Background: an optimization exercise with open tools, aiming at small area. Do not read the settings as production practice.
The RTL was checked by simulation tests, not by an equivalence proof against the original design.
Not every run is shown, and edits may drop behaviour that the tests do not exercise.
No activity file was given, so power comes from the tool's default toggle rates.

run_1/port_nets.png
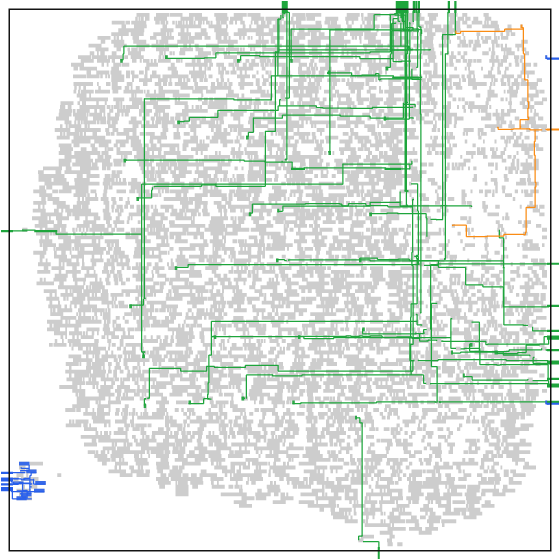
run_1/final_routing.png
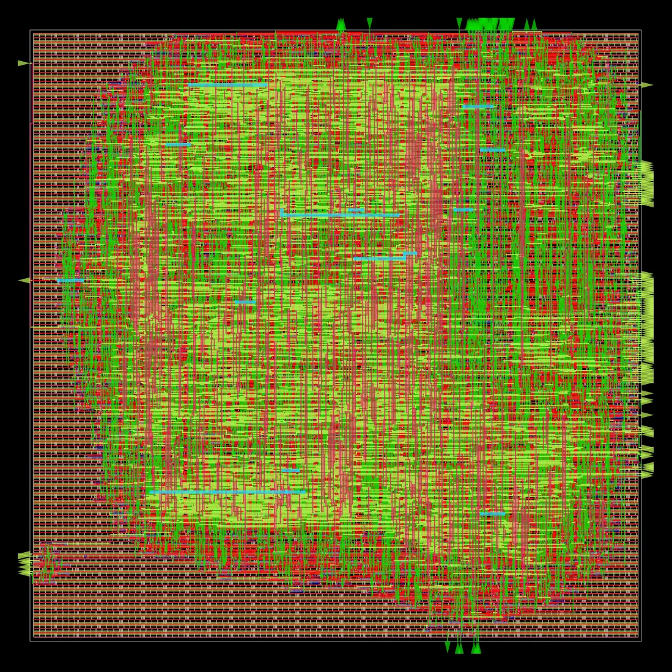
run_1/registers.png
Other cells in grey.
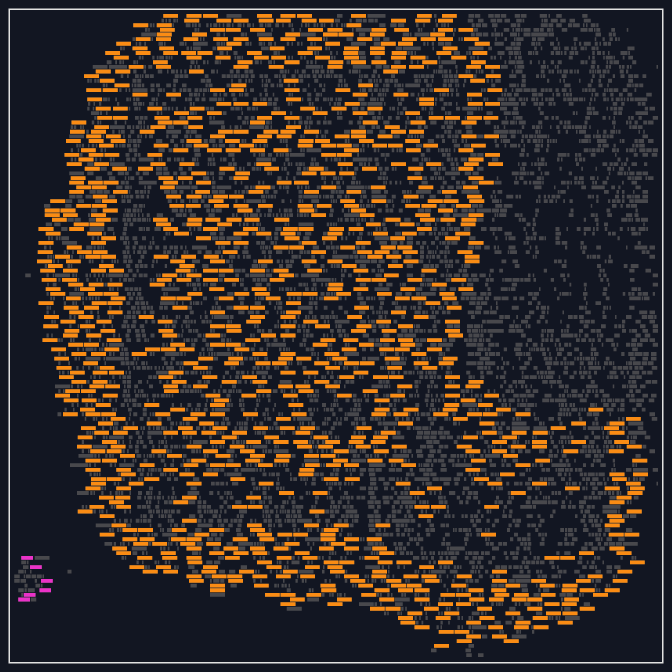
run_1/gate_families.png
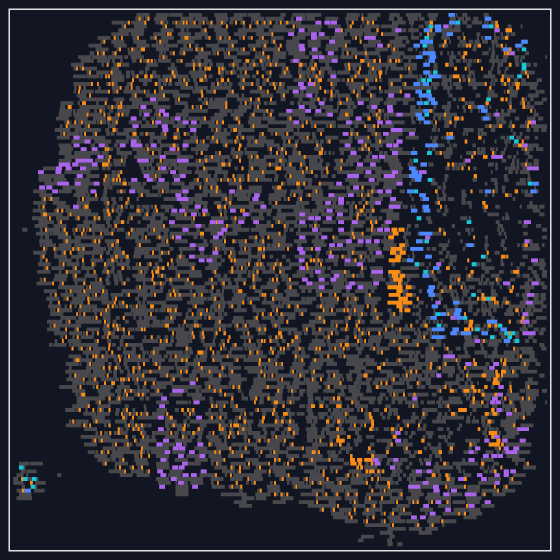
**run.sh**
```bash
#!/bin/bash
# synth_recipe.tcl (not shown) runs the flow's synth.tcl, then flattens the netlist and writes it again
# the make line also repeats each setting of config.mk as NAME=value (left out here)
make -C /OpenROAD-flow-scripts/flow DESIGN_CONFIG=/design/flow/config.mk WORK_HOME=/design/flow/orfs CLKGATE_MAP_FILE= SYNTH_SCRIPT=/design/flow/synth_recipe.tcl finish
```
**config.mk**
```make
export PLATFORM = sky130hd
export DESIGN_NAME = processor
export DESIGN_NICKNAME = processor
export VERILOG_FILES = /design/flow/design.v
export SDC_FILE = /design/flow/constraint.sdc
export NUM_CORES = 4
export LEC_CHECK = 0
export CAP_MARGIN = 20
export CORE_MARGIN = 2
export CORE_UTILIZATION = 40
export SLEW_MARGIN = 20
```
**constraint.sdc**
```tcl
create_clock -name core_clock -period 14.0 [get_ports {clk}]
set_input_delay 2.8000 -clock core_clock [delete_from_list [all_inputs] [get_ports {clk}]]
set_output_delay 2.8000 -clock core_clock [all_outputs]
set_load 0.01 [all_outputs]
```
**design.v**
```verilog
`timescale 1ns / 1ps
module Controller (
    input [6:0] Opcode, 
    output reg ALUSrc, MemtoReg, RegWrite, MemRead, MemWrite,
    output reg [1:0] ALUOp
);
    always @ (*) begin      
        case (Opcode) 
            7'b0110011: begin        
                ALUSrc = 1'b0;
                MemtoReg = 1'b0;
                RegWrite = 1'b1;
                MemRead = 1'b0;
                MemWrite = 1'b0;
                ALUOp = 2'b10;
            end
            7'b0010011: begin        
                ALUSrc = 1'b1;
                MemtoReg = 1'b0;
                RegWrite = 1'b1;
                MemRead = 1'b0;
                MemWrite = 1'b0;
                ALUOp = 2'b10;
            end
            7'b0000011: begin        
                ALUSrc = 1'b1;
                MemtoReg = 1'b1;
                RegWrite = 1'b1;
                MemRead = 1'b1;
                MemWrite = 1'b0;
                ALUOp = 2'b00;
            end
            7'b0100011: begin        
                ALUSrc = 1'b1;
                MemtoReg = 1'b0;
                RegWrite = 1'b0;
                MemRead = 1'b0;
                MemWrite = 1'b1;
                ALUOp = 2'b01;
            end
            default: begin           
                ALUSrc = 1'b0;
                MemtoReg = 1'b0;
                RegWrite = 1'b0;
                MemRead = 1'b0;
                MemWrite = 1'b0;
                ALUOp = 2'b00;
            end
        endcase    
    end
endmodule    
`timescale 1ns / 1ps
module ALUController (
    input [1:0] ALUOp,
    input [6:0] Funct7,
    input [2:0] Funct3,
    output reg [3:0] Operation
);
    always @(*) begin
        case (ALUOp)
            2'b00: begin                                                                 
                case (Funct3)
                    3'b000: Operation = 4'b0010;                                         
                    3'b010: Operation = 4'b0010;                                         
                    3'b100: Operation = 4'b1100;                                         
                    3'b110: Operation = 4'b0001;                                         
                    3'b111: Operation = 4'b0000;                                         
                    default: Operation = 4'b0000;
                endcase
            end
            2'b01: Operation = 4'b0010;                                                  
            2'b10: begin                                                                 
                case (Funct3)
                    3'b000: Operation = (Funct7 == 7'b0100000) ? 4'b0110 : 4'b0010;      
                    3'b010: Operation = 4'b0111;                                         
                    3'b100: Operation = 4'b1100;                                         
                    3'b110: Operation = 4'b0001;                                         
                    3'b111: Operation = 4'b0000;                                         
                    default: Operation = 4'b0000;
                endcase
            end
            default: Operation = 4'b0000;
        endcase
    end
endmodule            
`timescale 1ns / 1ps
module alu_32(
    input wire [31:0] A_in, B_in,
    input wire [3:0] ALU_Sel,
    output reg [31:0] ALU_Out,
    output reg Carry_Out, Overflow,
    output wire Zero 
);
    reg [32:0] Temp;
    assign Zero = (ALU_Out == 32'h00000000);
    always @ (*)
    begin        
        ALU_Out = 32'b0;
        Temp = 33'b0;
        Carry_Out = 1'b0;
        Overflow = 1'b0;
        case(ALU_Sel)
            4'b0000:     
                begin
                    ALU_Out = A_in & B_in;
                end            
            4'b0001:     
                begin
                    ALU_Out = A_in | B_in;
                end
            4'b0010:     
                begin
                    ALU_Out = $signed(A_in) + $signed(B_in);
                    Temp = A_in + B_in;
                    Carry_Out = Temp[32];
                    Overflow = (~A_in[31] & ~B_in[31] & ALU_Out[31]) | (A_in[31] & B_in[31] & ~ALU_Out[31]);
                end
            4'b0110:     
                begin
                    ALU_Out = $signed(A_in) - $signed(B_in);
                    Overflow = (~A_in[31] & B_in[31] & ALU_Out[31]) | (A_in[31] & ~B_in[31] & ~ALU_Out[31]);
                end
            4'b0111:     
                begin
                    ALU_Out = ($signed(A_in) < $signed(B_in)) ? 32'h00000001 : 32'h00000000;
                end
            4'b1100:     
                begin
                    ALU_Out = ~(A_in | B_in);
                end
            4'b1111:     
                begin
                    ALU_Out = (A_in == B_in) ? 32'h00000001 : 32'h00000000;
                end
            default:     
                begin
                    ALU_Out = $signed(A_in) + $signed(B_in);
                    Temp = A_in + B_in;
                    Carry_Out = Temp[32];
                    Overflow = (~A_in[31] & ~B_in[31] & ALU_Out[31]) | (A_in[31] & B_in[31] & ~ALU_Out[31]);
                end
        endcase
    end
endmodule    
`timescale 1ns / 1ps
module RegFile(
    input clk, reset, rg_wrt_en,
    input [4:0] rg_rd_addr1, rg_rd_addr2, rg_wrt_addr,
    input [31:0] rg_wrt_data,
    output wire [31:0] rg_rd_data1, rg_rd_data2 
    );
    reg [31:0] register_file [31:0];
    integer i;
    always @ (posedge reset or posedge clk) begin
        if (reset) begin
            for (i = 0; i < 32; i = i + 1) begin
                register_file[i] <= 32'h00000000;
            end
        end
        else if (rg_wrt_en) begin
            register_file[rg_wrt_addr] <= rg_wrt_data;
        end
    end
    assign rg_rd_data1 = register_file[rg_rd_addr1];
    assign rg_rd_data2 = register_file[rg_rd_addr2];
endmodule  
`timescale 1ns / 1ps
module FlipFlop(input clk, reset, input [7:0] d, output reg [7:0] q);
    always @ (posedge clk)
        begin
            if (reset)
                q <= 8'b0000000;
            else 
                q <= d;
        end
endmodule    
`timescale 1ns / 1ps
module ImmGen(InstCode, ImmOut);
input [31:0] InstCode;
output reg [31:0] ImmOut;
always @ (InstCode)
    begin
        case (InstCode[6:0])
            7'b0000011:
                ImmOut = {InstCode[31] ? {20{1'b1}} : 20'b0, InstCode[31:20]};
            7'b0010011:
                ImmOut = {InstCode[31] ? {20{1'b1}} : 20'b0, InstCode[31:20]};
            7'b0100011:
                ImmOut = {InstCode[31] ? {20{1'b1}} : 20'b0, InstCode[31:25], InstCode[11:7]};
            7'b0010111:
                ImmOut = {InstCode[31:12], 12'b0};
            default:
                ImmOut = {32'b0};
        endcase
    end
endmodule
`timescale 1ns / 1ps
module MUX21 (
    input  S,
    input [31:0] D1, D2,
    output [31:0] Y
);
    assign Y = S ? D2 : D1;
endmodule 
`timescale 1ns / 1ps
module data_path #(
    parameter PC_W = 8,        
    parameter INS_W = 32,      
    parameter RF_ADDRESS = 5,  
    parameter DATA_W = 32,     
    parameter DM_ADDRESS = 9,  
    parameter ALU_CC_W = 4     
)(
    input                  clk ,         
    input                  reset,        
    input                  reg_write,    
    input                  mem2reg,      
    input                  alu_src,      
    input                  mem_write,    
    input                  mem_read,     
    input  [ALU_CC_W-1:0]  alu_cc,       
    output          [6:0]  opcode,       
    output          [6:0]  funct7,       
    output          [2:0]  funct3,       
    output   [DATA_W-1:0]  alu_result,   
    output     [PC_W-1:0]  pc_out,       
    input     [INS_W-1:0]  instruction,  
    output   [DATA_W-1:0]  dm_wdata,     
    input    [DATA_W-1:0]  dm_rdata      
);
    wire carry_out, overflow, zero;
    wire [RF_ADDRESS-1:0] rd_rg_wrt_wire, rd_rg_addr_wire1, rd_rg_addr_wire2;        
    wire [PC_W-1:0] pc, pc_plus4;                                                    
    wire [DATA_W-1:0] reg1, reg2, ext_imm, src_b;                                    
    wire [DATA_W-1:0] datamem_read, writeback_data;                                  
    assign opcode = instruction[6:0];
    assign funct3 = instruction[14:12];
    assign funct7 = instruction[31:25];
    assign rd_rg_wrt_wire = instruction[11:7];
    assign rd_rg_addr_wire1 = instruction[19:15];
    assign rd_rg_addr_wire2 = instruction[24:20];
    assign pc_plus4 = pc + 4;         
    FlipFlop PC_Reg (
        .clk(clk),           
        .reset(reset),       
        .d(pc_plus4),         
        .q(pc)               
    );    
    assign pc_out = pc;
    RegFile reg_file (
        .clk(clk),                               
        .reset(reset),                           
        .rg_wrt_en(reg_write),                   
        .rg_rd_addr1(rd_rg_addr_wire1),          
        .rg_rd_addr2(rd_rg_addr_wire2),          
        .rg_wrt_addr(rd_rg_wrt_wire),            
        .rg_wrt_data(writeback_data),            
        .rg_rd_data1(reg1),                      
        .rg_rd_data2(reg2)                       
    );
    ImmGen imm_gen (
        .InstCode(instruction),          
        .ImmOut(ext_imm)                  
    );
    MUX21 alu_src_mux (
        .S(alu_src),                 
        .D1(reg2),                   
        .D2(ext_imm),                 
        .Y(src_b)                     
    );
    alu_32 alu (
        .A_in(reg1),                 
        .B_in(src_b),                 
        .ALU_Sel(alu_cc),            
        .ALU_Out(alu_result),        
        .Carry_Out(carry_out),       
        .Overflow(overflow),         
        .Zero(zero)                  
    );
    assign dm_wdata = reg2;
    assign datamem_read = dm_rdata;
    MUX21 mem2reg_mux (
        .S(mem2reg),                         
        .D1(alu_result),                     
        .D2(datamem_read),                   
        .Y(writeback_data)                   
    );
endmodule
`timescale 1ns / 1ps
module processor (
    input clk, reset,
    output [31:0] Result,        
    output [7:0] pc,             
    input [31:0] instruction,    
    output mem_read,             
    output mem_write,            
    output [31:0] mem_wdata,     
    input [31:0] mem_rdata       
);
    wire alu_src, mem2reg, reg_write;       
    wire [6:0] funct7, opcode;                                   
    wire [2:0] funct3;                                           
    wire [3:0] operation;                                        
    wire [1:0] alu_op;                                           
    wire [31:0] datapath_result;                                 
    assign Result = datapath_result;
    Controller controller (
        .Opcode(opcode),                     
        .ALUSrc(alu_src),                    
        .MemtoReg(mem2reg),                  
        .RegWrite(reg_write),                
        .MemRead(mem_read),                  
        .MemWrite(mem_write),                
        .ALUOp(alu_op)                       
    );
    ALUController alu_controller (
        .ALUOp(alu_op),              
        .Funct7(funct7),             
        .Funct3(funct3),             
        .Operation(operation)        
    );
    data_path datapath (
        .clk(clk),                           
        .reset(reset),                       
        .reg_write(reg_write),               
        .mem2reg(mem2reg),                   
        .alu_src(alu_src),                   
        .mem_write(mem_write),               
        .mem_read(mem_read),                 
        .alu_cc(operation),                  
        .opcode(opcode),                     
        .funct7(funct7),                     
        .funct3(funct3),                     
        .alu_result(datapath_result),        
        .pc_out(pc),                         
        .instruction(instruction),           
        .dm_wdata(mem_wdata),                
        .dm_rdata(mem_rdata)                 
    );
endmodule    
```
==> results.yml, run 1 <==
finish:
  stdcell_area_um2: 66000
  inv_count: 101
  stdcell_count: 8354
  layout-drive-gt1-share_pct: 14.8
  top_regs: "datapath.reg_file.register_file (1024), datapath.PC_Reg.q (6)"
  clkCellAreaFrac_pct: 6.05
  largest_cell_class: "multi-input combinational cells"
  mostFrequentLayoutCell: "nand2_1"
  antenna_cells_inserted: 13
  largest_register_ffs: 1024
synth:
  synth_seq_area_share_pct: 44.8
  ys_top_cells_by_area: "dfrtp_1, a22oi_1, nand2_1"
  yosysMostFrequentCell: "nand2_1"
  synth_area_leader_cell: "dfrtp_1"
  synth_cell_type_count: 111
  async_reset_ff_share_pct: 99.4
routing:
  drtIter0Drc: 10600
  vias: 58400
  drt_first_pass_iters: 11
global_route:
  grt_max_degree: 167
  grt.met2_usage_pct: 57.7
  gr-usage-met3_pct: 18.1
  grt_usage_pct: 41.5
pwr:
  intPower_mw: 5.07
  clkPwrFrac_pct: 47.0
  irDropWorstVdd_mv: 0.108
  p_total_mw: 6.92
sta:
  setup_tns_ns: 0
  worst_slack_ns: 0.342
  final_hold_viol_count: 0
  finalSetupViolations: 0
  min_period_over_period_pct: 97.6
  timing.hold.ws_ns: 0.462
die:
  fp.dieArea_um2: 147000
  die_h_um: 383
clocking:
  htree_levels: 3
  clk_latency_ns: 0.78
status:
  status: "timing/DRC/antenna clean"
worst_setup_path:
  cp-startpoint: "instruction[20]"
placed_design:
  gp_congestion: 1.02
  place_inst: 8119
About port_nets.png:
port	colour	direction	edge	end cells	wire
`mem_wdata`	green	output	18 top, 12 right, 1 bottom, 1 left	32	7390 µm
`mem_read`	orange	output	right	1	319 µm
`pc`	blue	output	6 left, 2 right	8	204 µm

About final_routing.png:
wl on met1: 115000 µm
final WL: 311000 µm
DR WL/cell: 37.2 µm
top routing layer in use: met5
metal2 WL: 124000 µm

About registers.png:
name in the netlist	colour	sequential cells
`datapath.PC_Reg.q`	magenta	6
`datapath.reg_file.register_file`	orange	1024

About gate_families.png:
family	colour	cells	most used
multiplexers	purple	345	mux2_2
adder and majority cells	blue	90	ha_1
XOR/XNOR gates	cyan	46	xor2_1
NAND gates	orange	1467	nand2_1

run 1: kinds of logic (layout without fill, tap and decap cells):
group,Yosys count,count (layout),share of synthesized area [%]
multiplexers,345,345,6.69
XOR/XNOR,46,46,0.701
adder cells (fa/ha/maj),90,90,1.99
AND/OR/NAND/NOR,2059,2059,16.1
flip-flops,1030,1030,44.8
buffers and inverters,665,710,4.68
AO/OA/AOI/OAI,2156,2156,25.0
other,1,15,0.00653
run 1: worst min-delay path by stage:
| stage | slack, ns | from | to | cells after the start |
|---|---|---|---|---|
| final | 0.46 | datapath.PC_Reg.q[2] | datapath.PC_Reg.q[2] | 1 |
| after global routing | 0.50 | datapath.PC_Reg.q[2] | datapath.PC_Reg.q[2] | 1 |
| after CTS | 0.47 | datapath.PC_Reg.q[2] | datapath.PC_Reg.q[2] | 1 |
| after detailed placement | 0.45 | datapath.PC_Reg.q[2] | datapath.PC_Reg.q[2] | 1 |
| after global placement | 0.45 | datapath.PC_Reg.q[2] | datapath.PC_Reg.q[2] | 1 |
| after floorplan | 0.46 | datapath.reg_file.register_file[13][9] | datapath.reg_file.register_file[13][9] | 2 |
==> run 2: a larger rewrite; changed files in full <==
==> design.v <==
`timescale 1ns / 1ps
module Controller (
    input [6:0] Opcode,
    output RegWrite, MemRead, MemWrite
);
    wire r_type = (Opcode == 7'b0110011);
    wire i_type = (Opcode == 7'b0010011);
    assign MemRead  = (Opcode == 7'b0000011);
    assign MemWrite = (Opcode == 7'b0100011);
    assign RegWrite = r_type | i_type | MemRead;
endmodule
`timescale 1ns / 1ps
`timescale 1ns / 1ps
module alu_32 (
    input  wire [31:0] ins,
    input  wire [31:0] A_in, B_reg,
    output wire [31:0] ALU_Out
);
    wire [2:0] f3 = ins[14:12];
    wire st   = ins[5] & ~ins[4];           
    wire ri   = ins[4];                     
    wire [31:0] immI = {{20{ins[31]}}, ins[31:20]};
    wire [31:0] immS = {{20{ins[31]}}, ins[31:25], ins[11:7]};
    wire [31:0] B = (ins[5] & ins[4]) ? B_reg : (st ? immS : immI);
    wire slt   = ri & (f3 == 3'b010);
    wire sub   = slt | (ri & (f3 == 3'b000) & (ins[31:25] == 7'b0100000));
    wire arith = st | (f3 == 3'b000) | (f3 == 3'b010);
    wire [31:0] sum = A_in + (B ^ {32{sub}}) + {31'b0, sub};
    wire lt = (A_in[31] ^ B[31]) ? A_in[31] : sum[31];
    reg [31:0] logic_out;
    always @(*) begin
        case (f3)
            3'b100:  logic_out = ~(A_in | B);
            3'b110:  logic_out = A_in | B;
            default: logic_out = A_in & B;
        endcase
    end
    assign ALU_Out = arith ? (slt ? {31'b0, lt} : sum) : logic_out;
endmodule
`timescale 1ns / 1ps
module RegFile(
    input clk, reset, rg_wrt_en,
    input [4:0] rg_rd_addr1, rg_rd_addr2, rg_wrt_addr,
    input [31:0] rg_wrt_data,
    output wire [31:0] rg_rd_data1, rg_rd_data2
    );
    wire [31:0] we, hold, valid;
    wire [31:0] sel1, sel2;
    wire [1023:0] q;
    WriteDec wdec (
        .clk(clk), .reset(reset), .en(rg_wrt_en), .addr(rg_wrt_addr),
        .we(we), .hold(hold), .valid(valid)
    );
    ReadDec rdec1 (.addr(rg_rd_addr1), .valid(valid), .sel(sel1));
    ReadDec rdec2 (.addr(rg_rd_addr2), .valid(valid), .sel(sel2));
    genvar k, j;
    generate
        for (k = 0; k < 32; k = k + 1) begin : row
            for (j = 0; j < 32; j = j + 1) begin : b
                RegBit r (
                    .clk(clk), .we(we[k]), .hold(hold[k]),
                    .d(rg_wrt_data[j]), .q(q[32*k + j])
                );
            end
        end
    endgenerate
    ReadMux rmux1 (.sel(sel1), .q(q), .y(rg_rd_data1));
    ReadMux rmux2 (.sel(sel2), .q(q), .y(rg_rd_data2));
endmodule
module WriteDec (
    input clk, reset, en,
    input [4:0] addr,
    output [31:0] we, hold,
    output reg [31:0] valid
);
    genvar k;
    generate
        for (k = 0; k < 32; k = k + 1) begin : dec
            assign we[k]   = en & (addr == k);
            assign hold[k] = ~(en & (addr == k));
        end
    endgenerate
    always @ (posedge reset or posedge clk)
        if (reset) valid <= 32'h0;
        else       valid <= valid | we;
endmodule
module ReadDec (
    input [4:0] addr,
    input [31:0] valid,
    output [31:0] sel
);
    genvar k;
    generate
        for (k = 0; k < 32; k = k + 1) begin : dec
            assign sel[k] = valid[k] & (addr == k);
        end
    endgenerate
endmodule
module RegBit (
    input clk, we, hold, d,
    output reg q
);
    always @ (posedge clk)
        q <= (d & we) | (q & hold);
endmodule
module ReadMux (
    input [31:0] sel,
    input [1023:0] q,
    output [31:0] y
);
    genvar j;
    generate
        for (j = 0; j < 32; j = j + 1) begin : bs
            wire [31:0] col;
            genvar k;
            for (k = 0; k < 32; k = k + 1) begin : c
                assign col[k] = q[32*k + j];
            end
            ReadSlice s (.sel(sel), .d(col), .y(y[j]));
        end
    endgenerate
endmodule
module ReadSlice (
    input [31:0] sel,
    input [31:0] d,
    output y
);
    wire [10:0] n;
    wire [2:0] o;
    genvar g;
    generate
        for (g = 0; g < 10; g = g + 1) begin : grp
            AOI222 u (.a1(sel[3*g]), .a2(d[3*g]), .b1(sel[3*g+1]), .b2(d[3*g+1]),
                      .c1(sel[3*g+2]), .c2(d[3*g+2]), .y(n[g]));
        end
    endgenerate
    AOI22 u10 (.a1(sel[30]), .a2(d[30]), .b1(sel[31]), .b2(d[31]), .y(n[10]));
    NAND4 u11 (.a(n[0]), .b(n[1]), .c(n[2]), .d(n[3]), .y(o[0]));
    NAND4 u12 (.a(n[4]), .b(n[5]), .c(n[6]), .d(n[7]), .y(o[1]));
    NAND3 u13 (.a(n[8]), .b(n[9]), .c(n[10]), .y(o[2]));
    assign y = o[0] | o[1] | o[2];
endmodule
module AOI222 (input a1, a2, b1, b2, c1, c2, output y);
    assign y = ~((a1 & a2) | (b1 & b2) | (c1 & c2));
endmodule
module AOI22 (input a1, a2, b1, b2, output y);
    assign y = ~((a1 & a2) | (b1 & b2));
endmodule
module NAND4 (input a, b, c, d, output y);
    assign y = ~(a & b & c & d);
endmodule
module NAND3 (input a, b, c, output y);
    assign y = ~(a & b & c);
endmodule
`timescale 1ns / 1ps
module PCReg (input clk, reset, output [7:0] pc);
    reg [5:0] q;
    always @ (posedge clk)
        if (reset) q <= 6'd0;
        else       q <= q + 6'd1;
    assign pc = {q, 2'b00};
endmodule
`timescale 1ns / 1ps
`timescale 1ns / 1ps
module MUX21 (
    input  S,
    input [31:0] D1, D2,
    output [31:0] Y
);
    assign Y = S ? D2 : D1;
endmodule
`timescale 1ns / 1ps
`timescale 1ns / 1ps
module processor (
    input clk, reset,
    output [31:0] Result,        
    output [7:0] pc,             
    input [31:0] instruction,    
    output mem_read,             
    output mem_write,            
    output [31:0] mem_wdata,     
    input [31:0] mem_rdata       
);
    wire        reg_write;
    wire [31:0] reg1, reg2, wb_data;
    Controller controller (
        .Opcode(instruction[6:0]),
        .RegWrite(reg_write),
        .MemRead(mem_read),
        .MemWrite(mem_write)
    );
    PCReg pc_reg (
        .clk(clk),
        .reset(reset),
        .pc(pc)
    );
    RegFile reg_file (
        .clk(clk),
        .reset(reset),
        .rg_wrt_en(reg_write),
        .rg_rd_addr1(instruction[19:15]),
        .rg_rd_addr2(instruction[24:20]),
        .rg_wrt_addr(instruction[11:7]),
        .rg_wrt_data(wb_data),
        .rg_rd_data1(reg1),
        .rg_rd_data2(reg2)
    );
    alu_32 alu (
        .ins(instruction),
        .A_in(reg1),
        .B_reg(reg2),
        .ALU_Out(Result)
    );
    assign mem_wdata = reg2;
    MUX21 wb_mux (
        .S(instruction[4]),
        .D1(mem_rdata),
        .D2(Result),
        .Y(wb_data)
    );
endmodule
==> config.mk <==
export PLATFORM = sky130hd
export DESIGN_NAME = processor
export DESIGN_NICKNAME = processor
export VERILOG_FILES = /design/flow/design.v
export SDC_FILE = /design/flow/constraint.sdc
export NUM_CORES = 4
export LEC_CHECK = 0
export CAP_MARGIN = 20
export CORE_MARGIN = 2
export CORE_UTILIZATION = 40
export SLEW_MARGIN = 20
export SYNTH_HIERARCHICAL = 1
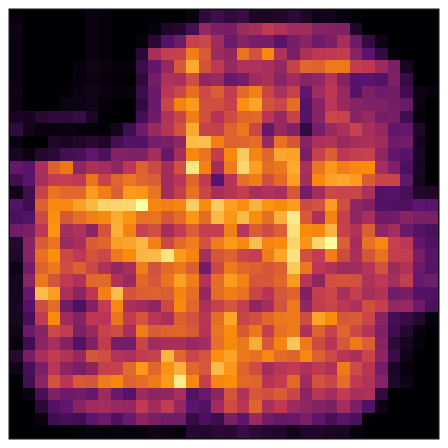
run_2/wire_density.png
34 x 34 tiles, from black (low) to pale yellow (high), scaled to the fullest tile. Values are wire area over tile area, all layers added.
nearly empty tiles	13%
emptiest ninth of the die	top left
mean over tiles	0.35
densest ninth of the die	middle

==> results.yml, run 2 <==
synth:
  synthXorXnorAreaFrac_pct: 1.38
  yosysMostFrequentCell: "dfxtp_1"
  async_reset_ff_share_pct: 3.01
  synth_fa_ha_area_share_pct: 0.992
  synth_top_family_by_area: "compound AO/OA/AOI/OAI gates"
  synth_area_leader_cell: "dfxtp_1"
  synth_seq_area_share_pct: 47.7
  synth_mux_area_share_pct: 1.38
  synth_simple_gate_area_share_pct: 7.82
  synth_cell_type_count: 82
routing:
  wire_per_inst_um: 37.9
  vias: 44900
  wl_um: 219000
  drtIter0Drc: 10100
  drt_first_pass_iters: 14
  routed.top_layer: "met5"
  met2_length_um: 85900
min_path:
  min_delay_worst_endpoint: "reg_file.wdec.valid[25]"
  min_from: "reg_file.wdec.valid[25]"
global_route:
  grt_usage_pct: 36.1
  grt_max_degree: 38
  gr-usage-met3_pct: 15.4
placed_design:
  place_inst: 5559
  gp_congestion: 0.998
worst_setup_path:
  cp-startpoint: "instruction[21]"
  path_depth: 19
pwr:
  p_total_mw: 6.66
  irDropWorstVdd_mv: 0.123
  intPower_mw: 5.00
  leakagePower_nw: 19.7
clocking:
  htree_levels: 3
  clk_latency_ns: 0.75
finish:
  largest_register_ffs: 1024
  mostFrequentLayoutCell: "dfxtp_1"
  stdcell_area_um2: 53000
  top_regs: "reg_file.row.b.r.q (1024), reg_file.wdec.valid (32), pc_reg.q (6)"
status:
  status: "timing/DRC/antenna clean"
sta:
  setup_tns_ns: 0
  rsz0062_at_grt: "false"
  timing.hold.ws_ns: 0.467
  final_hold_viol_count: 0
  worst_slack_ns: 0.806
  finalSetupViolations: 0
die:
  die_h_um: 339
  fp.dieArea_um2: 115000
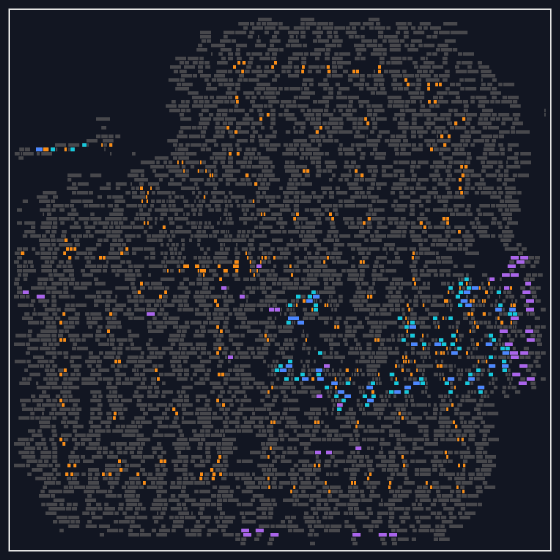
run_2/gate_families.png
family	colour	cells	most used
multiplexers	purple	46	mux2_4
NAND gates	orange	309	nand4_1
adder and majority cells	blue	35	ha_1
XOR/XNOR gates	cyan	71	xnor2_1

==> run 2: cell types whose count changed in the layout (fill, tap and decap cells not counted), moves of 605 or more <==
cell / previous run / this run
a22o_1: 34 / 1025
dfrtp_1: 1024 / 32
a222oi_1: 6 / 640
nand2_1: 1212 / 74
o21ai_0: 649 / 44
a22oi_1: 795 / 0
dfxtp_1: 6 / 1030
==> run 2: layout make-up <==
type	instances	share of cell area, %
multi-input combinational	2759	44.2
clock inverter	46	1.03
tap	1488	3.51
inverter	13	0.0920
clock buffer	162	6.23
sequential	1062	40.4
timing repair buffer	245	4.48
antenna	9	0.0425
==> run 2: Yosys stat by module, one instance, submodules excluded, a selection <==
| module | flip-flops and latches | copies in the design |
|---|---|---|
| Controller | 0 | 1 |
| NAND3 | 0 | 64 |
| RegBit | 1 | 1024 |
| NAND4 | 0 | 128 |
| ReadSlice | 0 | 64 |
| AOI22 | 0 | 64 |
| PCReg | 6 | 1 |
| WriteDec | 32 | 1 |
| AOI222 | 0 | 640 |
| alu_32 | 0 | 1 |
| ReadDec | 0 | 2 |
| MUX21 | 0 | 1 |
--- run 3 (changed files replaced; the others as in run 2) ---
removed: run.sh
==> design.v <==
`timescale 1ns / 1ps
module Controller (
    input [6:0] Opcode,
    output RegWrite, MemRead, MemWrite
);
    wire r_type = (Opcode == 7'b0110011);
    wire i_type = (Opcode == 7'b0010011);
    assign MemRead  = (Opcode == 7'b0000011);
    assign MemWrite = (Opcode == 7'b0100011);
    assign RegWrite = r_type | i_type | MemRead;
endmodule
`timescale 1ns / 1ps
`timescale 1ns / 1ps
module alu_32 (
    input  wire [31:0] ins,
    input  wire [31:0] A_in, B_reg,
    output wire [31:0] ALU_Out
);
    wire [2:0] f3 = ins[14:12];
    wire st    = ins[5] & ~ins[4];          
    wire ri    = ins[4];                    
    wire selB  = ins[5] & ins[4];           
    wire [11:0] imm = {ins[31:25], st ? ins[11:7] : ins[24:20]};
    wire hi_k  = ~selB & ins[31];           
    wire slt    = ri & (f3 == 3'b010);
    wire sub    = slt | (ri & (f3 == 3'b000) & (ins[31:25] == 7'b0100000));
    wire arith  = st | (f3 == 3'b000) | (f3 == 3'b010);
    wire nor_m  = ~arith & (f3 == 3'b100);
    wire or_m   = ~arith & (f3 == 3'b110);
    wire and_m  = ~arith & ~nor_m & ~or_m;
    wire k_g = or_m | and_m;
    wire k_p = or_m;
    wire k_n = nor_m;
    wire add_m = arith & ~slt;
    wire cinn = ~sub;
    wire [31:0] op2n, b, p, g, gn, tn, sn, ln;
    wire g0c;
    genvar i;
    generate
        for (i = 0; i < 32; i = i + 1) begin : sl
            if (i < 12) begin : lo
                CellMux2i m (.a0(imm[i]), .a1(B_reg[i]), .s(selB), .y(op2n[i]));
            end else begin : hi
                CellA21oi m (.a1(selB), .a2(B_reg[i]), .b1(hi_k), .y(op2n[i]));
            end
            CellXnor2 x (.a(op2n[i]), .b(sub), .y(b[i]));
            CellHa h (.a(A_in[i]), .b(b[i]), .s(p[i]), .c(g[i]));
            CellNand2 gg (.a(A_in[i]), .b(b[i]), .y(gn[i]));
            CellNor2 tt (.a(A_in[i]), .b(b[i]), .y(tn[i]));
            CellA222oi l (.a1(g[i]), .a2(k_g), .b1(p[i]), .b2(k_p), .c1(tn[i]), .c2(k_n), .y(ln[i]));
        end
    endgenerate
    CellO21ai c0 (.a1(tn[0]), .a2(cinn), .b1(gn[0]), .y(g0c));
    wire i_g0c;
    wire G_1_0;
    wire G_3_2;
    wire T_3_2;
    wire G_5_4;
    wire T_5_4;
    wire G_7_6;
    wire T_7_6;
    wire G_9_8;
    wire T_9_8;
    wire G_11_10;
    wire T_11_10;
    wire G_13_12;
    wire T_13_12;
    wire G_15_14;
    wire T_15_14;
    wire G_17_16;
    wire T_17_16;
    wire G_19_18;
    wire T_19_18;
    wire G_21_20;
    wire T_21_20;
    wire G_23_22;
    wire T_23_22;
    wire G_25_24;
    wire T_25_24;
    wire G_27_26;
    wire T_27_26;
    wire G_29_28;
    wire T_29_28;
    wire G_31_30;
    wire T_31_30;
    wire G_3_0;
    wire G_7_4;
    wire T_7_4;
    wire G_11_8;
    wire T_11_8;
    wire G_15_12;
    wire T_15_12;
    wire G_19_16;
    wire T_19_16;
    wire G_23_20;
    wire T_23_20;
    wire G_27_24;
    wire T_27_24;
    wire G_31_28;
    wire T_31_28;
    wire G_7_0;
    wire G_15_8;
    wire T_15_8;
    wire G_23_16;
    wire T_23_16;
    wire G_31_24;
    wire T_31_24;
    wire G_15_0;
    wire G_31_16;
    wire T_31_16;
    wire G_31_0;
    wire i_G_15_0;
    wire G_23_0;
    wire i_G_7_0;
    wire G_11_0;
    wire G_19_0;
    wire G_27_0;
    wire i_G_3_0;
    wire G_5_0;
    wire G_9_0;
    wire G_13_0;
    wire G_17_0;
    wire G_21_0;
    wire i_G_23_0;
    wire G_25_0;
    wire G_29_0;
    wire i_G_1_0;
    wire G_2_0;
    wire G_4_0;
    wire G_6_0;
    wire G_8_0;
    wire G_10_0;
    wire i_G_11_0;
    wire G_12_0;
    wire G_14_0;
    wire G_16_0;
    wire G_18_0;
    wire i_G_19_0;
    wire G_20_0;
    wire G_22_0;
    wire G_24_0;
    wire G_26_0;
    wire i_G_27_0;
    wire G_28_0;
    wire G_30_0;
    CellInv u1 (.a(g0c), .y(i_g0c));
    CellO21ai u2 (.a1(tn[1]), .a2(i_g0c), .b1(gn[1]), .y(G_1_0));
    CellO21ai u3 (.a1(tn[3]), .a2(gn[2]), .b1(gn[3]), .y(G_3_2));
    CellNor2 u4 (.a(tn[3]), .b(tn[2]), .y(T_3_2));
    CellO21ai u5 (.a1(tn[5]), .a2(gn[4]), .b1(gn[5]), .y(G_5_4));
    CellNor2 u6 (.a(tn[5]), .b(tn[4]), .y(T_5_4));
    CellO21ai u7 (.a1(tn[7]), .a2(gn[6]), .b1(gn[7]), .y(G_7_6));
    CellNor2 u8 (.a(tn[7]), .b(tn[6]), .y(T_7_6));
    CellO21ai u9 (.a1(tn[9]), .a2(gn[8]), .b1(gn[9]), .y(G_9_8));
    CellNor2 u10 (.a(tn[9]), .b(tn[8]), .y(T_9_8));
    CellO21ai u11 (.a1(tn[11]), .a2(gn[10]), .b1(gn[11]), .y(G_11_10));
    CellNor2 u12 (.a(tn[11]), .b(tn[10]), .y(T_11_10));
    CellO21ai u13 (.a1(tn[13]), .a2(gn[12]), .b1(gn[13]), .y(G_13_12));
    CellNor2 u14 (.a(tn[13]), .b(tn[12]), .y(T_13_12));
    CellO21ai u15 (.a1(tn[15]), .a2(gn[14]), .b1(gn[15]), .y(G_15_14));
    CellNor2 u16 (.a(tn[15]), .b(tn[14]), .y(T_15_14));
    CellO21ai u17 (.a1(tn[17]), .a2(gn[16]), .b1(gn[17]), .y(G_17_16));
    CellNor2 u18 (.a(tn[17]), .b(tn[16]), .y(T_17_16));
    CellO21ai u19 (.a1(tn[19]), .a2(gn[18]), .b1(gn[19]), .y(G_19_18));
    CellNor2 u20 (.a(tn[19]), .b(tn[18]), .y(T_19_18));
    CellO21ai u21 (.a1(tn[21]), .a2(gn[20]), .b1(gn[21]), .y(G_21_20));
    CellNor2 u22 (.a(tn[21]), .b(tn[20]), .y(T_21_20));
    CellO21ai u23 (.a1(tn[23]), .a2(gn[22]), .b1(gn[23]), .y(G_23_22));
    CellNor2 u24 (.a(tn[23]), .b(tn[22]), .y(T_23_22));
    CellO21ai u25 (.a1(tn[25]), .a2(gn[24]), .b1(gn[25]), .y(G_25_24));
    CellNor2 u26 (.a(tn[25]), .b(tn[24]), .y(T_25_24));
    CellO21ai u27 (.a1(tn[27]), .a2(gn[26]), .b1(gn[27]), .y(G_27_26));
    CellNor2 u28 (.a(tn[27]), .b(tn[26]), .y(T_27_26));
    CellO21ai u29 (.a1(tn[29]), .a2(gn[28]), .b1(gn[29]), .y(G_29_28));
    CellNor2 u30 (.a(tn[29]), .b(tn[28]), .y(T_29_28));
    CellO21ai u31 (.a1(tn[31]), .a2(gn[30]), .b1(gn[31]), .y(G_31_30));
    CellNor2 u32 (.a(tn[31]), .b(tn[30]), .y(T_31_30));
    CellA21oi u33 (.a1(T_3_2), .a2(G_1_0), .b1(G_3_2), .y(G_3_0));
    CellA21oi u34 (.a1(T_7_6), .a2(G_5_4), .b1(G_7_6), .y(G_7_4));
    CellNand2 u35 (.a(T_7_6), .b(T_5_4), .y(T_7_4));
    CellA21oi u36 (.a1(T_11_10), .a2(G_9_8), .b1(G_11_10), .y(G_11_8));
    CellNand2 u37 (.a(T_11_10), .b(T_9_8), .y(T_11_8));
    CellA21oi u38 (.a1(T_15_14), .a2(G_13_12), .b1(G_15_14), .y(G_15_12));
    CellNand2 u39 (.a(T_15_14), .b(T_13_12), .y(T_15_12));
    CellA21oi u40 (.a1(T_19_18), .a2(G_17_16), .b1(G_19_18), .y(G_19_16));
    CellNand2 u41 (.a(T_19_18), .b(T_17_16), .y(T_19_16));
    CellA21oi u42 (.a1(T_23_22), .a2(G_21_20), .b1(G_23_22), .y(G_23_20));
    CellNand2 u43 (.a(T_23_22), .b(T_21_20), .y(T_23_20));
    CellA21oi u44 (.a1(T_27_26), .a2(G_25_24), .b1(G_27_26), .y(G_27_24));
    CellNand2 u45 (.a(T_27_26), .b(T_25_24), .y(T_27_24));
    CellA21oi u46 (.a1(T_31_30), .a2(G_29_28), .b1(G_31_30), .y(G_31_28));
    CellNand2 u47 (.a(T_31_30), .b(T_29_28), .y(T_31_28));
    CellO21ai u48 (.a1(T_7_4), .a2(G_3_0), .b1(G_7_4), .y(G_7_0));
    CellO21ai u49 (.a1(T_15_12), .a2(G_11_8), .b1(G_15_12), .y(G_15_8));
    CellNor2 u50 (.a(T_15_12), .b(T_11_8), .y(T_15_8));
    CellO21ai u51 (.a1(T_23_20), .a2(G_19_16), .b1(G_23_20), .y(G_23_16));
    CellNor2 u52 (.a(T_23_20), .b(T_19_16), .y(T_23_16));
    CellO21ai u53 (.a1(T_31_28), .a2(G_27_24), .b1(G_31_28), .y(G_31_24));
    CellNor2 u54 (.a(T_31_28), .b(T_27_24), .y(T_31_24));
    CellA21oi u55 (.a1(T_15_8), .a2(G_7_0), .b1(G_15_8), .y(G_15_0));
    CellA21oi u56 (.a1(T_31_24), .a2(G_23_16), .b1(G_31_24), .y(G_31_16));
    CellNand2 u57 (.a(T_31_24), .b(T_23_16), .y(T_31_16));
    CellO21ai u58 (.a1(T_31_16), .a2(G_15_0), .b1(G_31_16), .y(G_31_0));
    CellInv u59 (.a(G_15_0), .y(i_G_15_0));
    CellA21oi u60 (.a1(T_23_16), .a2(i_G_15_0), .b1(G_23_16), .y(G_23_0));
    CellInv u61 (.a(G_7_0), .y(i_G_7_0));
    CellO21ai u62 (.a1(T_11_8), .a2(i_G_7_0), .b1(G_11_8), .y(G_11_0));
    CellO21ai u63 (.a1(T_19_16), .a2(G_15_0), .b1(G_19_16), .y(G_19_0));
    CellO21ai u64 (.a1(T_27_24), .a2(G_23_0), .b1(G_27_24), .y(G_27_0));
    CellInv u65 (.a(G_3_0), .y(i_G_3_0));
    CellA21oi u66 (.a1(T_5_4), .a2(i_G_3_0), .b1(G_5_4), .y(G_5_0));
    CellA21oi u67 (.a1(T_9_8), .a2(G_7_0), .b1(G_9_8), .y(G_9_0));
    CellA21oi u68 (.a1(T_13_12), .a2(G_11_0), .b1(G_13_12), .y(G_13_0));
    CellA21oi u69 (.a1(T_17_16), .a2(i_G_15_0), .b1(G_17_16), .y(G_17_0));
    CellA21oi u70 (.a1(T_21_20), .a2(G_19_0), .b1(G_21_20), .y(G_21_0));
    CellInv u71 (.a(G_23_0), .y(i_G_23_0));
    CellA21oi u72 (.a1(T_25_24), .a2(i_G_23_0), .b1(G_25_24), .y(G_25_0));
    CellA21oi u73 (.a1(T_29_28), .a2(G_27_0), .b1(G_29_28), .y(G_29_0));
    CellInv u74 (.a(G_1_0), .y(i_G_1_0));
    CellO21ai u75 (.a1(tn[2]), .a2(i_G_1_0), .b1(gn[2]), .y(G_2_0));
    CellO21ai u76 (.a1(tn[4]), .a2(G_3_0), .b1(gn[4]), .y(G_4_0));
    CellO21ai u77 (.a1(tn[6]), .a2(G_5_0), .b1(gn[6]), .y(G_6_0));
    CellO21ai u78 (.a1(tn[8]), .a2(i_G_7_0), .b1(gn[8]), .y(G_8_0));
    CellO21ai u79 (.a1(tn[10]), .a2(G_9_0), .b1(gn[10]), .y(G_10_0));
    CellInv u80 (.a(G_11_0), .y(i_G_11_0));
    CellO21ai u81 (.a1(tn[12]), .a2(i_G_11_0), .b1(gn[12]), .y(G_12_0));
    CellO21ai u82 (.a1(tn[14]), .a2(G_13_0), .b1(gn[14]), .y(G_14_0));
    CellO21ai u83 (.a1(tn[16]), .a2(G_15_0), .b1(gn[16]), .y(G_16_0));
    CellO21ai u84 (.a1(tn[18]), .a2(G_17_0), .b1(gn[18]), .y(G_18_0));
    CellInv u85 (.a(G_19_0), .y(i_G_19_0));
    CellO21ai u86 (.a1(tn[20]), .a2(i_G_19_0), .b1(gn[20]), .y(G_20_0));
    CellO21ai u87 (.a1(tn[22]), .a2(G_21_0), .b1(gn[22]), .y(G_22_0));
    CellO21ai u88 (.a1(tn[24]), .a2(G_23_0), .b1(gn[24]), .y(G_24_0));
    CellO21ai u89 (.a1(tn[26]), .a2(G_25_0), .b1(gn[26]), .y(G_26_0));
    CellInv u90 (.a(G_27_0), .y(i_G_27_0));
    CellO21ai u91 (.a1(tn[28]), .a2(i_G_27_0), .b1(gn[28]), .y(G_28_0));
    CellO21ai u92 (.a1(tn[30]), .a2(G_29_0), .b1(gn[30]), .y(G_30_0));
    CellXnor2 s1 (.a(p[1]), .b(g0c), .y(sn[1]));
    CellMux2i r1 (.a0(ln[1]), .a1(sn[1]), .s(add_m), .y(ALU_Out[1]));
    CellXnor2 s2 (.a(p[2]), .b(G_1_0), .y(sn[2]));
    CellMux2i r2 (.a0(ln[2]), .a1(sn[2]), .s(add_m), .y(ALU_Out[2]));
    CellXnor2 s3 (.a(p[3]), .b(G_2_0), .y(sn[3]));
    CellMux2i r3 (.a0(ln[3]), .a1(sn[3]), .s(add_m), .y(ALU_Out[3]));
    CellXor2 s4 (.a(p[4]), .b(G_3_0), .y(sn[4]));
    CellMux2i r4 (.a0(ln[4]), .a1(sn[4]), .s(add_m), .y(ALU_Out[4]));
    CellXnor2 s5 (.a(p[5]), .b(G_4_0), .y(sn[5]));
    CellMux2i r5 (.a0(ln[5]), .a1(sn[5]), .s(add_m), .y(ALU_Out[5]));
    CellXor2 s6 (.a(p[6]), .b(G_5_0), .y(sn[6]));
    CellMux2i r6 (.a0(ln[6]), .a1(sn[6]), .s(add_m), .y(ALU_Out[6]));
    CellXnor2 s7 (.a(p[7]), .b(G_6_0), .y(sn[7]));
    CellMux2i r7 (.a0(ln[7]), .a1(sn[7]), .s(add_m), .y(ALU_Out[7]));
    CellXnor2 s8 (.a(p[8]), .b(G_7_0), .y(sn[8]));
    CellMux2i r8 (.a0(ln[8]), .a1(sn[8]), .s(add_m), .y(ALU_Out[8]));
    CellXnor2 s9 (.a(p[9]), .b(G_8_0), .y(sn[9]));
    CellMux2i r9 (.a0(ln[9]), .a1(sn[9]), .s(add_m), .y(ALU_Out[9]));
    CellXor2 s10 (.a(p[10]), .b(G_9_0), .y(sn[10]));
    CellMux2i r10 (.a0(ln[10]), .a1(sn[10]), .s(add_m), .y(ALU_Out[10]));
    CellXnor2 s11 (.a(p[11]), .b(G_10_0), .y(sn[11]));
    CellMux2i r11 (.a0(ln[11]), .a1(sn[11]), .s(add_m), .y(ALU_Out[11]));
    CellXnor2 s12 (.a(p[12]), .b(G_11_0), .y(sn[12]));
    CellMux2i r12 (.a0(ln[12]), .a1(sn[12]), .s(add_m), .y(ALU_Out[12]));
    CellXnor2 s13 (.a(p[13]), .b(G_12_0), .y(sn[13]));
    CellMux2i r13 (.a0(ln[13]), .a1(sn[13]), .s(add_m), .y(ALU_Out[13]));
    CellXor2 s14 (.a(p[14]), .b(G_13_0), .y(sn[14]));
    CellMux2i r14 (.a0(ln[14]), .a1(sn[14]), .s(add_m), .y(ALU_Out[14]));
    CellXnor2 s15 (.a(p[15]), .b(G_14_0), .y(sn[15]));
    CellMux2i r15 (.a0(ln[15]), .a1(sn[15]), .s(add_m), .y(ALU_Out[15]));
    CellXor2 s16 (.a(p[16]), .b(G_15_0), .y(sn[16]));
    CellMux2i r16 (.a0(ln[16]), .a1(sn[16]), .s(add_m), .y(ALU_Out[16]));
    CellXnor2 s17 (.a(p[17]), .b(G_16_0), .y(sn[17]));
    CellMux2i r17 (.a0(ln[17]), .a1(sn[17]), .s(add_m), .y(ALU_Out[17]));
    CellXor2 s18 (.a(p[18]), .b(G_17_0), .y(sn[18]));
    CellMux2i r18 (.a0(ln[18]), .a1(sn[18]), .s(add_m), .y(ALU_Out[18]));
    CellXnor2 s19 (.a(p[19]), .b(G_18_0), .y(sn[19]));
    CellMux2i r19 (.a0(ln[19]), .a1(sn[19]), .s(add_m), .y(ALU_Out[19]));
    CellXnor2 s20 (.a(p[20]), .b(G_19_0), .y(sn[20]));
    CellMux2i r20 (.a0(ln[20]), .a1(sn[20]), .s(add_m), .y(ALU_Out[20]));
    CellXnor2 s21 (.a(p[21]), .b(G_20_0), .y(sn[21]));
    CellMux2i r21 (.a0(ln[21]), .a1(sn[21]), .s(add_m), .y(ALU_Out[21]));
    CellXor2 s22 (.a(p[22]), .b(G_21_0), .y(sn[22]));
    CellMux2i r22 (.a0(ln[22]), .a1(sn[22]), .s(add_m), .y(ALU_Out[22]));
    CellXnor2 s23 (.a(p[23]), .b(G_22_0), .y(sn[23]));
    CellMux2i r23 (.a0(ln[23]), .a1(sn[23]), .s(add_m), .y(ALU_Out[23]));
    CellXor2 s24 (.a(p[24]), .b(G_23_0), .y(sn[24]));
    CellMux2i r24 (.a0(ln[24]), .a1(sn[24]), .s(add_m), .y(ALU_Out[24]));
    CellXnor2 s25 (.a(p[25]), .b(G_24_0), .y(sn[25]));
    CellMux2i r25 (.a0(ln[25]), .a1(sn[25]), .s(add_m), .y(ALU_Out[25]));
    CellXor2 s26 (.a(p[26]), .b(G_25_0), .y(sn[26]));
    CellMux2i r26 (.a0(ln[26]), .a1(sn[26]), .s(add_m), .y(ALU_Out[26]));
    CellXnor2 s27 (.a(p[27]), .b(G_26_0), .y(sn[27]));
    CellMux2i r27 (.a0(ln[27]), .a1(sn[27]), .s(add_m), .y(ALU_Out[27]));
    CellXnor2 s28 (.a(p[28]), .b(G_27_0), .y(sn[28]));
    CellMux2i r28 (.a0(ln[28]), .a1(sn[28]), .s(add_m), .y(ALU_Out[28]));
    CellXnor2 s29 (.a(p[29]), .b(G_28_0), .y(sn[29]));
    CellMux2i r29 (.a0(ln[29]), .a1(sn[29]), .s(add_m), .y(ALU_Out[29]));
    CellXor2 s30 (.a(p[30]), .b(G_29_0), .y(sn[30]));
    CellMux2i r30 (.a0(ln[30]), .a1(sn[30]), .s(add_m), .y(ALU_Out[30]));
    CellXnor2 s31 (.a(p[31]), .b(G_30_0), .y(sn[31]));
    CellMux2i r31 (.a0(ln[31]), .a1(sn[31]), .s(add_m), .y(ALU_Out[31]));
    wire c32 = G_31_0;
    wire lt = p[31] ^ c32;
    wire l0 = ~ln[0] | (lt & slt);
    assign ALU_Out[0] = add_m ? (p[0] ^ sub) : l0;
endmodule
module CellInv (input a, output y);            assign y = ~a;                 endmodule
module CellNand2 (input a, b, output y);       assign y = ~(a & b);           endmodule
module CellNor2 (input a, b, output y);        assign y = ~(a | b);           endmodule
module CellXor2 (input a, b, output y);        assign y = a ^ b;              endmodule
module CellXnor2 (input a, b, output y);       assign y = ~(a ^ b);           endmodule
module CellHa (input a, b, output s, c);       assign s = a ^ b; assign c = a & b; endmodule
module CellMux2i (input a0, a1, s, output y);  assign y = ~(s ? a1 : a0);     endmodule
module CellA21oi (input a1, a2, b1, output y); assign y = ~((a1 & a2) | b1);  endmodule
module CellO21ai (input a1, a2, b1, output y); assign y = ~((a1 | a2) & b1);  endmodule
module CellA222oi (input a1, a2, b1, b2, c1, c2, output y);
    assign y = ~((a1 & a2) | (b1 & b2) | (c1 & c2));
endmodule
`timescale 1ns / 1ps
module RegFile(
    input clk, reset, rg_wrt_en,
    input [4:0] rg_rd_addr1, rg_rd_addr2, rg_wrt_addr,
    input [31:0] rg_wrt_data,
    output wire [31:0] rg_rd_data1, rg_rd_data2
    );
    wire [31:0] we, hold, valid;
    wire [31:0] sel1, sel2;
    wire [1023:0] q;
    WriteDec wdec (
        .clk(clk), .reset(reset), .en(rg_wrt_en), .addr(rg_wrt_addr),
        .we(we), .hold(hold), .valid(valid)
    );
    ReadDec rdec1 (.addr(rg_rd_addr1), .valid(valid), .sel(sel1));
    ReadDec rdec2 (.addr(rg_rd_addr2), .valid(valid), .sel(sel2));
    genvar k, j;
    generate
        for (k = 0; k < 32; k = k + 1) begin : row
            for (j = 0; j < 32; j = j + 1) begin : b
                RegBit r (
                    .clk(clk), .we(we[k]), .hold(hold[k]),
                    .d(rg_wrt_data[j]), .q(q[32*k + j])
                );
            end
        end
    endgenerate
    ReadMux rmux1 (.sel(sel1), .q(q), .y(rg_rd_data1));
    ReadMux rmux2 (.sel(sel2), .q(q), .y(rg_rd_data2));
endmodule
module WriteDec (
    input clk, reset, en,
    input [4:0] addr,
    output [31:0] we, hold,
    output reg [31:0] valid
);
    genvar k;
    generate
        for (k = 0; k < 32; k = k + 1) begin : dec
            assign we[k]   = en & (addr == k);
            assign hold[k] = ~(en & (addr == k));
        end
    endgenerate
    always @ (posedge reset or posedge clk)
        if (reset) valid <= 32'h0;
        else       valid <= valid | we;
endmodule
module ReadDec (
    input [4:0] addr,
    input [31:0] valid,
    output [31:0] sel
);
    genvar k;
    generate
        for (k = 0; k < 32; k = k + 1) begin : dec
            assign sel[k] = valid[k] & (addr == k);
        end
    endgenerate
endmodule
module RegBit (
    input clk, we, hold, d,
    output reg q
);
    always @ (posedge clk)
        q <= (d & we) | (q & hold);
endmodule
module ReadMux (
    input [31:0] sel,
    input [1023:0] q,
    output [31:0] y
);
    genvar j;
    generate
        for (j = 0; j < 32; j = j + 1) begin : bs
            wire [31:0] col;
            genvar k;
            for (k = 0; k < 32; k = k + 1) begin : c
                assign col[k] = q[32*k + j];
            end
            ReadSlice s (.sel(sel), .d(col), .y(y[j]));
        end
    endgenerate
endmodule
module ReadSlice (
    input [31:0] sel,
    input [31:0] d,
    output y
);
    wire [10:0] n;
    wire [1:0] o;
    genvar g;
    generate
        for (g = 0; g < 10; g = g + 1) begin : grp
            AOI222 u (.a1(sel[3*g]), .a2(d[3*g]), .b1(sel[3*g+1]), .b2(d[3*g+1]),
                      .c1(sel[3*g+2]), .c2(d[3*g+2]), .y(n[g]));
        end
    endgenerate
    NAND4 u11 (.a(n[0]), .b(n[1]), .c(n[2]), .d(n[3]), .y(o[0]));
    NAND4 u12 (.a(n[4]), .b(n[5]), .c(n[6]), .d(n[7]), .y(o[1]));
    ReadTail u13 (.o0(o[0]), .o1(o[1]), .n8(n[8]), .n9(n[9]),
                  .s30(sel[30]), .d30(d[30]), .s31(sel[31]), .d31(d[31]), .y(y));
endmodule
module AOI222 (input a1, a2, b1, b2, c1, c2, output y);
    assign y = ~((a1 & a2) | (b1 & b2) | (c1 & c2));
endmodule
module ReadTail (input o0, o1, n8, n9, s30, d30, s31, d31, output y);
    assign y = o0 | o1 | ~n8 | ~n9 | (s30 & d30) | (s31 & d31);
endmodule
module NAND4 (input a, b, c, d, output y);
    assign y = ~(a & b & c & d);
endmodule
`timescale 1ns / 1ps
module PCReg (input clk, reset, output [7:0] pc);
    reg [5:0] q;
    always @ (posedge clk)
        if (reset) q <= 6'd0;
        else       q <= q + 6'd1;
    assign pc = {q, 2'b00};
endmodule
`timescale 1ns / 1ps
`timescale 1ns / 1ps
module MUX21 (
    input  S,
    input [31:0] D1, D2,
    output [31:0] Y
);
    assign Y = S ? D2 : D1;
endmodule
`timescale 1ns / 1ps
`timescale 1ns / 1ps
module processor (
    input clk, reset,
    output [31:0] Result,        
    output [7:0] pc,             
    input [31:0] instruction,    
    output mem_read,             
    output mem_write,            
    output [31:0] mem_wdata,     
    input [31:0] mem_rdata       
);
    wire        reg_write;
    wire [31:0] reg1, reg2, wb_data;
    Controller controller (
        .Opcode(instruction[6:0]),
        .RegWrite(reg_write),
        .MemRead(mem_read),
        .MemWrite(mem_write)
    );
    PCReg pc_reg (
        .clk(clk),
        .reset(reset),
        .pc(pc)
    );
    RegFile reg_file (
        .clk(clk),
        .reset(reset),
        .rg_wrt_en(reg_write),
        .rg_rd_addr1(instruction[19:15]),
        .rg_rd_addr2(instruction[24:20]),
        .rg_wrt_addr(instruction[11:7]),
        .rg_wrt_data(wb_data),
        .rg_rd_data1(reg1),
        .rg_rd_data2(reg2)
    );
    alu_32 alu (
        .ins(instruction),
        .A_in(reg1),
        .B_reg(reg2),
        .ALU_Out(Result)
    );
    assign mem_wdata = reg2;
    MUX21 wb_mux (
        .S(instruction[4]),
        .D1(mem_rdata),
        .D2(Result),
        .Y(wb_data)
    );
endmodule
==> flow/run.sh <==
#!/bin/bash
set -euo pipefail
export BUFFER_PORTS_ARGS="-buffer_cell sky130_fd_sc_hd__buf_1"
bash standard.sh > standard.log 2>&1
==> standard.sh <==
#!/bin/bash
# synth_recipe.tcl (not shown) runs the flow's synth.tcl, then flattens the netlist and writes it again
# the make line also repeats each setting of config.mk as NAME=value (left out here)
make -C /OpenROAD-flow-scripts/flow DESIGN_CONFIG=/design/flow/config.mk WORK_HOME=/design/flow/orfs CLKGATE_MAP_FILE= SYNTH_SCRIPT=/design/flow/synth_recipe.tcl "${@:-finish}"
==> config.mk <==
export PLATFORM = sky130hd
export DESIGN_NAME = processor
export DESIGN_NICKNAME = processor
export VERILOG_FILES = /design/flow/design.v
export SDC_FILE = /design/flow/constraint.sdc
export NUM_CORES = 4
export LEC_CHECK = 0
export CAP_MARGIN = 20
export CORE_MARGIN = 2
export CORE_UTILIZATION = 50
export CTS_CLUSTER_DIAMETER = 100
export CTS_CLUSTER_SIZE = 24
export SLEW_MARGIN = 20
export SYNTH_HIERARCHICAL = 1
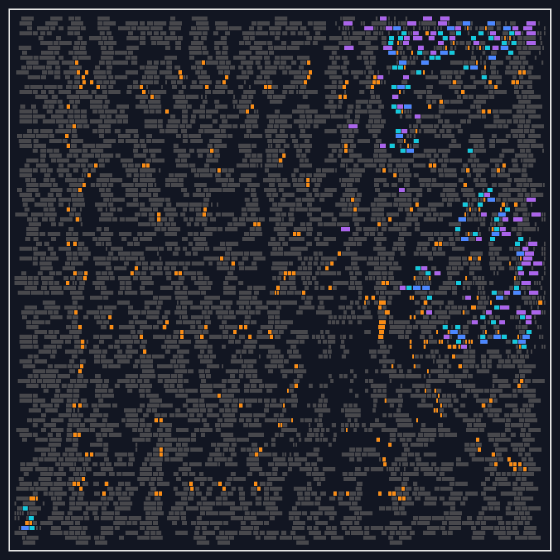
run_3/gate_families.png
family	colour	cells	most used
multiplexers	purple	76	mux2i_1
adder and majority cells	blue	33	ha_1
XOR/XNOR gates	cyan	68	xnor2_1
NAND gates	orange	298	nand4_1

==> results.yml, run 3 <==
status:
  status: "timing/DRC/antenna clean"
worst_setup_path:
  required_ns: 11.20
  cp-startpoint: "instruction[21]"
  slowest_delay_ns: 0.56
  path_max_fanout: 19
  path_depth: 25
  reg2reg_from: "reg_file.wdec.valid[11]"
  ff2ff_path_depth: 24
  crit_path_end: "Result[31]"
clocking:
  postCtsResizedCells: 0
  path_clk_slew_ns: 0.10
  htree_levels: 2
  clk_latency_ns: 0.72
  cts_hold_buffers: 0
  clockBufferDepth: 3
  cts_buffers: 51
global_route:
  overflow: 0
  grt_pass1_vias: 42300
  grt_usage_pct: 46.1
  grt_pass1_wl_um: 306000
  grt_max_degree: 33
sta:
  worst_slack_ns: 1.72
  slew_headroom_pct: 14.6
  clock_skew_ns: 0.0661
  min_period_ns: 12.28
  rsz0062_at_grt: "false"
  final_hold_viol_count: 0
  timing.hold.ws_ns: 0.475
  min_period_over_period_pct: 87.7
  finalSetupViolations: 0
  setup_tns_ns: 0
  worst_slew_pin_slew_ns: 1.28
finish:
  final-nonclk-buf-share_pct: 3.50
  multi_input_area_share_pct: 46.3
  largest_register_ffs: 1024
  final_core_util_pct: 55.9
  fill_cells: 7386
  nNonClkBuffers: 268
  area_growth_pct: 10.8
  nFlopsAndLatches: 1062
  nMultiInputCombCells: 2634
  layout-drive-gt1-share_pct: 8.94
  inv_count: 10
  clkCellAreaFrac_pct: 2.95
  stdcell_area_um2: 48500
  seq_share_pct: 44.2
  regMostFlops: "reg_file.row.b.r.q"
  nClkBuffers: 58
  largest_cell_class: "multi-input combinational cells"
  mostFrequentLayoutCell: "dfxtp_1"
  stdcell_count: 5198
  nets: 4126
  top_regs: "reg_file.row.b.r.q (1024), reg_file.wdec.valid (32), pc_reg.q (6)"
  antenna_cells_inserted: 4
routing:
  wire_per_inst_um: 41.9
  vias: 44900
  drt_first_pass_iters: 15
  routed_via_density: 8.64
  drtIter0Drc: 12200
  wl_um: 218000
placed_design:
  gp_congestion: 0.995
  postPlaceCellArea_um2: 46800
  place_inst: 5121
die:
  fp.dieArea_um2: 89900
  num_io_pins: 140
  die_w_um: 300
  nWellTaps: 1155
  start_util_pct: 50.4
  num_rows: 108
  design.core.area_um2: 86800
  die_h_um: 300
pwr:
  p_total_mw: 5.23
  clkPwrFrac_pct: 32.9
  combPwrFrac_pct: 7.2
  sw_frac_of_total_pct: 26.0
  p_sw_mw: 1.36
  irDropWorstVdd_mv: 0.123
  leakagePower_nw: 17.5
  intPower_mw: 3.87
min_path:
  min_from: "reg_file.wdec.valid[24]"
  min_delay_path_depth: 1
  min_delay_worst_endpoint: "reg_file.wdec.valid[24]"
synth:
  async_reset_ff_share_pct: 3.01
  yosysMostFrequentCell: "dfxtp_1"
  synth_seq_area_share_pct: 49.0
  ys_top_cells_by_area: "dfxtp_1, a22o_1, a222oi_1"
  yosysTopAreaCellShare_pct: 47.1
  synth_area_leader_cell: "dfxtp_1"
  synthTopCellsByCount: "dfxtp_1, a22o_1, a222oi_1"
  synth_cell_type_count: 56
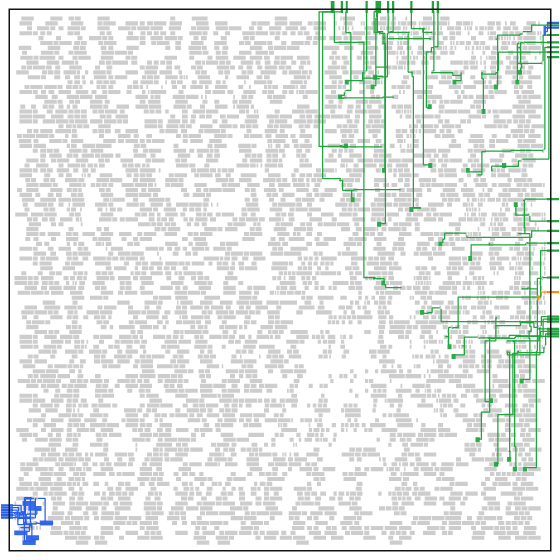
run_3/port_nets.png
port	colour	direction	edge	end cells	wire
`pc`	blue	output	6 left, 2 right	8	254 µm
`mem_wdata`	green	output	19 right, 13 top	32	2900 µm
`mem_read`	orange	output	right	1	7.80 µm

[run 3: changes by cell type after synthesis, sizes merged, moves of 28 or more]
cell	previous run	this run
or3	87	0
o22ai	29	1
clkbuf	38	9
nand4	135	193
a21oi	69	39
a222oi	640	672
nor2	71	160
nand3	81	2
mux2i	8	44
[run 3: power by group through the flow]
stage               Sequential [mW]  Combinational, mW  Clock [mW]
finish                         3.13              0.379        1.72
global route                   3.14              0.389        1.83
CTS                            3.13              0.361        1.72
detailed placement             3.20              0.360           0
global placement               3.20              0.349           0
floorplan                      3.18              0.221           0
[run 3: kinds of logic (layout without fill, tap and decap cells)]
kind of cell | after synthesis | count (layout) | share of synthesized area, %
AOI/OAI and AO/OA | 1876 | 1876 | 38.8
xor gates and xnor gates | 68 | 68 | 1.36
adders and majority gates | 33 | 33 | 0.944
buffers and inverters | 38 | 343 | 0.535
DFF | 1062 | 1062 | 49.0
muxes | 76 | 76 | 2.09
other | 1 | 6 | 0.00857
and+or+nand+nor | 579 | 579 | 7.28
[run 3: layer usage]
layer  up-vias  track usage [%]  routed length, µm
li1      17500                -                  -
met5         -                0                 72
met1     21900             58.2              76200
met3       965             17.8              36400
met2      4584             65.0              87300
met4        12             31.1              17900
==> run 3 -> run 4 <==
--- a/design.v
+++ b/design.v
@@ -321,15 +321,15 @@
     input [31:0] rg_wrt_data,
     output wire [31:0] rg_rd_data1, rg_rd_data2
     );
-    wire [31:0] we, hold, valid;
+    wire [31:0] we, hold;
     wire [31:0] sel1, sel2;
     wire [1023:0] q;
     WriteDec wdec (
-        .clk(clk), .reset(reset), .en(rg_wrt_en), .addr(rg_wrt_addr),
-        .we(we), .hold(hold), .valid(valid)
+        .reset(reset), .en(rg_wrt_en), .addr(rg_wrt_addr),
+        .we(we), .hold(hold)
     );
-    ReadDec rdec1 (.addr(rg_rd_addr1), .valid(valid), .sel(sel1));
-    ReadDec rdec2 (.addr(rg_rd_addr2), .valid(valid), .sel(sel2));
+    ReadDec rdec1 (.addr(rg_rd_addr1), .sel(sel1));
+    ReadDec rdec2 (.addr(rg_rd_addr2), .sel(sel2));
     genvar k, j;
     generate
         for (k = 0; k < 32; k = k + 1) begin : row
@@ -345,31 +345,27 @@
     ReadMux rmux2 (.sel(sel2), .q(q), .y(rg_rd_data2));
 endmodule
 module WriteDec (
-    input clk, reset, en,
+    input reset, en,
     input [4:0] addr,
-    output [31:0] we, hold,
-    output reg [31:0] valid
+    output [31:0] we, hold
 );
+    wire wen = en & ~reset;
     genvar k;
     generate
         for (k = 0; k < 32; k = k + 1) begin : dec
-            assign we[k]   = en & (addr == k);
-            assign hold[k] = ~(en & (addr == k));
+            assign we[k]   = wen & (addr == k);
+            assign hold[k] = ~(wen & (addr == k)) & ~reset;
         end
     endgenerate
-    always @ (posedge reset or posedge clk)
-        if (reset) valid <= 32'h0;
-        else       valid <= valid | we;
 endmodule
 module ReadDec (
     input [4:0] addr,
-    input [31:0] valid,
     output [31:0] sel
 );
     genvar k;
     generate
         for (k = 0; k < 32; k = k + 1) begin : dec
-            assign sel[k] = valid[k] & (addr == k);
+            assign sel[k] = (addr == k);
         end
     endgenerate
 endmodule
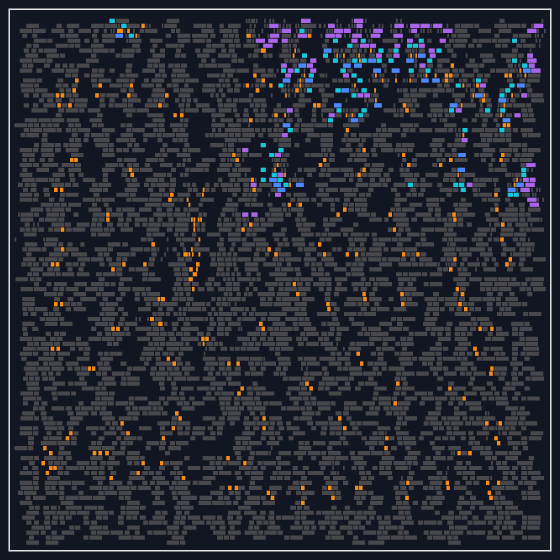
run_4/gate_families.png
family	colour	cells	most used
adder and majority cells	blue	33	ha_1
XOR/XNOR gates	cyan	68	xnor2_1
NAND gates	orange	270	nand4_1
multiplexers	purple	76	mux2i_1

==> results.yml, run 4 <==
min_path:
  min_delay_path_depth: 1
  min_delay_worst_endpoint: "pc_reg.q[0]"
  min_from: "pc_reg.q[0]"
worst_setup_path:
  path_depth: 19
  slowest_delay_ns: 0.71
  reg2reg_from: "reg_file.row[6].b[0].r.q"
  crit_path_end: "Result[0]"
  path_max_fanout: 32
  required_ns: 11.20
  cp-startpoint: "instruction[24]"
  ff2ff_path_depth: 22
global_route:
  overflow: 0
  grt_pass1_wl_um: 293000
  grt_max_degree: 40
synth:
  async_reset_ff_share_pct: 0
  yosysMostFrequentCell: "dfxtp_1"
  synth_top_family_by_area: "compound AO/OA/AOI/OAI gates"
  yosysTopAreaCellShare_pct: 48.5
  netlist_instances: 3649
  synth_compound_area_share_pct: 39.9
  synth_seq_area_share_pct: 48.5
  synthXorXnorAreaFrac_pct: 1.40
  synth_cell_type_count: 51
  synth_simple_gate_area_share_pct: 6.51
  ys_top_cells_by_area: "dfxtp_1, a22o_1, a222oi_1"
  synth_area_leader_cell: "dfxtp_1"
  synthTopCellsByCount: "dfxtp_1, a22o_1, a222oi_1"
  synth_fa_ha_area_share_pct: 0.971
finish:
  final_core_util_pct: 57.0
  top_regs: "reg_file.row.b.r.q (1024), pc_reg.q (6)"
  mostFrequentLayoutCell: "dfxtp_1"
  layout-drive-gt1-share_pct: 9.90
  regMostFlops: "reg_file.row.b.r.q"
  largest_register_ffs: 1024
  nets: 4035
  area_growth_pct: 12.5
sta:
  slew_headroom_pct: 11.4
  rsz0062_at_grt: "false"
  setup_tns_ns: 0
  worst_slew_pin_slew_ns: 1.33
  final_hold_viol_count: 0
  clock_skew_ns: 0.0373
  min_period_ns: 11.61
  min_period_over_period_pct: 83.0
routing:
  wire_per_inst_um: 41.2
  routed_via_density: 8.62
  vias: 43800
  drt_first_pass_iters: 14
  wl_um: 209000
die:
  start_util_pct: 50.7
  num_rows: 106
  die_h_um: 296
  die_w_um: 296
  design.core.area_um2: 84000
  fp.dieArea_um2: 87400
  num_io_pins: 140
clocking:
  clk_latency_ns: 0.69
  clockBufferDepth: 3
  cts_buffers: 49
  cts_hold_buffers: 0
  postCtsResizedCells: 0
status:
  status: "timing/DRC/antenna clean"
placed_design:
  gp_congestion: 0.973
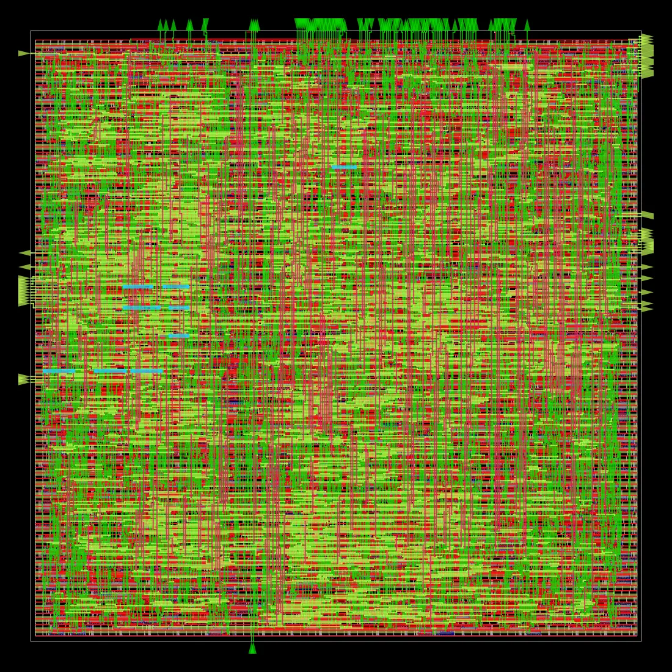
run_4/final_routing.png
WL met3: 34700 µm
Total GRT Usage: 45.6%
metal2 WL: 86800 µm

## run 4: final cells by class
class                           instances  area (µm²)
Fill cell                            7006       36100
Inverter                                9        33.8
Clock buffer                           50        1230
Timing Repair Buffer                  266        1820
Tap cell                             1134        1420
Sequential cell                      1030       20600
Multi-Input combinational cell       2580       22600
Antenna cell                            4        10.0
Clock inverter                          6        95.1
## run 4: stage by stage
step	power [mW]	setup WS, ns	instances	instance area, µm²	hold WS, ns
after floorplan	3.22	3.82	3650	42500	0.462
after global placement	3.44	2.85	5001	46100	0.452
after detailed placement	3.45	2.77	5004	46100	0.460
after CTS	5.03	2.75	5060	47500	0.482
after global routing	5.17	2.31	5076	47800	0.500
final	5.07	2.39	5079	47900	0.481
## run 4: per-layer routing
metal	vias up	GRT usage [%]	wire length [µm]
met5	-	0.277	108
met4	18	30.6	15900
met3	981	18.8	34700
met2	4215	65.7	86800
met1	21400	55.5	71700
li1	17200	-	-
## run 4: report_power, final
| part | switching, mW | internal (mW) |
|---|---|---|
| Clock | 0.999 | 0.658 |
| Sequential | 0.00183 | 2.93 |
| Combinational | 0.393 | 0.0879 |
==> run 4 -> run 5 <==
--- a/config.mk
+++ b/config.mk
@@ -5,10 +5,10 @@
 export SDC_FILE = /design/flow/constraint.sdc
 export NUM_CORES = 4
 export LEC_CHECK = 0
-export CAP_MARGIN = 20
+export CAP_MARGIN = 5
 export CORE_MARGIN = 2
 export CORE_UTILIZATION = 50
 export CTS_CLUSTER_DIAMETER = 100
 export CTS_CLUSTER_SIZE = 24
-export SLEW_MARGIN = 20
+export SLEW_MARGIN = 5
 export SYNTH_HIERARCHICAL = 1
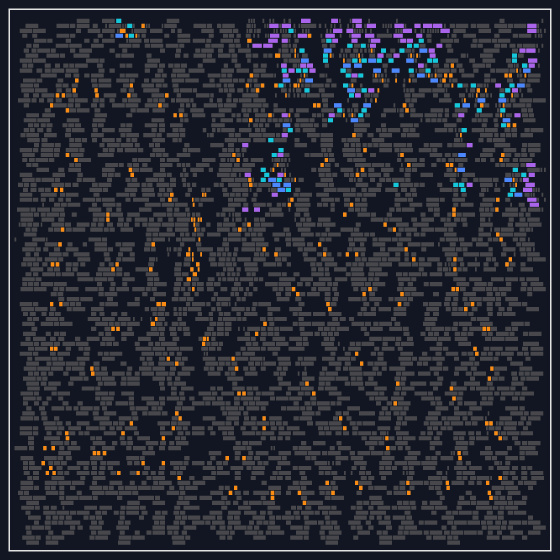
run_5/gate_families.png
family	colour	cells	most used
adder and majority cells	blue	33	ha_1
multiplexers	purple	76	mux2i_1
NAND gates	orange	270	nand4_1
XOR/XNOR gates	cyan	68	xnor2_1

==> results.yml, run 5 <==
routing:
  wire_per_inst_um: 41.3
  routed_via_density: 8.61
  routed.top_layer: "met5"
  vias: 43600
  wl_um: 209000
  met2_length_um: 85900
  drtIter0Drc: 10600
finish:
  nNonClkBuffers: 248
  antenna_cells_inserted: 5
  stdcell_area_um2: 47400
  multi_input_area_um2: 22600
  clkCellAreaFrac_pct: 2.90
  largest_cell_class: "multi-input combinational cells"
  seq_share_pct: 43.5
  largest_register_ffs: 1024
  nFlopsAndLatches: 1030
  area_growth_pct: 11.6
  nClkBuffers: 54
  regMostFlops: "reg_file.row.b.r.q"
  inv_count: 9
  nMultiInputCombCells: 2580
worst_setup_path:
  slowest_delay_ns: 1.11
  required_ns: 11.20
sta:
  finalSetupViolations: 0
  worst_slew_pin_slew_ns: 1.44
  rsz0062_at_grt: "false"
  timing.hold.ws_ns: 0.486
  clock_skew_ns: 0.0379
  worst_slack_ns: 2.31
die:
  num_rows: 106
  nWellTaps: 1134
  design.core.area_um2: 84000
  die_h_um: 296
  start_util_pct: 50.7
clocking:
  path_clk_slew_ns: 0.09
  cts_hold_buffers: 0
  clockBufferDepth: 3
  clk_latency_ns: 0.66
global_route:
  grt_usage_pct: 45.4
  overflow: 0
  grt_pass1_vias: 41700
pwr:
  clkPwrFrac_pct: 32.9
  p_total_mw: 5.08
  sw_frac_of_total_pct: 27.0
  pg_comb_uw: 476
  intPower_mw: 3.71
status:
  status: "timing/DRC/antenna clean"
synth:
  yosysMostFrequentCell: "dfxtp_1"
  synth_seq_area_share_pct: 48.5
placed_design:
  place_inst: 5001
  gp_congestion: 0.973
min_path:
  min_delay_worst_endpoint: "pc_reg.q[0]"
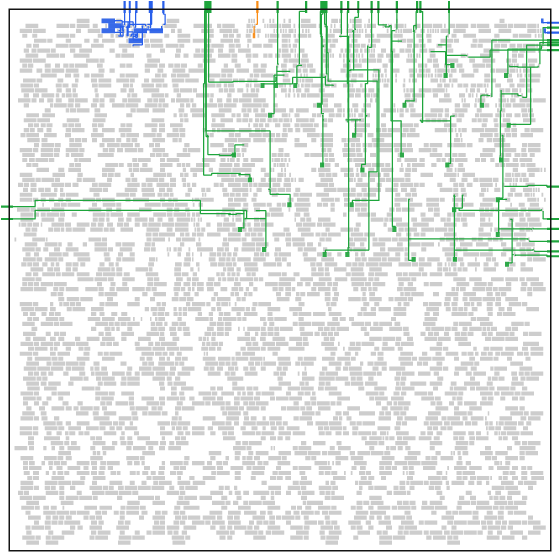
run_5/port_nets.png
port	colour	direction	edge	end cells	wire
`pc`	blue	output	6 top, 2 right	8	193 µm
`mem_read`	orange	output	top	1	13.4 µm
`mem_wdata`	green	output	19 top, 11 right, 2 left	32	3000 µm

## run 5: changes by cell type in the layout (fill, tap and decap cells not counted), sizes merged
cell / change
clkinvlp: +1
inv: -2
diode: +1
clkbuf: +4
clkinv: -1
bufinv: +1
buf: -18
## run 5: kinds of logic after synthesis
family | Yosys count | synth area share (%)
AOI/OAI and AO/OA | 1876 | 39.9
DFF | 1030 | 48.5
and+or+nand+nor | 525 | 6.51
muxes | 76 | 2.15
xor gates and xnor gates | 68 | 1.40
buffers and inverters | 40 | 0.606
adders and majority gates | 33 | 0.971
other | 1 | 0.00882
## run 5: worst max-delay path by stage
| stage | from | endpoint | slack (ns) | cells after the start |
|---|---|---|---|---|
| after floorplan | instruction[24] | Result[31] | 3.82 | 23 |
| after global placement | instruction[24] | Result[31] | 2.85 | 24 |
| after detailed placement | instruction[24] | Result[31] | 2.70 | 24 |
| after CTS | instruction[24] | Result[31] | 2.70 | 24 |
| after global routing | instruction[21] | Result[31] | 2.21 | 24 |
| final | instruction[20] | Result[31] | 2.31 | 24 |
==> run 5 -> run 6 <==
--- a/design.v
+++ b/design.v
@@ -350,11 +350,20 @@
     output [31:0] we, hold
 );
     wire wen = en & ~reset;
+    wire resetn = ~reset;
+    wire [3:0] ph = {wen & addr[4] & addr[3], wen & addr[4] & ~addr[3],
+                     wen & ~addr[4] & addr[3], wen & ~addr[4] & ~addr[3]};
+    wire [7:0] pl;
     genvar k;
     generate
+        for (k = 0; k < 8; k = k + 1) begin : lo
+            assign pl[k] = (addr[2:0] == k);
+        end
         for (k = 0; k < 32; k = k + 1) begin : dec
-            assign we[k]   = wen & (addr == k);
-            assign hold[k] = ~(wen & (addr == k)) & ~reset;
+            wire nwe;
+            AND2 w (.a(ph[k / 8]), .b(pl[k % 8]), .y(we[k]));
+            NAND2 n (.a(ph[k / 8]), .b(pl[k % 8]), .y(nwe));
+            AND2 h (.a(nwe), .b(resetn), .y(hold[k]));
         end
     endgenerate
 endmodule
@@ -362,13 +371,27 @@
     input [4:0] addr,
     output [31:0] sel
 );
+    wire [3:0] ph;
+    wire [7:0] pl;
     genvar k;
     generate
+        for (k = 0; k < 4; k = k + 1) begin : hi
+            assign ph[k] = (addr[4:3] == k);
+        end
+        for (k = 0; k < 8; k = k + 1) begin : lo
+            assign pl[k] = (addr[2:0] == k);
+        end
         for (k = 0; k < 32; k = k + 1) begin : dec
-            assign sel[k] = (addr == k);
+            AND2 a (.a(ph[k / 8]), .b(pl[k % 8]), .y(sel[k]));
         end
     endgenerate
 endmodule
+module AND2 (input a, b, output y);
+    assign y = a & b;
+endmodule
+module NAND2 (input a, b, output y);
+    assign y = ~(a & b);
+endmodule
 module RegBit (
     input clk, we, hold, d,
     output reg q
--- a/config.mk
+++ b/config.mk
@@ -9,6 +9,6 @@
 export CORE_MARGIN = 2
 export CORE_UTILIZATION = 50
 export CTS_CLUSTER_DIAMETER = 100
-export CTS_CLUSTER_SIZE = 24
+export CTS_CLUSTER_SIZE = 26
 export SLEW_MARGIN = 5
 export SYNTH_HIERARCHICAL = 1
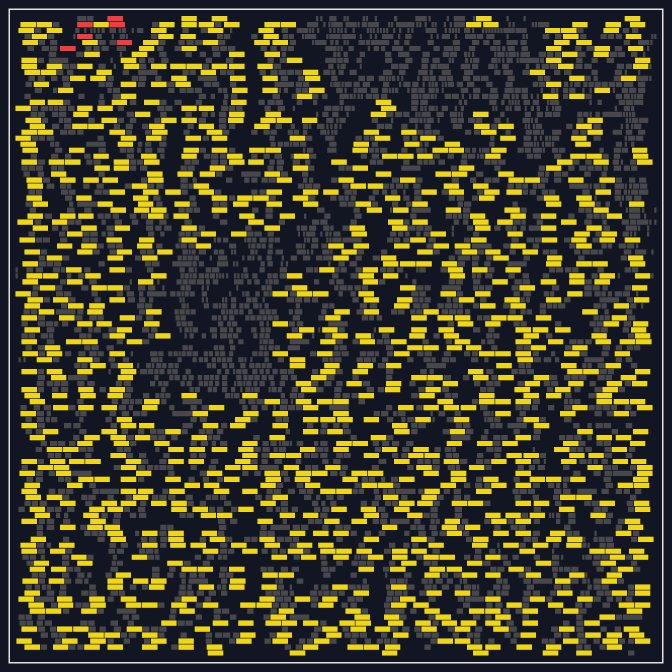
run_6/registers.png
Other cells in grey.
name in the netlist	colour	sequential cells	where
`pc_reg.q`	red	6	top left
`reg_file.row.b.r.q`	yellow	1024	all over the die

==> results.yml, run 6 <==
status:
  status: "failed layout checks"
  so.violations: "capacitance limit, slew limit"
sta:
  rsz0062_at_grt: "false"
  worst_slack_ns: 2.45
  finalSetupViolations: 0
  final_hold_viol_count: 0
  clock_skew_ns: 0.0371
  slew_headroom_pct: -4.88
  setup_tns_ns: 0
  drv_slew: 20
  worst_slew_pin_slew_ns: 1.57
clocking:
  postCtsResizedCells: 0
  path_clk_slew_ns: 0.09
  clockBufferDepth: 3
  htree_levels: 2
  cts_hold_buffers: 0
  clk_latency_ns: 0.67
  cts_buffers: 46
global_route:
  grt_util_met1_pct: 56.3
  overflow: 0
  grt.met2_usage_pct: 65.2
  grt_max_degree: 34
  gr-usage-met3_pct: 19.1
  grt_usage_pct: 46.2
  grt_pass1_vias: 42200
  grt_pass1_wl_um: 297000
finish:
  top_regs: "reg_file.row.b.r.q (1024), pc_reg.q (6)"
  final_core_util_pct: 55.1
  stdcell_area_um2: 46700
  regMostFlops: "reg_file.row.b.r.q"
  ff_latch_area_um2: 20600
  nets: 4051
  fill_cells: 7360
  layout-drive-gt1-share_pct: 7.40
  largest_register_ffs: 1024
  multi_input_area_um2: 22000
  area_growth_pct: 9.40
placed_design:
  gp_congestion: 0.974
  postPlaceCellArea_um2: 45500
  portBuffers: 137
  pre_cts_ws_ns: 2.77
pwr:
  power_density_nw_per_um2: 107
  p_total_mw: 4.98
  leakagePower_nw: 16.2
  irDropWorstVdd_mv: 0.117
die:
  die_h_um: 296
  design.core.area_um2: 84900
  die_w_um: 296
  fp.dieArea_um2: 87800
  num_io_pins: 140
  num_rows: 107
min_path:
  min_delay_worst_endpoint: "pc_reg.q[0]"
  min_from: "pc_reg.q[0]"
run:
  max_cap_violations: 1
synth:
  synthTopCellsByCount: "dfxtp_1, a22o_1, a222oi_1"
  ys_top_cells_by_area: "dfxtp_1, a22o_1, a222oi_1"
  yosysMostFrequentCell: "dfxtp_1"
  synth_area_leader_cell: "dfxtp_1"
  async_reset_ff_share_pct: 0
  yosysTopAreaCellShare_pct: 48.3
  netlist_instances: 3660
  synth_cell_type_count: 47
  synth_seq_area_share_pct: 48.3
worst_setup_path:
  path_max_fanout: 19
  path_cells: "buf_1, nor3b_1, and2_1, a222oi_1, nand4_1, nor2_1, nand4_1, mux2i_1, xnor2_1, nor2_1, o21ai_1, inv_1, o21ai_1, a21oi_2, o21ai_1, a21oi_2, inv_1, a21oi_2, inv_1, a21oi_2, o21ai_1, xnor2_1, mux2i_1, buf_1"
  path_depth: 24
  ff2ff_path_depth: 20
  cp-startpoint: "instruction[21]"
  required_ns: 11.20
  slowest_delay_ns: 1.27
routing:
  wl_um: 213000
  wl_met1_um: 73800
  drtIter0Drc: 10900
  wire_per_inst_um: 41.7
  met2_length_um: 86700
  routed.top_layer: "met5"
  drt_first_pass_iters: 17
  routed_via_density: 8.62
  vias: 44000
  wl_met3_um: 35400
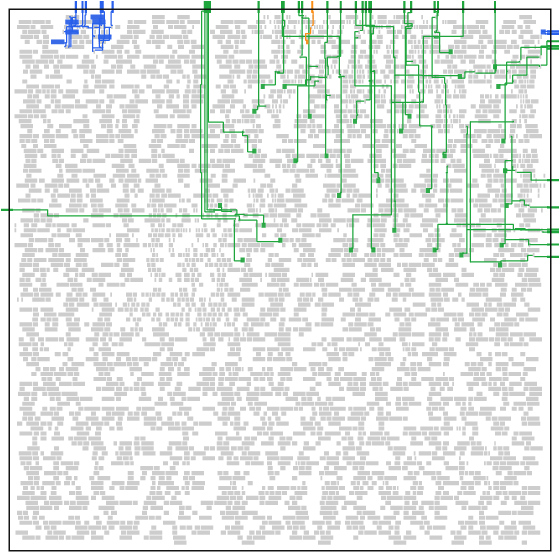
run_6/port_nets.png
port	colour	direction	edge	end cells	wire
`mem_read`	orange	output	top	1	20.0 µm
`mem_wdata`	green	output	22 top, 9 right, 1 left	32	3150 µm
`pc`	blue	output	6 top, 2 right	8	241 µm

-- run 6: report_power, final --
part,switching (mW),internal (mW),leakage (nW),total [mW]
clock network,0.990,0.610,0.607,1.60
registers,0.00196,2.93,8.29,2.93
logic,0.374,0.0768,7.32,0.451
-- run 6: cell families (layout without fill, tap and decap cells) --
| kind of cell | count (synthesis) | count (layout) | share of synthesized area [%] |
|---|---|---|---|
| AOI/OAI and AO/OA | 1844 | 1844 | 39.2 |
| DFF | 1030 | 1030 | 48.3 |
| and+or+nand+nor | 591 | 591 | 7.69 |
| muxes | 76 | 76 | 2.14 |
| xor gates and xnor gates | 68 | 68 | 1.39 |
| adders and majority gates | 33 | 33 | 0.967 |
| buffers and inverters | 17 | 316 | 0.302 |
| other | 1 | 4 | 0.00878 |
-- run 6: layout make-up --
type	count	area share, %
antenna	2	0.0107
clock buffer	48	2.50
clock inverter	8	0.169
inverter	10	0.0803
multi-input combinational	2614	47.1
sequential	1030	44.1
tap	1144	3.06
timing repair buffer	250	2.92
-- run 6: through the flow --
step,hold slack (ns),std cells
global placement,0.452,5048
detailed placement,0.478,5048
CTS,0.507,5104
floorplan,0.462,3661
global route,0.523,5105
finish,0.502,5106
==> run 6 -> run 7 <==
--- a/config.mk
+++ b/config.mk
@@ -5,10 +5,10 @@
 export SDC_FILE = /design/flow/constraint.sdc
 export NUM_CORES = 4
 export LEC_CHECK = 0
-export CAP_MARGIN = 5
+export CAP_MARGIN = 10
 export CORE_MARGIN = 2
-export CORE_UTILIZATION = 50
+export CORE_UTILIZATION = 45
 export CTS_CLUSTER_DIAMETER = 100
 export CTS_CLUSTER_SIZE = 26
-export SLEW_MARGIN = 5
+export SLEW_MARGIN = 10
 export SYNTH_HIERARCHICAL = 1
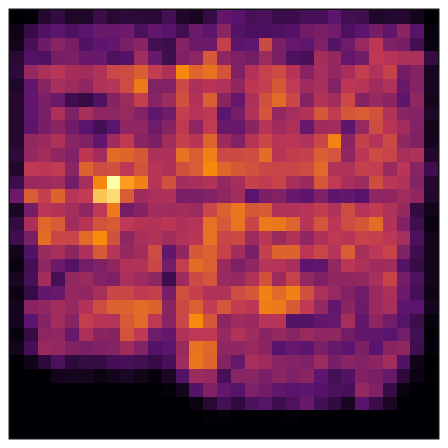
run_7/wire_density.png
31 x 31 tiles, from black (low) to pale yellow (high), scaled to the fullest tile. Values are wire area over tile area, all layers added.
emptiest ninth of the die	bottom left
tiles over half the peak	21%
fullest tile	1.1
nearly empty tiles	11%
mean over tiles	0.38
densest ninth of the die	middle

==> results.yml, run 7 <==
die:
  die_h_um: 312
  nWellTaps: 1265
  num_rows: 113
  design.core.area_um2: 94600
  start_util_pct: 45.2
  fp.dieArea_um2: 97400
  die_w_um: 312
pwr:
  power_density_nw_per_um2: 107
  p_seq_mw: 2.93
  sw_frac_of_total_pct: 27.0
  p_seq_share_pct: 58.9
  p_total_mw: 4.98
  power_leader: "sequential cells"
  clkPwrFrac_pct: 32.4
  intPower_mw: 3.63
  combPwrFrac_pct: 8.7
  p_sw_mw: 1.35
  p_clk_mw: 1.61
  pg_comb_uw: 436
  leakagePower_nw: 16.0
finish:
  largest_cell_class: "multi-input combinational cells"
  seq_share_pct: 44.3
  area_growth_pct: 9.06
  layout-drive-gt1-share_pct: 7.50
  ff_latch_area_um2: 20600
  final_core_util_pct: 49.3
  inv_count: 10
  nClkBuffers: 47
  clkCellAreaFrac_pct: 2.70
  stdcell_count: 5175
  nMultiInputCombCells: 2614
  regMostFlops: "reg_file.row.b.r.q"
  multi_input_area_share_pct: 47.4
  final-nonclk-buf-share_pct: 2.11
  antenna_cells_inserted: 4
  nets: 4000
  nNonClkBuffers: 199
  stdcell_area_um2: 46600
  mostFrequentLayoutCell: "dfxtp_1"
  multi_input_area_um2: 22100
  fill_cells: 8545
  top_regs: "reg_file.row.b.r.q (1024), pc_reg.q (6)"
  largest_register_ffs: 1024
  nFlopsAndLatches: 1030
synth:
  synth_seq_area_share_pct: 48.3
  yosysTopAreaCellShare_pct: 48.3
  yosysMostFrequentCell: "dfxtp_1"
  ys_top_cells_by_area: "dfxtp_1, a22o_1, a222oi_1"
  ys_ff_latch: 1030
  synthTopCellsByCount: "dfxtp_1, a22o_1, a222oi_1"
  synth_cell_type_count: 47
  async_reset_ff_share_pct: 0
  netlist_instances: 3660
  synth_area_leader_cell: "dfxtp_1"
placed_design:
  gp_congestion: 0.956
  place_inst: 5118
  postPlaceCellArea_um2: 45300
  portBuffers: 137
  pre_cts_ws_ns: 3.07
clocking:
  path_clk_slew_ns: 0.10
  clk_latency_ns: 0.68
  cts_buffers: 46
  cts_hold_buffers: 0
  clockBufferDepth: 3
  postCtsResizedCells: 0
  htree_levels: 2
sta:
  clock_skew_ns: 0.0438
  slew_headroom_pct: 14.6
  timing.hold.ws_ns: 0.502
  final_hold_viol_count: 0
  min_period_ns: 11.13
  rsz0062_at_grt: "false"
  worst_slew_pin_slew_ns: 1.28
  drv_slew: 0
  min_period_over_period_pct: 79.5
  finalSetupViolations: 0
  worst_slack_ns: 2.87
  setup_tns_ns: 0
routing:
  met2_length_um: 80700
  wl_met3_um: 31200
  wl_met1_um: 72600
  wire_per_inst_um: 38.6
  routed_via_density: 8.14
  drt_first_pass_iters: 11
  drtIter0Drc: 10800
  vias: 42100
  wl_um: 200000
  routed.top_layer: "met5"
global_route:
  grt_pass1_wl_um: 279000
  grt_usage_pct: 38.5
  overflow: 0
  grt_pass1_vias: 38400
  grt.met2_usage_pct: 54.6
  grt_max_degree: 42
  grt_busiest_layer: "met2"
  grt_util_met1_pct: 49.9
  gr-usage-met3_pct: 13.5
status:
  status: "timing/DRC/antenna clean"
worst_setup_path:
  cp-startpoint: "instruction[22]"
  required_ns: 11.20
  crit_path_end: "Result[31]"
  reg2reg_from: "reg_file.row[18].b[3].r.q"
  path_depth: 22
  cp-start-kind: "input port"
  path_max_fanout: 32
  slowest_delay_ns: 0.96
  ff2ff_path_depth: 20
  path_cells: "buf_1, nor3b_1, and2_2, a222oi_1, nand4_1, nor2_1, nand4_1, mux2i_1, xnor2_1, nor2_1, nor2_1, a21oi_2, o21ai_1, a21oi_2, inv_1, a21oi_2, o21ai_1, a21oi_2, o21ai_1, xnor2_1, mux2i_1, buf_1"
run:
  max_cap_violations: 0
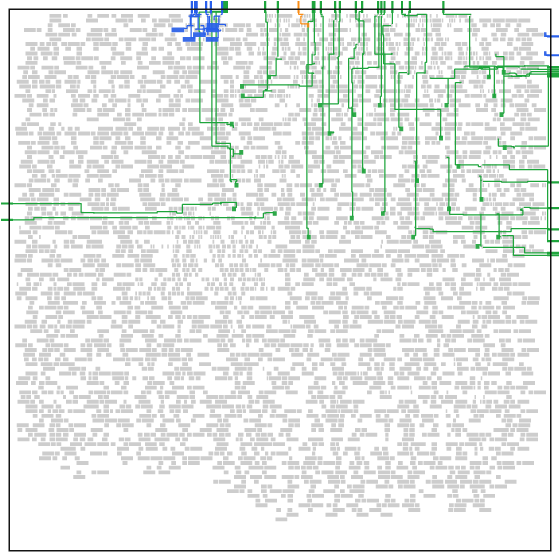
run_7/port_nets.png
port	colour	direction	edge	end cells	wire
`pc`	blue	output	6 top, 2 right	8	142 µm
`mem_read`	orange	output	top	1	13.5 µm
`mem_wdata`	green	output	19 top, 11 right, 2 left	32	2970 µm

run 7: logic make-up (layout without fill, tap and decap cells):
| group | count (synthesis) | in the layout | share of synthesized area [%] |
|---|---|---|---|
| simple gates | 591 | 591 | 7.69 |
| flops | 1030 | 1030 | 48.3 |
| compound gates | 1844 | 1844 | 39.2 |
| mux | 76 | 76 | 2.14 |
| xor+xnor | 68 | 68 | 1.39 |
| fa+ha+maj | 33 | 33 | 0.967 |
| buf+inv | 17 | 262 | 0.302 |
| other cells | 1 | 6 | 0.00878 |
run 7: how the worst min path moves through the flow:
stage	slack, ns	from	cells after the start	end
floorplan	0.46	reg_file.row[0].b[0].r.q	1	reg_file.row[0].b[0].r.q
global placement	0.46	pc_reg.q[0]	1	pc_reg.q[0]
detailed placement	0.48	pc_reg.q[0]	1	pc_reg.q[0]
CTS	0.50	pc_reg.q[0]	1	pc_reg.q[0]
global route	0.52	reg_file.row[30].b[13].r.q	1	reg_file.row[30].b[13].r.q
finish	0.50	pc_reg.q[0]	1	pc_reg.q[0]
==> run 7 -> run 8 <==
--- a/design.v
+++ b/design.v
@@ -33,17 +33,19 @@
     wire k_n = nor_m;
     wire add_m = arith & ~slt;
     wire cinn = ~sub;
-    wire [31:0] op2n, b, p, g, gn, tn, sn, ln;
+    wire hi_ks = hi_k ^ sub;                
+    wire [31:0] op2n, b, p, g, gn, tn, sm, sn, ln;
     wire g0c;
     genvar i;
     generate
         for (i = 0; i < 32; i = i + 1) begin : sl
             if (i < 12) begin : lo
                 CellMux2i m (.a0(imm[i]), .a1(B_reg[i]), .s(selB), .y(op2n[i]));
+                CellXnor2 x (.a(op2n[i]), .b(sub), .y(b[i]));
             end else begin : hi
-                CellA21oi m (.a1(selB), .a2(B_reg[i]), .b1(hi_k), .y(op2n[i]));
+                CellNand2 m (.a(selB), .b(B_reg[i]), .y(op2n[i]));
+                CellXnor2 x (.a(op2n[i]), .b(hi_ks), .y(b[i]));
             end
-            CellXnor2 x (.a(op2n[i]), .b(sub), .y(b[i]));
             CellHa h (.a(A_in[i]), .b(b[i]), .s(p[i]), .c(g[i]));
             CellNand2 gg (.a(A_in[i]), .b(b[i]), .y(gn[i]));
             CellNor2 tt (.a(A_in[i]), .b(b[i]), .y(tn[i]));
@@ -235,68 +237,99 @@
     CellInv u90 (.a(G_27_0), .y(i_G_27_0));
     CellO21ai u91 (.a1(tn[28]), .a2(i_G_27_0), .b1(gn[28]), .y(G_28_0));
     CellO21ai u92 (.a1(tn[30]), .a2(G_29_0), .b1(gn[30]), .y(G_30_0));
-    CellXnor2 s1 (.a(p[1]), .b(g0c), .y(sn[1]));
-    CellMux2i r1 (.a0(ln[1]), .a1(sn[1]), .s(add_m), .y(ALU_Out[1]));
-    CellXnor2 s2 (.a(p[2]), .b(G_1_0), .y(sn[2]));
-    CellMux2i r2 (.a0(ln[2]), .a1(sn[2]), .s(add_m), .y(ALU_Out[2]));
-    CellXnor2 s3 (.a(p[3]), .b(G_2_0), .y(sn[3]));
-    CellMux2i r3 (.a0(ln[3]), .a1(sn[3]), .s(add_m), .y(ALU_Out[3]));
-    CellXor2 s4 (.a(p[4]), .b(G_3_0), .y(sn[4]));
-    CellMux2i r4 (.a0(ln[4]), .a1(sn[4]), .s(add_m), .y(ALU_Out[4]));
-    CellXnor2 s5 (.a(p[5]), .b(G_4_0), .y(sn[5]));
-    CellMux2i r5 (.a0(ln[5]), .a1(sn[5]), .s(add_m), .y(ALU_Out[5]));
-    CellXor2 s6 (.a(p[6]), .b(G_5_0), .y(sn[6]));
-    CellMux2i r6 (.a0(ln[6]), .a1(sn[6]), .s(add_m), .y(ALU_Out[6]));
-    CellXnor2 s7 (.a(p[7]), .b(G_6_0), .y(sn[7]));
-    CellMux2i r7 (.a0(ln[7]), .a1(sn[7]), .s(add_m), .y(ALU_Out[7]));
-    CellXnor2 s8 (.a(p[8]), .b(G_7_0), .y(sn[8]));
-    CellMux2i r8 (.a0(ln[8]), .a1(sn[8]), .s(add_m), .y(ALU_Out[8]));
-    CellXnor2 s9 (.a(p[9]), .b(G_8_0), .y(sn[9]));
-    CellMux2i r9 (.a0(ln[9]), .a1(sn[9]), .s(add_m), .y(ALU_Out[9]));
-    CellXor2 s10 (.a(p[10]), .b(G_9_0), .y(sn[10]));
-    CellMux2i r10 (.a0(ln[10]), .a1(sn[10]), .s(add_m), .y(ALU_Out[10]));
-    CellXnor2 s11 (.a(p[11]), .b(G_10_0), .y(sn[11]));
-    CellMux2i r11 (.a0(ln[11]), .a1(sn[11]), .s(add_m), .y(ALU_Out[11]));
-    CellXnor2 s12 (.a(p[12]), .b(G_11_0), .y(sn[12]));
-    CellMux2i r12 (.a0(ln[12]), .a1(sn[12]), .s(add_m), .y(ALU_Out[12]));
-    CellXnor2 s13 (.a(p[13]), .b(G_12_0), .y(sn[13]));
-    CellMux2i r13 (.a0(ln[13]), .a1(sn[13]), .s(add_m), .y(ALU_Out[13]));
-    CellXor2 s14 (.a(p[14]), .b(G_13_0), .y(sn[14]));
-    CellMux2i r14 (.a0(ln[14]), .a1(sn[14]), .s(add_m), .y(ALU_Out[14]));
-    CellXnor2 s15 (.a(p[15]), .b(G_14_0), .y(sn[15]));
-    CellMux2i r15 (.a0(ln[15]), .a1(sn[15]), .s(add_m), .y(ALU_Out[15]));
-    CellXor2 s16 (.a(p[16]), .b(G_15_0), .y(sn[16]));
-    CellMux2i r16 (.a0(ln[16]), .a1(sn[16]), .s(add_m), .y(ALU_Out[16]));
-    CellXnor2 s17 (.a(p[17]), .b(G_16_0), .y(sn[17]));
-    CellMux2i r17 (.a0(ln[17]), .a1(sn[17]), .s(add_m), .y(ALU_Out[17]));
-    CellXor2 s18 (.a(p[18]), .b(G_17_0), .y(sn[18]));
-    CellMux2i r18 (.a0(ln[18]), .a1(sn[18]), .s(add_m), .y(ALU_Out[18]));
-    CellXnor2 s19 (.a(p[19]), .b(G_18_0), .y(sn[19]));
-    CellMux2i r19 (.a0(ln[19]), .a1(sn[19]), .s(add_m), .y(ALU_Out[19]));
-    CellXnor2 s20 (.a(p[20]), .b(G_19_0), .y(sn[20]));
-    CellMux2i r20 (.a0(ln[20]), .a1(sn[20]), .s(add_m), .y(ALU_Out[20]));
-    CellXnor2 s21 (.a(p[21]), .b(G_20_0), .y(sn[21]));
-    CellMux2i r21 (.a0(ln[21]), .a1(sn[21]), .s(add_m), .y(ALU_Out[21]));
-    CellXor2 s22 (.a(p[22]), .b(G_21_0), .y(sn[22]));
-    CellMux2i r22 (.a0(ln[22]), .a1(sn[22]), .s(add_m), .y(ALU_Out[22]));
-    CellXnor2 s23 (.a(p[23]), .b(G_22_0), .y(sn[23]));
-    CellMux2i r23 (.a0(ln[23]), .a1(sn[23]), .s(add_m), .y(ALU_Out[23]));
-    CellXor2 s24 (.a(p[24]), .b(G_23_0), .y(sn[24]));
-    CellMux2i r24 (.a0(ln[24]), .a1(sn[24]), .s(add_m), .y(ALU_Out[24]));
-    CellXnor2 s25 (.a(p[25]), .b(G_24_0), .y(sn[25]));
-    CellMux2i r25 (.a0(ln[25]), .a1(sn[25]), .s(add_m), .y(ALU_Out[25]));
-    CellXor2 s26 (.a(p[26]), .b(G_25_0), .y(sn[26]));
-    CellMux2i r26 (.a0(ln[26]), .a1(sn[26]), .s(add_m), .y(ALU_Out[26]));
-    CellXnor2 s27 (.a(p[27]), .b(G_26_0), .y(sn[27]));
-    CellMux2i r27 (.a0(ln[27]), .a1(sn[27]), .s(add_m), .y(ALU_Out[27]));
-    CellXnor2 s28 (.a(p[28]), .b(G_27_0), .y(sn[28]));
-    CellMux2i r28 (.a0(ln[28]), .a1(sn[28]), .s(add_m), .y(ALU_Out[28]));
-    CellXnor2 s29 (.a(p[29]), .b(G_28_0), .y(sn[29]));
-    CellMux2i r29 (.a0(ln[29]), .a1(sn[29]), .s(add_m), .y(ALU_Out[29]));
-    CellXor2 s30 (.a(p[30]), .b(G_29_0), .y(sn[30]));
-    CellMux2i r30 (.a0(ln[30]), .a1(sn[30]), .s(add_m), .y(ALU_Out[30]));
-    CellXnor2 s31 (.a(p[31]), .b(G_30_0), .y(sn[31]));
-    CellMux2i r31 (.a0(ln[31]), .a1(sn[31]), .s(add_m), .y(ALU_Out[31]));
+    CellXor2 s1 (.a(p[1]), .b(g0c), .y(sm[1]));
+    CellNand2 q1 (.a(sm[1]), .b(add_m), .y(sn[1]));
+    CellNand2 r1 (.a(ln[1]), .b(sn[1]), .y(ALU_Out[1]));
+    CellXor2 s2 (.a(p[2]), .b(G_1_0), .y(sm[2]));
+    CellNand2 q2 (.a(sm[2]), .b(add_m), .y(sn[2]));
+    CellNand2 r2 (.a(ln[2]), .b(sn[2]), .y(ALU_Out[2]));
+    CellXor2 s3 (.a(p[3]), .b(G_2_0), .y(sm[3]));
+    CellNand2 q3 (.a(sm[3]), .b(add_m), .y(sn[3]));
+    CellNand2 r3 (.a(ln[3]), .b(sn[3]), .y(ALU_Out[3]));
+    CellXnor2 s4 (.a(p[4]), .b(G_3_0), .y(sm[4]));
+    CellNand2 q4 (.a(sm[4]), .b(add_m), .y(sn[4]));
+    CellNand2 r4 (.a(ln[4]), .b(sn[4]), .y(ALU_Out[4]));
+    CellXor2 s5 (.a(p[5]), .b(G_4_0), .y(sm[5]));
+    CellNand2 q5 (.a(sm[5]), .b(add_m), .y(sn[5]));
+    CellNand2 r5 (.a(ln[5]), .b(sn[5]), .y(ALU_Out[5]));
+    CellXnor2 s6 (.a(p[6]), .b(G_5_0), .y(sm[6]));
+    CellNand2 q6 (.a(sm[6]), .b(add_m), .y(sn[6]));
+    CellNand2 r6 (.a(ln[6]), .b(sn[6]), .y(ALU_Out[6]));
+    CellXor2 s7 (.a(p[7]), .b(G_6_0), .y(sm[7]));
+    CellNand2 q7 (.a(sm[7]), .b(add_m), .y(sn[7]));
+    CellNand2 r7 (.a(ln[7]), .b(sn[7]), .y(ALU_Out[7]));
+    CellXor2 s8 (.a(p[8]), .b(G_7_0), .y(sm[8]));
+    CellNand2 q8 (.a(sm[8]), .b(add_m), .y(sn[8]));
+    CellNand2 r8 (.a(ln[8]), .b(sn[8]), .y(ALU_Out[8]));
+    CellXor2 s9 (.a(p[9]), .b(G_8_0), .y(sm[9]));
+    CellNand2 q9 (.a(sm[9]), .b(add_m), .y(sn[9]));
+    CellNand2 r9 (.a(ln[9]), .b(sn[9]), .y(ALU_Out[9]));
+    CellXnor2 s10 (.a(p[10]), .b(G_9_0), .y(sm[10]));
+    CellNand2 q10 (.a(sm[10]), .b(add_m), .y(sn[10]));
+    CellNand2 r10 (.a(ln[10]), .b(sn[10]), .y(ALU_Out[10]));
+    CellXor2 s11 (.a(p[11]), .b(G_10_0), .y(sm[11]));
+    CellNand2 q11 (.a(sm[11]), .b(add_m), .y(sn[11]));
+    CellNand2 r11 (.a(ln[11]), .b(sn[11]), .y(ALU_Out[11]));
+    CellXor2 s12 (.a(p[12]), .b(G_11_0), .y(sm[12]));
+    CellNand2 q12 (.a(sm[12]), .b(add_m), .y(sn[12]));
+    CellNand2 r12 (.a(ln[12]), .b(sn[12]), .y(ALU_Out[12]));
+    CellXor2 s13 (.a(p[13]), .b(G_12_0), .y(sm[13]));
+    CellNand2 q13 (.a(sm[13]), .b(add_m), .y(sn[13]));
+    CellNand2 r13 (.a(ln[13]), .b(sn[13]), .y(ALU_Out[13]));
+    CellXnor2 s14 (.a(p[14]), .b(G_13_0), .y(sm[14]));
+    CellNand2 q14 (.a(sm[14]), .b(add_m), .y(sn[14]));
+    CellNand2 r14 (.a(ln[14]), .b(sn[14]), .y(ALU_Out[14]));
+    CellXor2 s15 (.a(p[15]), .b(G_14_0), .y(sm[15]));
+    CellNand2 q15 (.a(sm[15]), .b(add_m), .y(sn[15]));
+    CellNand2 r15 (.a(ln[15]), .b(sn[15]), .y(ALU_Out[15]));
+    CellXnor2 s16 (.a(p[16]), .b(G_15_0), .y(sm[16]));
+    CellNand2 q16 (.a(sm[16]), .b(add_m), .y(sn[16]));
+    CellNand2 r16 (.a(ln[16]), .b(sn[16]), .y(ALU_Out[16]));
+    CellXor2 s17 (.a(p[17]), .b(G_16_0), .y(sm[17]));
+    CellNand2 q17 (.a(sm[17]), .b(add_m), .y(sn[17]));
+    CellNand2 r17 (.a(ln[17]), .b(sn[17]), .y(ALU_Out[17]));
+    CellXnor2 s18 (.a(p[18]), .b(G_17_0), .y(sm[18]));
+    CellNand2 q18 (.a(sm[18]), .b(add_m), .y(sn[18]));
+    CellNand2 r18 (.a(ln[18]), .b(sn[18]), .y(ALU_Out[18]));
+    CellXor2 s19 (.a(p[19]), .b(G_18_0), .y(sm[19]));
+    CellNand2 q19 (.a(sm[19]), .b(add_m), .y(sn[19]));
+    CellNand2 r19 (.a(ln[19]), .b(sn[19]), .y(ALU_Out[19]));
+    CellXor2 s20 (.a(p[20]), .b(G_19_0), .y(sm[20]));
+    CellNand2 q20 (.a(sm[20]), .b(add_m), .y(sn[20]));
+    CellNand2 r20 (.a(ln[20]), .b(sn[20]), .y(ALU_Out[20]));
+    CellXor2 s21 (.a(p[21]), .b(G_20_0), .y(sm[21]));
+    CellNand2 q21 (.a(sm[21]), .b(add_m), .y(sn[21]));
+    CellNand2 r21 (.a(ln[21]), .b(sn[21]), .y(ALU_Out[21]));
+    CellXnor2 s22 (.a(p[22]), .b(G_21_0), .y(sm[22]));
+    CellNand2 q22 (.a(sm[22]), .b(add_m), .y(sn[22]));
+    CellNand2 r22 (.a(ln[22]), .b(sn[22]), .y(ALU_Out[22]));
+    CellXor2 s23 (.a(p[23]), .b(G_22_0), .y(sm[23]));
+    CellNand2 q23 (.a(sm[23]), .b(add_m), .y(sn[23]));
+    CellNand2 r23 (.a(ln[23]), .b(sn[23]), .y(ALU_Out[23]));
+    CellXnor2 s24 (.a(p[24]), .b(G_23_0), .y(sm[24]));
+    CellNand2 q24 (.a(sm[24]), .b(add_m), .y(sn[24]));
+    CellNand2 r24 (.a(ln[24]), .b(sn[24]), .y(ALU_Out[24]));
+    CellXor2 s25 (.a(p[25]), .b(G_24_0), .y(sm[25]));
+    CellNand2 q25 (.a(sm[25]), .b(add_m), .y(sn[25]));
+    CellNand2 r25 (.a(ln[25]), .b(sn[25]), .y(ALU_Out[25]));
+    CellXnor2 s26 (.a(p[26]), .b(G_25_0), .y(sm[26]));
+    CellNand2 q26 (.a(sm[26]), .b(add_m), .y(sn[26]));
+    CellNand2 r26 (.a(ln[26]), .b(sn[26]), .y(ALU_Out[26]));
+    CellXor2 s27 (.a(p[27]), .b(G_26_0), .y(sm[27]));
+    CellNand2 q27 (.a(sm[27]), .b(add_m), .y(sn[27]));
+    CellNand2 r27 (.a(ln[27]), .b(sn[27]), .y(ALU_Out[27]));
+    CellXor2 s28 (.a(p[28]), .b(G_27_0), .y(sm[28]));
+    CellNand2 q28 (.a(sm[28]), .b(add_m), .y(sn[28]));
+    CellNand2 r28 (.a(ln[28]), .b(sn[28]), .y(ALU_Out[28]));
+    CellXor2 s29 (.a(p[29]), .b(G_28_0), .y(sm[29]));
+    CellNand2 q29 (.a(sm[29]), .b(add_m), .y(sn[29]));
+    CellNand2 r29 (.a(ln[29]), .b(sn[29]), .y(ALU_Out[29]));
+    CellXnor2 s30 (.a(p[30]), .b(G_29_0), .y(sm[30]));
+    CellNand2 q30 (.a(sm[30]), .b(add_m), .y(sn[30]));
+    CellNand2 r30 (.a(ln[30]), .b(sn[30]), .y(ALU_Out[30]));
+    CellXor2 s31 (.a(p[31]), .b(G_30_0), .y(sm[31]));
+    CellNand2 q31 (.a(sm[31]), .b(add_m), .y(sn[31]));
+    CellNand2 r31 (.a(ln[31]), .b(sn[31]), .y(ALU_Out[31]));
     wire c32 = G_31_0;
     wire lt = p[31] ^ c32;
     wire l0 = ~ln[0] | (lt & slt);
--- a/config.mk
+++ b/config.mk
@@ -5,10 +5,10 @@
 export SDC_FILE = /design/flow/constraint.sdc
 export NUM_CORES = 4
 export LEC_CHECK = 0
-export CAP_MARGIN = 10
+export CAP_MARGIN = 5
 export CORE_MARGIN = 2
 export CORE_UTILIZATION = 45
 export CTS_CLUSTER_DIAMETER = 100
 export CTS_CLUSTER_SIZE = 26
-export SLEW_MARGIN = 10
+export SLEW_MARGIN = 5
 export SYNTH_HIERARCHICAL = 1
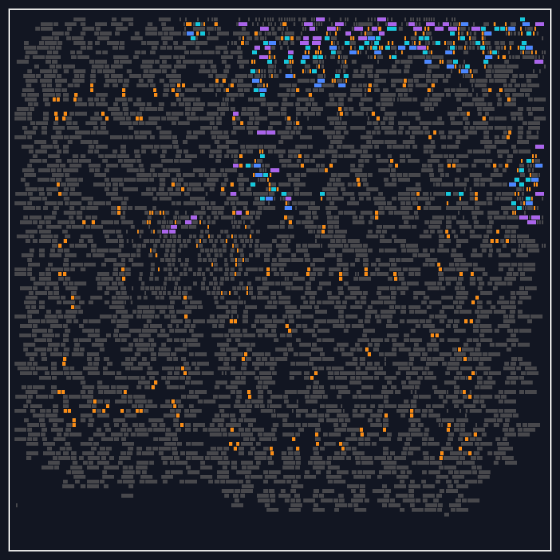
run_8/gate_families.png
family	colour	cells	most used
multiplexers	purple	50	mux2_4
XOR/XNOR gates	cyan	69	xnor2_1
adder and majority cells	blue	33	ha_1
NAND gates	orange	357	nand4_1

==> results.yml, run 8 <==
finish:
  top_regs: "reg_file.row.b.r.q (1024), pc_reg.q (6)"
  regMostFlops: "reg_file.row.b.r.q"
  nets: 4028
  fill_cells: 8409
  layout-drive-gt1-share_pct: 6.96
  stdcell_area_um2: 46400
  largest_register_ffs: 1024
pwr:
  p_total_mw: 4.97
  irDropWorstVdd_mv: 0.110
  power_density_nw_per_um2: 107
min_path:
  min_delay_path_depth: 1
synth:
  synth_fa_ha_area_share_pct: 0.971
  synthXorXnorAreaFrac_pct: 1.42
  synth_mux_area_share_pct: 1.55
  synth_compound_area_share_pct: 39.0
  ys_top_cells_by_area: "dfxtp_1, a22o_1, a222oi_1"
  ys_ff_latch: 1030
  synth_top_family_by_area: "compound AO/OA/AOI/OAI gates"
  synth_simple_gate_area_share_pct: 8.27
  yosysMostFrequentCell: "dfxtp_1"
  netlist_instances: 3682
  yosysTopAreaCellShare_pct: 48.5
  synth_area_leader_cell: "dfxtp_1"
global_route:
  grt_pass1_vias: 38800
  grt_usage_pct: 38.5
sta:
  timing.hold.ws_ns: 0.497
  min_period_over_period_pct: 81.2
  drv_slew: 0
  worst_slew_pin_slew_ns: 1.24
  clock_skew_ns: 0.0259
  min_period_ns: 11.37
  slew_headroom_pct: 17.6
die:
  start_util_pct: 45.5
  design.core.area_um2: 93500
  num_io_pins: 140
status:
  status: "timing/DRC/antenna clean"
routing:
  routed_via_density: 8.08
  wire_per_inst_um: 38.1
  vias: 42000
  drtIter0Drc: 10600
worst_setup_path:
  cp-startpoint: "instruction[20]"
  path_depth: 26
clocking:
  htree_levels: 2
  clk_latency_ns: 0.66
  postCtsResizedCells: 0
  path_clk_slew_ns: 0.11
  cts_buffers: 46
  cts_hold_buffers: 0
placed_design:
  portBuffers: 137
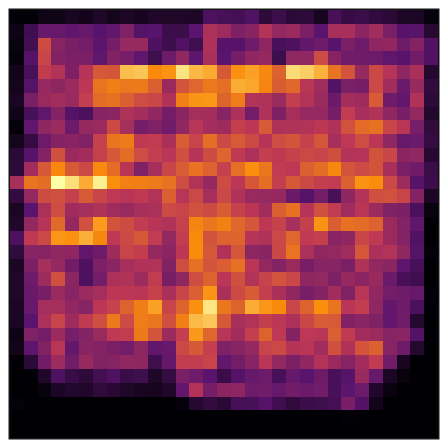
run_8/wire_density.png
31 x 31 tiles, from black (low) to pale yellow (high), scaled to the fullest tile. Values are wire area over tile area, all layers added.
mean over tiles	0.38
fullest tile	1.0
tiles over half the peak	30%
densest ninth of the die	middle
nearly empty tiles	11%

## run 8: cell types whose count changed after synthesis, sizes merged, moves of 2 or more
cell	before	now
nor2b	7	5
a21oi	39	20
mux2	32	37
xnor2	54	45
mux2i	44	13
xor2	14	24
nand2b	2	5
inv	10	12
nand2	91	156
## run 8: power breakdown
| group | switching [mW] | leakage [nW] | internal (mW) |
|---|---|---|---|
| clock | 0.973 | 0.627 | 0.637 |
| sequential | 0.00188 | 8.29 | 2.93 |
| combinational | 0.361 | 7.28 | 0.0697 |
| total | 1.34 | 16.2 | 3.64 |
## run 8: area by class of cell
type | count | area (µm²) | share of cell area [%]
clock buffer | 48 | 1190 | 2.56
timing repair buffer | 205 | 1030 | 2.21
clock inverter | 6 | 77.6 | 0.167
multi-input combinational | 2634 | 21900 | 47.2
antenna | 8 | 20.0 | 0.0431
sequential | 1030 | 20600 | 44.4
tap | 1254 | 1570 | 3.38
inverter | 12 | 45.0 | 0.0970
## run 8: per-layer routing
metal	part of all wire (%)	track usage (%)
met4	6.4	21.9
met2	41	54.8
met3	16	15.4
met5	0.28	2.17
met1	37	49.0
==> run 8 -> run 9 <==
--- a/config.mk
+++ b/config.mk
@@ -5,10 +5,10 @@
 export SDC_FILE = /design/flow/constraint.sdc
 export NUM_CORES = 4
 export LEC_CHECK = 0
-export CAP_MARGIN = 5
+export CAP_MARGIN = 10
 export CORE_MARGIN = 2
 export CORE_UTILIZATION = 45
 export CTS_CLUSTER_DIAMETER = 100
 export CTS_CLUSTER_SIZE = 26
-export SLEW_MARGIN = 5
+export SLEW_MARGIN = 10
 export SYNTH_HIERARCHICAL = 1
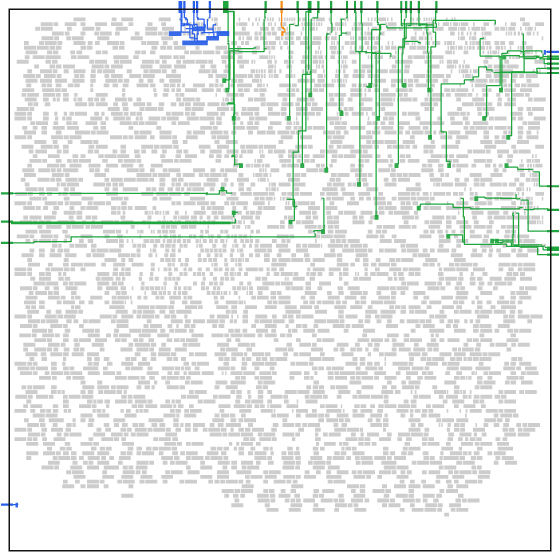
run_9/port_nets.png
port	colour	direction	edge	end cells	wire
`mem_wdata`	green	output	18 top, 11 right, 3 left	32	2800 µm
`mem_read`	orange	output	top	1	16.3 µm
`pc`	blue	output	6 top, 1 left, 1 right	8	179 µm

==> results.yml, run 9 <==
status:
  status: "timing/DRC/antenna clean"
synth:
  yosysWarnings: 8
  yosysTopAreaCellShare_pct: 48.5
  synthTopCellsByCount: "dfxtp_1, a22o_1, a222oi_1"
  synth_mux_area_share_pct: 1.55
  netlist_instances: 3682
  synthXorXnorAreaFrac_pct: 1.42
  synth_fa_ha_area_share_pct: 0.971
  synth_simple_gate_area_share_pct: 8.27
  synth_cell_type_count: 46
  ys_top_cells_by_area: "dfxtp_1, a22o_1, a222oi_1"
  ys_ff_latch: 1030
  yosysMostFrequentCell: "dfxtp_1"
  synth_compound_area_share_pct: 39.0
  synth_seq_area_share_pct: 48.5
  async_reset_ff_share_pct: 0
finish:
  fill_cells: 8409
  regMostFlops: "reg_file.row.b.r.q"
  final_core_util_pct: 49.7
  ff_latch_area_um2: 20600
  stdcell_area_um2: 46400
  layout-drive-gt1-share_pct: 6.96
  stdcell_count: 5197
  final_cell_mix: "dfxtp_1, a22o_1, a222oi_1"
  mostFrequentLayoutCell: "dfxtp_1"
  largest_register_ffs: 1024
  top_regs: "reg_file.row.b.r.q (1024), pc_reg.q (6)"
  multi_input_area_um2: 21900
  nets: 4028
routing:
  drtIter0Drc: 10600
  routed.top_layer: "met5"
  drt_first_pass_iters: 14
  routed_via_density: 8.08
  wl_met1_um: 72700
  wl_um: 198000
clocking:
  cts_buffers: 46
  path_clk_slew_ns: 0.11
  clockBufferDepth: 3
  clk_latency_ns: 0.66
  cts_hold_buffers: 0
  postCtsResizedCells: 0
  htree_levels: 2
run:
  max_cap_violations: 0
sta:
  drv_slew: 0
  timing.hold.ws_ns: 0.497
  min_period_ns: 11.37
  final_hold_viol_count: 0
  slew_headroom_pct: 17.6
  worst_slew_pin_slew_ns: 1.24
  setup_tns_ns: 0
  min_period_over_period_pct: 81.2
  finalSetupViolations: 0
  max_freq_ghz: 0.0880
  worst_slack_ns: 2.63
  rsz0062_at_grt: "false"
  clock_skew_ns: 0.0259
die:
  design.core.area_um2: 93500
  die_w_um: 311
  num_io_pins: 140
  die_h_um: 311
  num_rows: 112
  fp.dieArea_um2: 97000
  start_util_pct: 45.5
global_route:
  grt_busiest_layer: "met2"
  overflow: 0
  grt_util_met1_pct: 49.0
  grt_max_degree: 40
  grt.met2_usage_pct: 54.8
  grt_pass1_wl_um: 279000
  gr-usage-met3_pct: 15.4
  grt_pass1_vias: 38800
min_path:
  min_delay_path_depth: 1
  min_delay_worst_endpoint: "pc_reg.q[0]"
  min_from: "pc_reg.q[0]"
worst_setup_path:
  ff2ff_path_depth: 23
  reg2reg_from: "reg_file.row[0].b[0].r.q"
  path_max_fanout: 18
  cp-start-kind: "input port"
  required_ns: 11.20
  path_depth: 26
  slowest_delay_ns: 0.74
placed_design:
  postPlaceCellArea_um2: 45200
  pre_cts_ws_ns: 2.84
  gp_congestion: 0.934
  place_inst: 5135
pwr:
  p_total_mw: 4.97
  irDropWorstVdd_mv: 0.110
  power_density_nw_per_um2: 107
  leakagePower_nw: 16.2
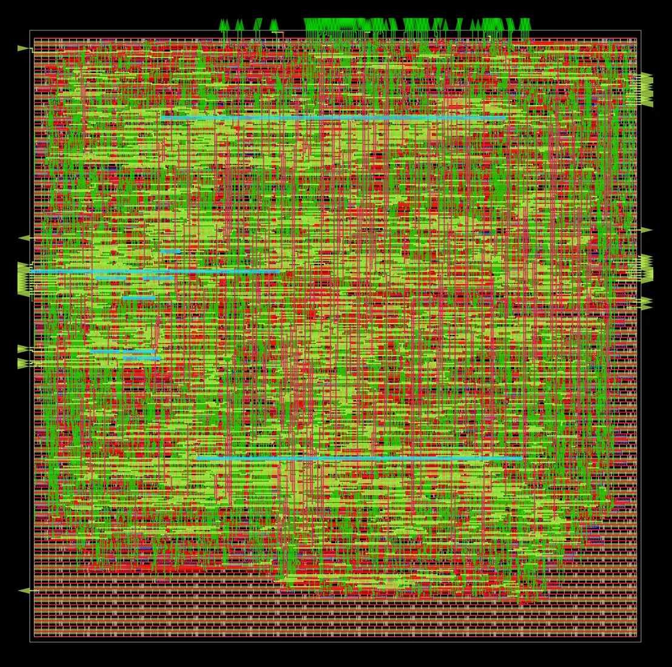
run_9/final_routing.png
via count: 42000
metal2 WL: 80800 µm
Total GRT Usage: 38.5%
WL met3: 31400 µm
DR WL/cell: 38.1 µm

[run 9: cell counts in the layout (fill, tap and decap cells not counted)]
Identical to the previous run, type by type.
[run 9: cells by family (layout without fill, tap and decap cells)]
kind of cell | Yosys count | count (layout)
compound gates | 1823 | 1823
xor+xnor | 69 | 69
fa+ha+maj | 33 | 33
buf+inv | 19 | 271
flops | 1030 | 1030
mux | 50 | 50
other cells | 1 | 10
simple gates | 657 | 657
[run 9: worst max path at each step]
stage,startpoint,to
CTS,instruction[20],Result[31]
floorplan,instruction[5],Result[31]
detailed placement,instruction[23],Result[31]
global route,instruction[20],Result[31]
finish,instruction[20],Result[31]
global placement,instruction[20],Result[23]
[run 9: cell type report]
class / instances / share of cell area [%]
Antenna cell: 8 / 0.0431
Inverter: 12 / 0.0970
Clock buffer: 48 / 2.56
Clock inverter: 6 / 0.167
Tap cell: 1254 / 3.38
Multi-Input combinational cell: 2634 / 47.2
Sequential cell: 1030 / 44.4
Timing Repair Buffer: 205 / 2.21
[run 9: report_power, final]
group	leakage, nW	internal (mW)	switching [mW]
Combinational	7.28	0.0697	0.361
Sequential	8.29	2.93	0.00188
Clock	0.627	0.637	0.973
==> run 9 -> run 10 <==
==> flow/run.sh (replaced) <==
#!/bin/bash
set -euo pipefail
export BUFFER_PORTS_ARGS="-buffer_cell sky130_fd_sc_hd__buf_1"
export CTS_ARGS="-sink_clustering_enable -repair_clock_nets -sink_clustering_size 26 -sink_clustering_max_diameter 100 -dont_use_dummy_load"
bash standard.sh > standard.log 2>&1
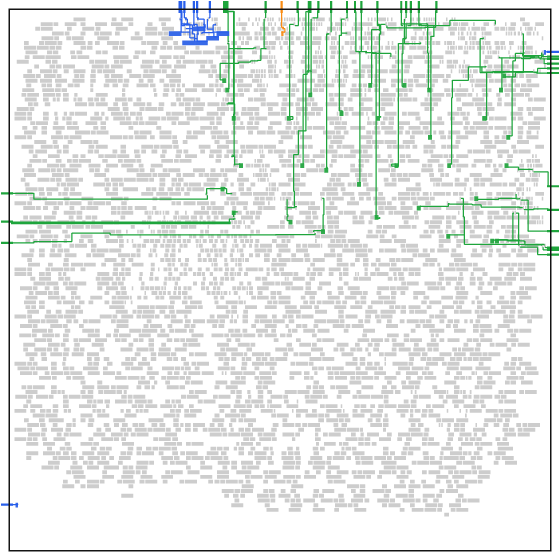
run_10/port_nets.png
port	colour	direction	edge	end cells	wire
`pc`	blue	output	6 top, 1 left, 1 right	8	179 µm
`mem_wdata`	green	output	18 top, 11 right, 3 left	32	2810 µm
`mem_read`	orange	output	top	1	16.3 µm

==> results.yml, run 10 <==
pwr:
  power_density_nw_per_um2: 106
  pg_comb_uw: 430
  p_total_mw: 4.90
  clkPwrFrac_pct: 31.4
  p_seq_share_pct: 59.8
  power_leader: "sequential cells"
  irDropWorstVdd_mv: 0.111
  p_seq_mw: 2.93
  sw_frac_of_total_pct: 26.7
  leakagePower_nw: 16.1
  p_clk_mw: 1.54
  combPwrFrac_pct: 8.8
  p_sw_mw: 1.31
  intPower_mw: 3.59
worst_setup_path:
  cp_top_family: "compound AO/OA/AOI/OAI gates"
  crit_path_end: "Result[31]"
  slowest_delay_ns: 0.73
  reg2reg_from: "reg_file.row[21].b[1].r.q"
  arrival_ns: 8.61
  ff2ff_path_depth: 21
  reg2reg_slack_ns: 8.10
  cp-startpoint: "instruction[20]"
  path_depth: 26
  cp-start-kind: "input port"
  path_max_fanout: 18
  required_ns: 11.20
global_route:
  grt_pass1_wl_um: 279000
  grt_busiest_layer: "met2"
  antenna_found_initial: 14
  gr-usage-met3_pct: 15.9
  overflow: 0
  grt_pass1_vias: 38800
  grt_usage_pct: 38.4
  grt.met2_usage_pct: 54.9
  grt_max_degree: 40
  grt_util_met1_pct: 48.6
finish:
  multi_input_area_um2: 21900
  nets: 4028
  layout-drive-gt1-share_pct: 6.77
  mostFrequentLayoutCell: "dfxtp_1"
  stdcell_count: 5194
  fill_cells: 8414
  top_regs: "reg_file.row.b.r.q (1024), pc_reg.q (6)"
  ff_latch_area_um2: 20600
  largest_register_ffs: 1024
  regMostFlops: "reg_file.row.b.r.q"
  area_growth_pct: 8.99
  final_cell_mix: "dfxtp_1, a22o_1, a222oi_1"
die:
  die_w_um: 311
  num_rows: 112
  design.core.area_um2: 93500
  fp.dieArea_um2: 97000
  die_h_um: 311
  num_io_pins: 140
  start_util_pct: 45.5
routing:
  routed.top_layer: "met5"
  drtIter0Drc: 10100
  wl_met3_um: 32000
  wl_met1_um: 72100
  met2_length_um: 81300
  drt_first_pass_iters: 13
  routed_via_density: 8.08
  vias: 42000
  wire_per_inst_um: 38.1
  wl_um: 198000
synth:
  synthTopCellsByCount: "dfxtp_1, a22o_1, a222oi_1"
  synth_seq_area_share_pct: 48.5
  ys_top_cells_by_area: "dfxtp_1, a22o_1, a222oi_1"
  synth_cell_type_count: 46
  yosysWarnings: 8
  yosysMostFrequentCell: "dfxtp_1"
  ys_ff_latch: 1030
  async_reset_ff_share_pct: 0
  netlist_instances: 3682
  yosysTopAreaCellShare_pct: 48.5
  synth_area_leader_cell: "dfxtp_1"
status:
  status: "timing/DRC/antenna clean"
run:
  max_cap_violations: 0
clocking:
  htree_levels: 2
  postCtsResizedCells: 0
  cts_buffers: 46
  cts_hold_buffers: 0
  path_clk_slew_ns: 0.11
  clk_latency_ns: 0.66
  clock-sinks: 1030
  clockBufferDepth: 3
sta:
  slew_headroom_pct: 19.9
  min_period_over_period_pct: 81.5
  worst_slack_ns: 2.59
  final_hold_viol_count: 0
  min_period_ns: 11.41
  finalSetupViolations: 0
  max_freq_ghz: 0.0876
  timing.hold.ws_ns: 0.498
  setup_tns_ns: 0
  worst_slew_pin_slew_ns: 1.20
  drv_slew: 0
  rsz0062_at_grt: "false"
  clock_skew_ns: 0.0493
placed_design:
  pre_cts_ws_ns: 2.84
  portBuffers: 137
  gp_congestion: 0.934
  place_inst: 5135
min_path:
  min_delay_path_depth: 1
  min_from: "pc_reg.q[0]"
  min_delay_worst_endpoint: "pc_reg.q[0]"
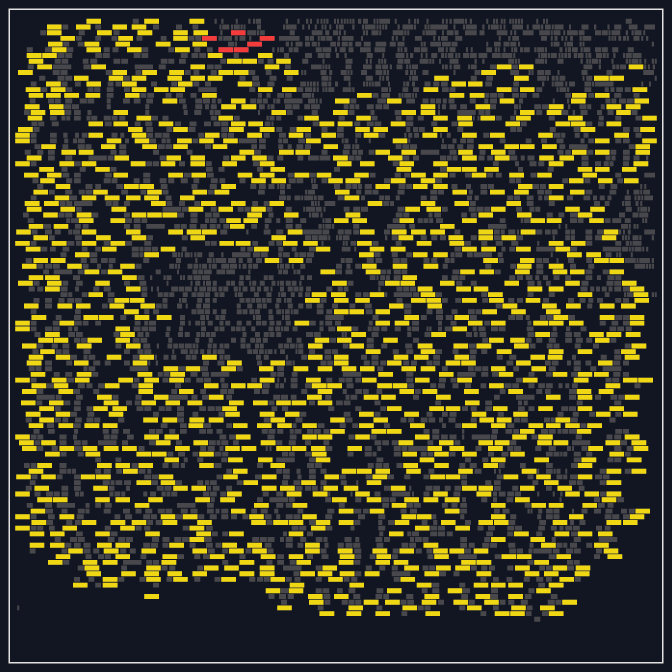
run_10/registers.png
Other cells in grey.
name in the netlist	colour	sequential cells
`reg_file.row.b.r.q`	yellow	1024
`pc_reg.q`	red	6

==> run 10: changes by cell type in the layout (fill, tap and decap cells not counted), sizes merged <==
cell	change
diode	+5
clkbuf	-2
clkinv	-2
inv	-3
bufinv	-1
==> run 10: stage by stage <==
| step | utilization [%] | cell area, µm² |
|---|---|---|
| floorplan | - | 42500 |
| global placement | 48.3 | 45200 |
| detailed placement | 48.3 | 45200 |
| CTS | 49.5 | 46300 |
| global route | 49.6 | 46300 |
| finish | 49.6 | 46300 |
==> run 10: cells by family (layout without fill, tap and decap cells) <==
logic type | after synthesis | in the layout | share of synthesized area [%]
buffers and inverters | 19 | 263 | 0.321
adders and majority gates | 33 | 33 | 0.971
xor gates and xnor gates | 69 | 69 | 1.42
muxes | 50 | 50 | 1.55
AOI/OAI and AO/OA | 1823 | 1823 | 39.0
other | 1 | 15 | 0.00882
and+or+nand+nor | 657 | 657 | 8.27
DFF | 1030 | 1030 | 48.5
==> run 10: final cells by class <==
class / count / share of cell area, %
inverters: 12 / 0.0972
well taps: 1254 / 3.39
repair buffers: 205 / 2.21
clock buffers: 46 / 2.48
flip-flops and latches: 1030 / 44.5
multi-input cells: 2634 / 47.3
diodes: 13 / 0.0702

==> afterwards: timing with drivers on the ports <==
In the flow no input, the clock included, has a driving cell. The finished layouts below were timed again as built, in two steps.
Step 1 assumes that a clkbuf_16 drives the clock port and a buf_2 every other input.
Step 2, shift: input delay + t, output delay - t, t = (earliest + latest rising clock arrival at the registers) / 2. This alone moves slack from input paths to output paths.
Slacks: ideal ports / drivers / drivers and shift; pairs: ideal ports / drivers.
run	shift t [ns]	setup WS [ns]	worst setup path at the end	latest minus earliest clock arrival (ns)	worst data-port slew with drivers (ns)
run 1	0.818	0.342 / 0.313 / 0.313	input to output	0.075 / 0.076	0.06
run 2	0.799	0.806 / 0.682 / 0.682	input to output	0.050 / 0.051	0.12
run 3	0.756	1.717 / 1.684 / 1.684	input to output	0.066 / 0.066	0.10
run 4	0.740	2.386 / 2.274 / 2.274	input to output	0.037 / 0.037	0.12
run 5	0.711	2.313 / 2.200 / 2.200	input to output	0.038 / 0.038	0.12
run 6	0.732	2.447 / 2.311 / 2.311	input to output	0.037 / 0.037	0.14
run 7	0.733	2.865 / 2.739 / 2.739	input to output	0.044 / 0.044	0.14
run 8	0.722	2.633 / 2.513 / 2.513	input to output	0.026 / 0.026	0.13
run 9	0.722	2.633 / 2.513 / 2.513	input to output	0.026 / 0.026	0.13
run 10	0.708	2.586 / 2.476 / 2.476	input to output	0.050 / 0.049	0.14
The setup slack of run 6, which loses most, moves by -0.136 ns with the drivers and by -0.136 ns with both steps.
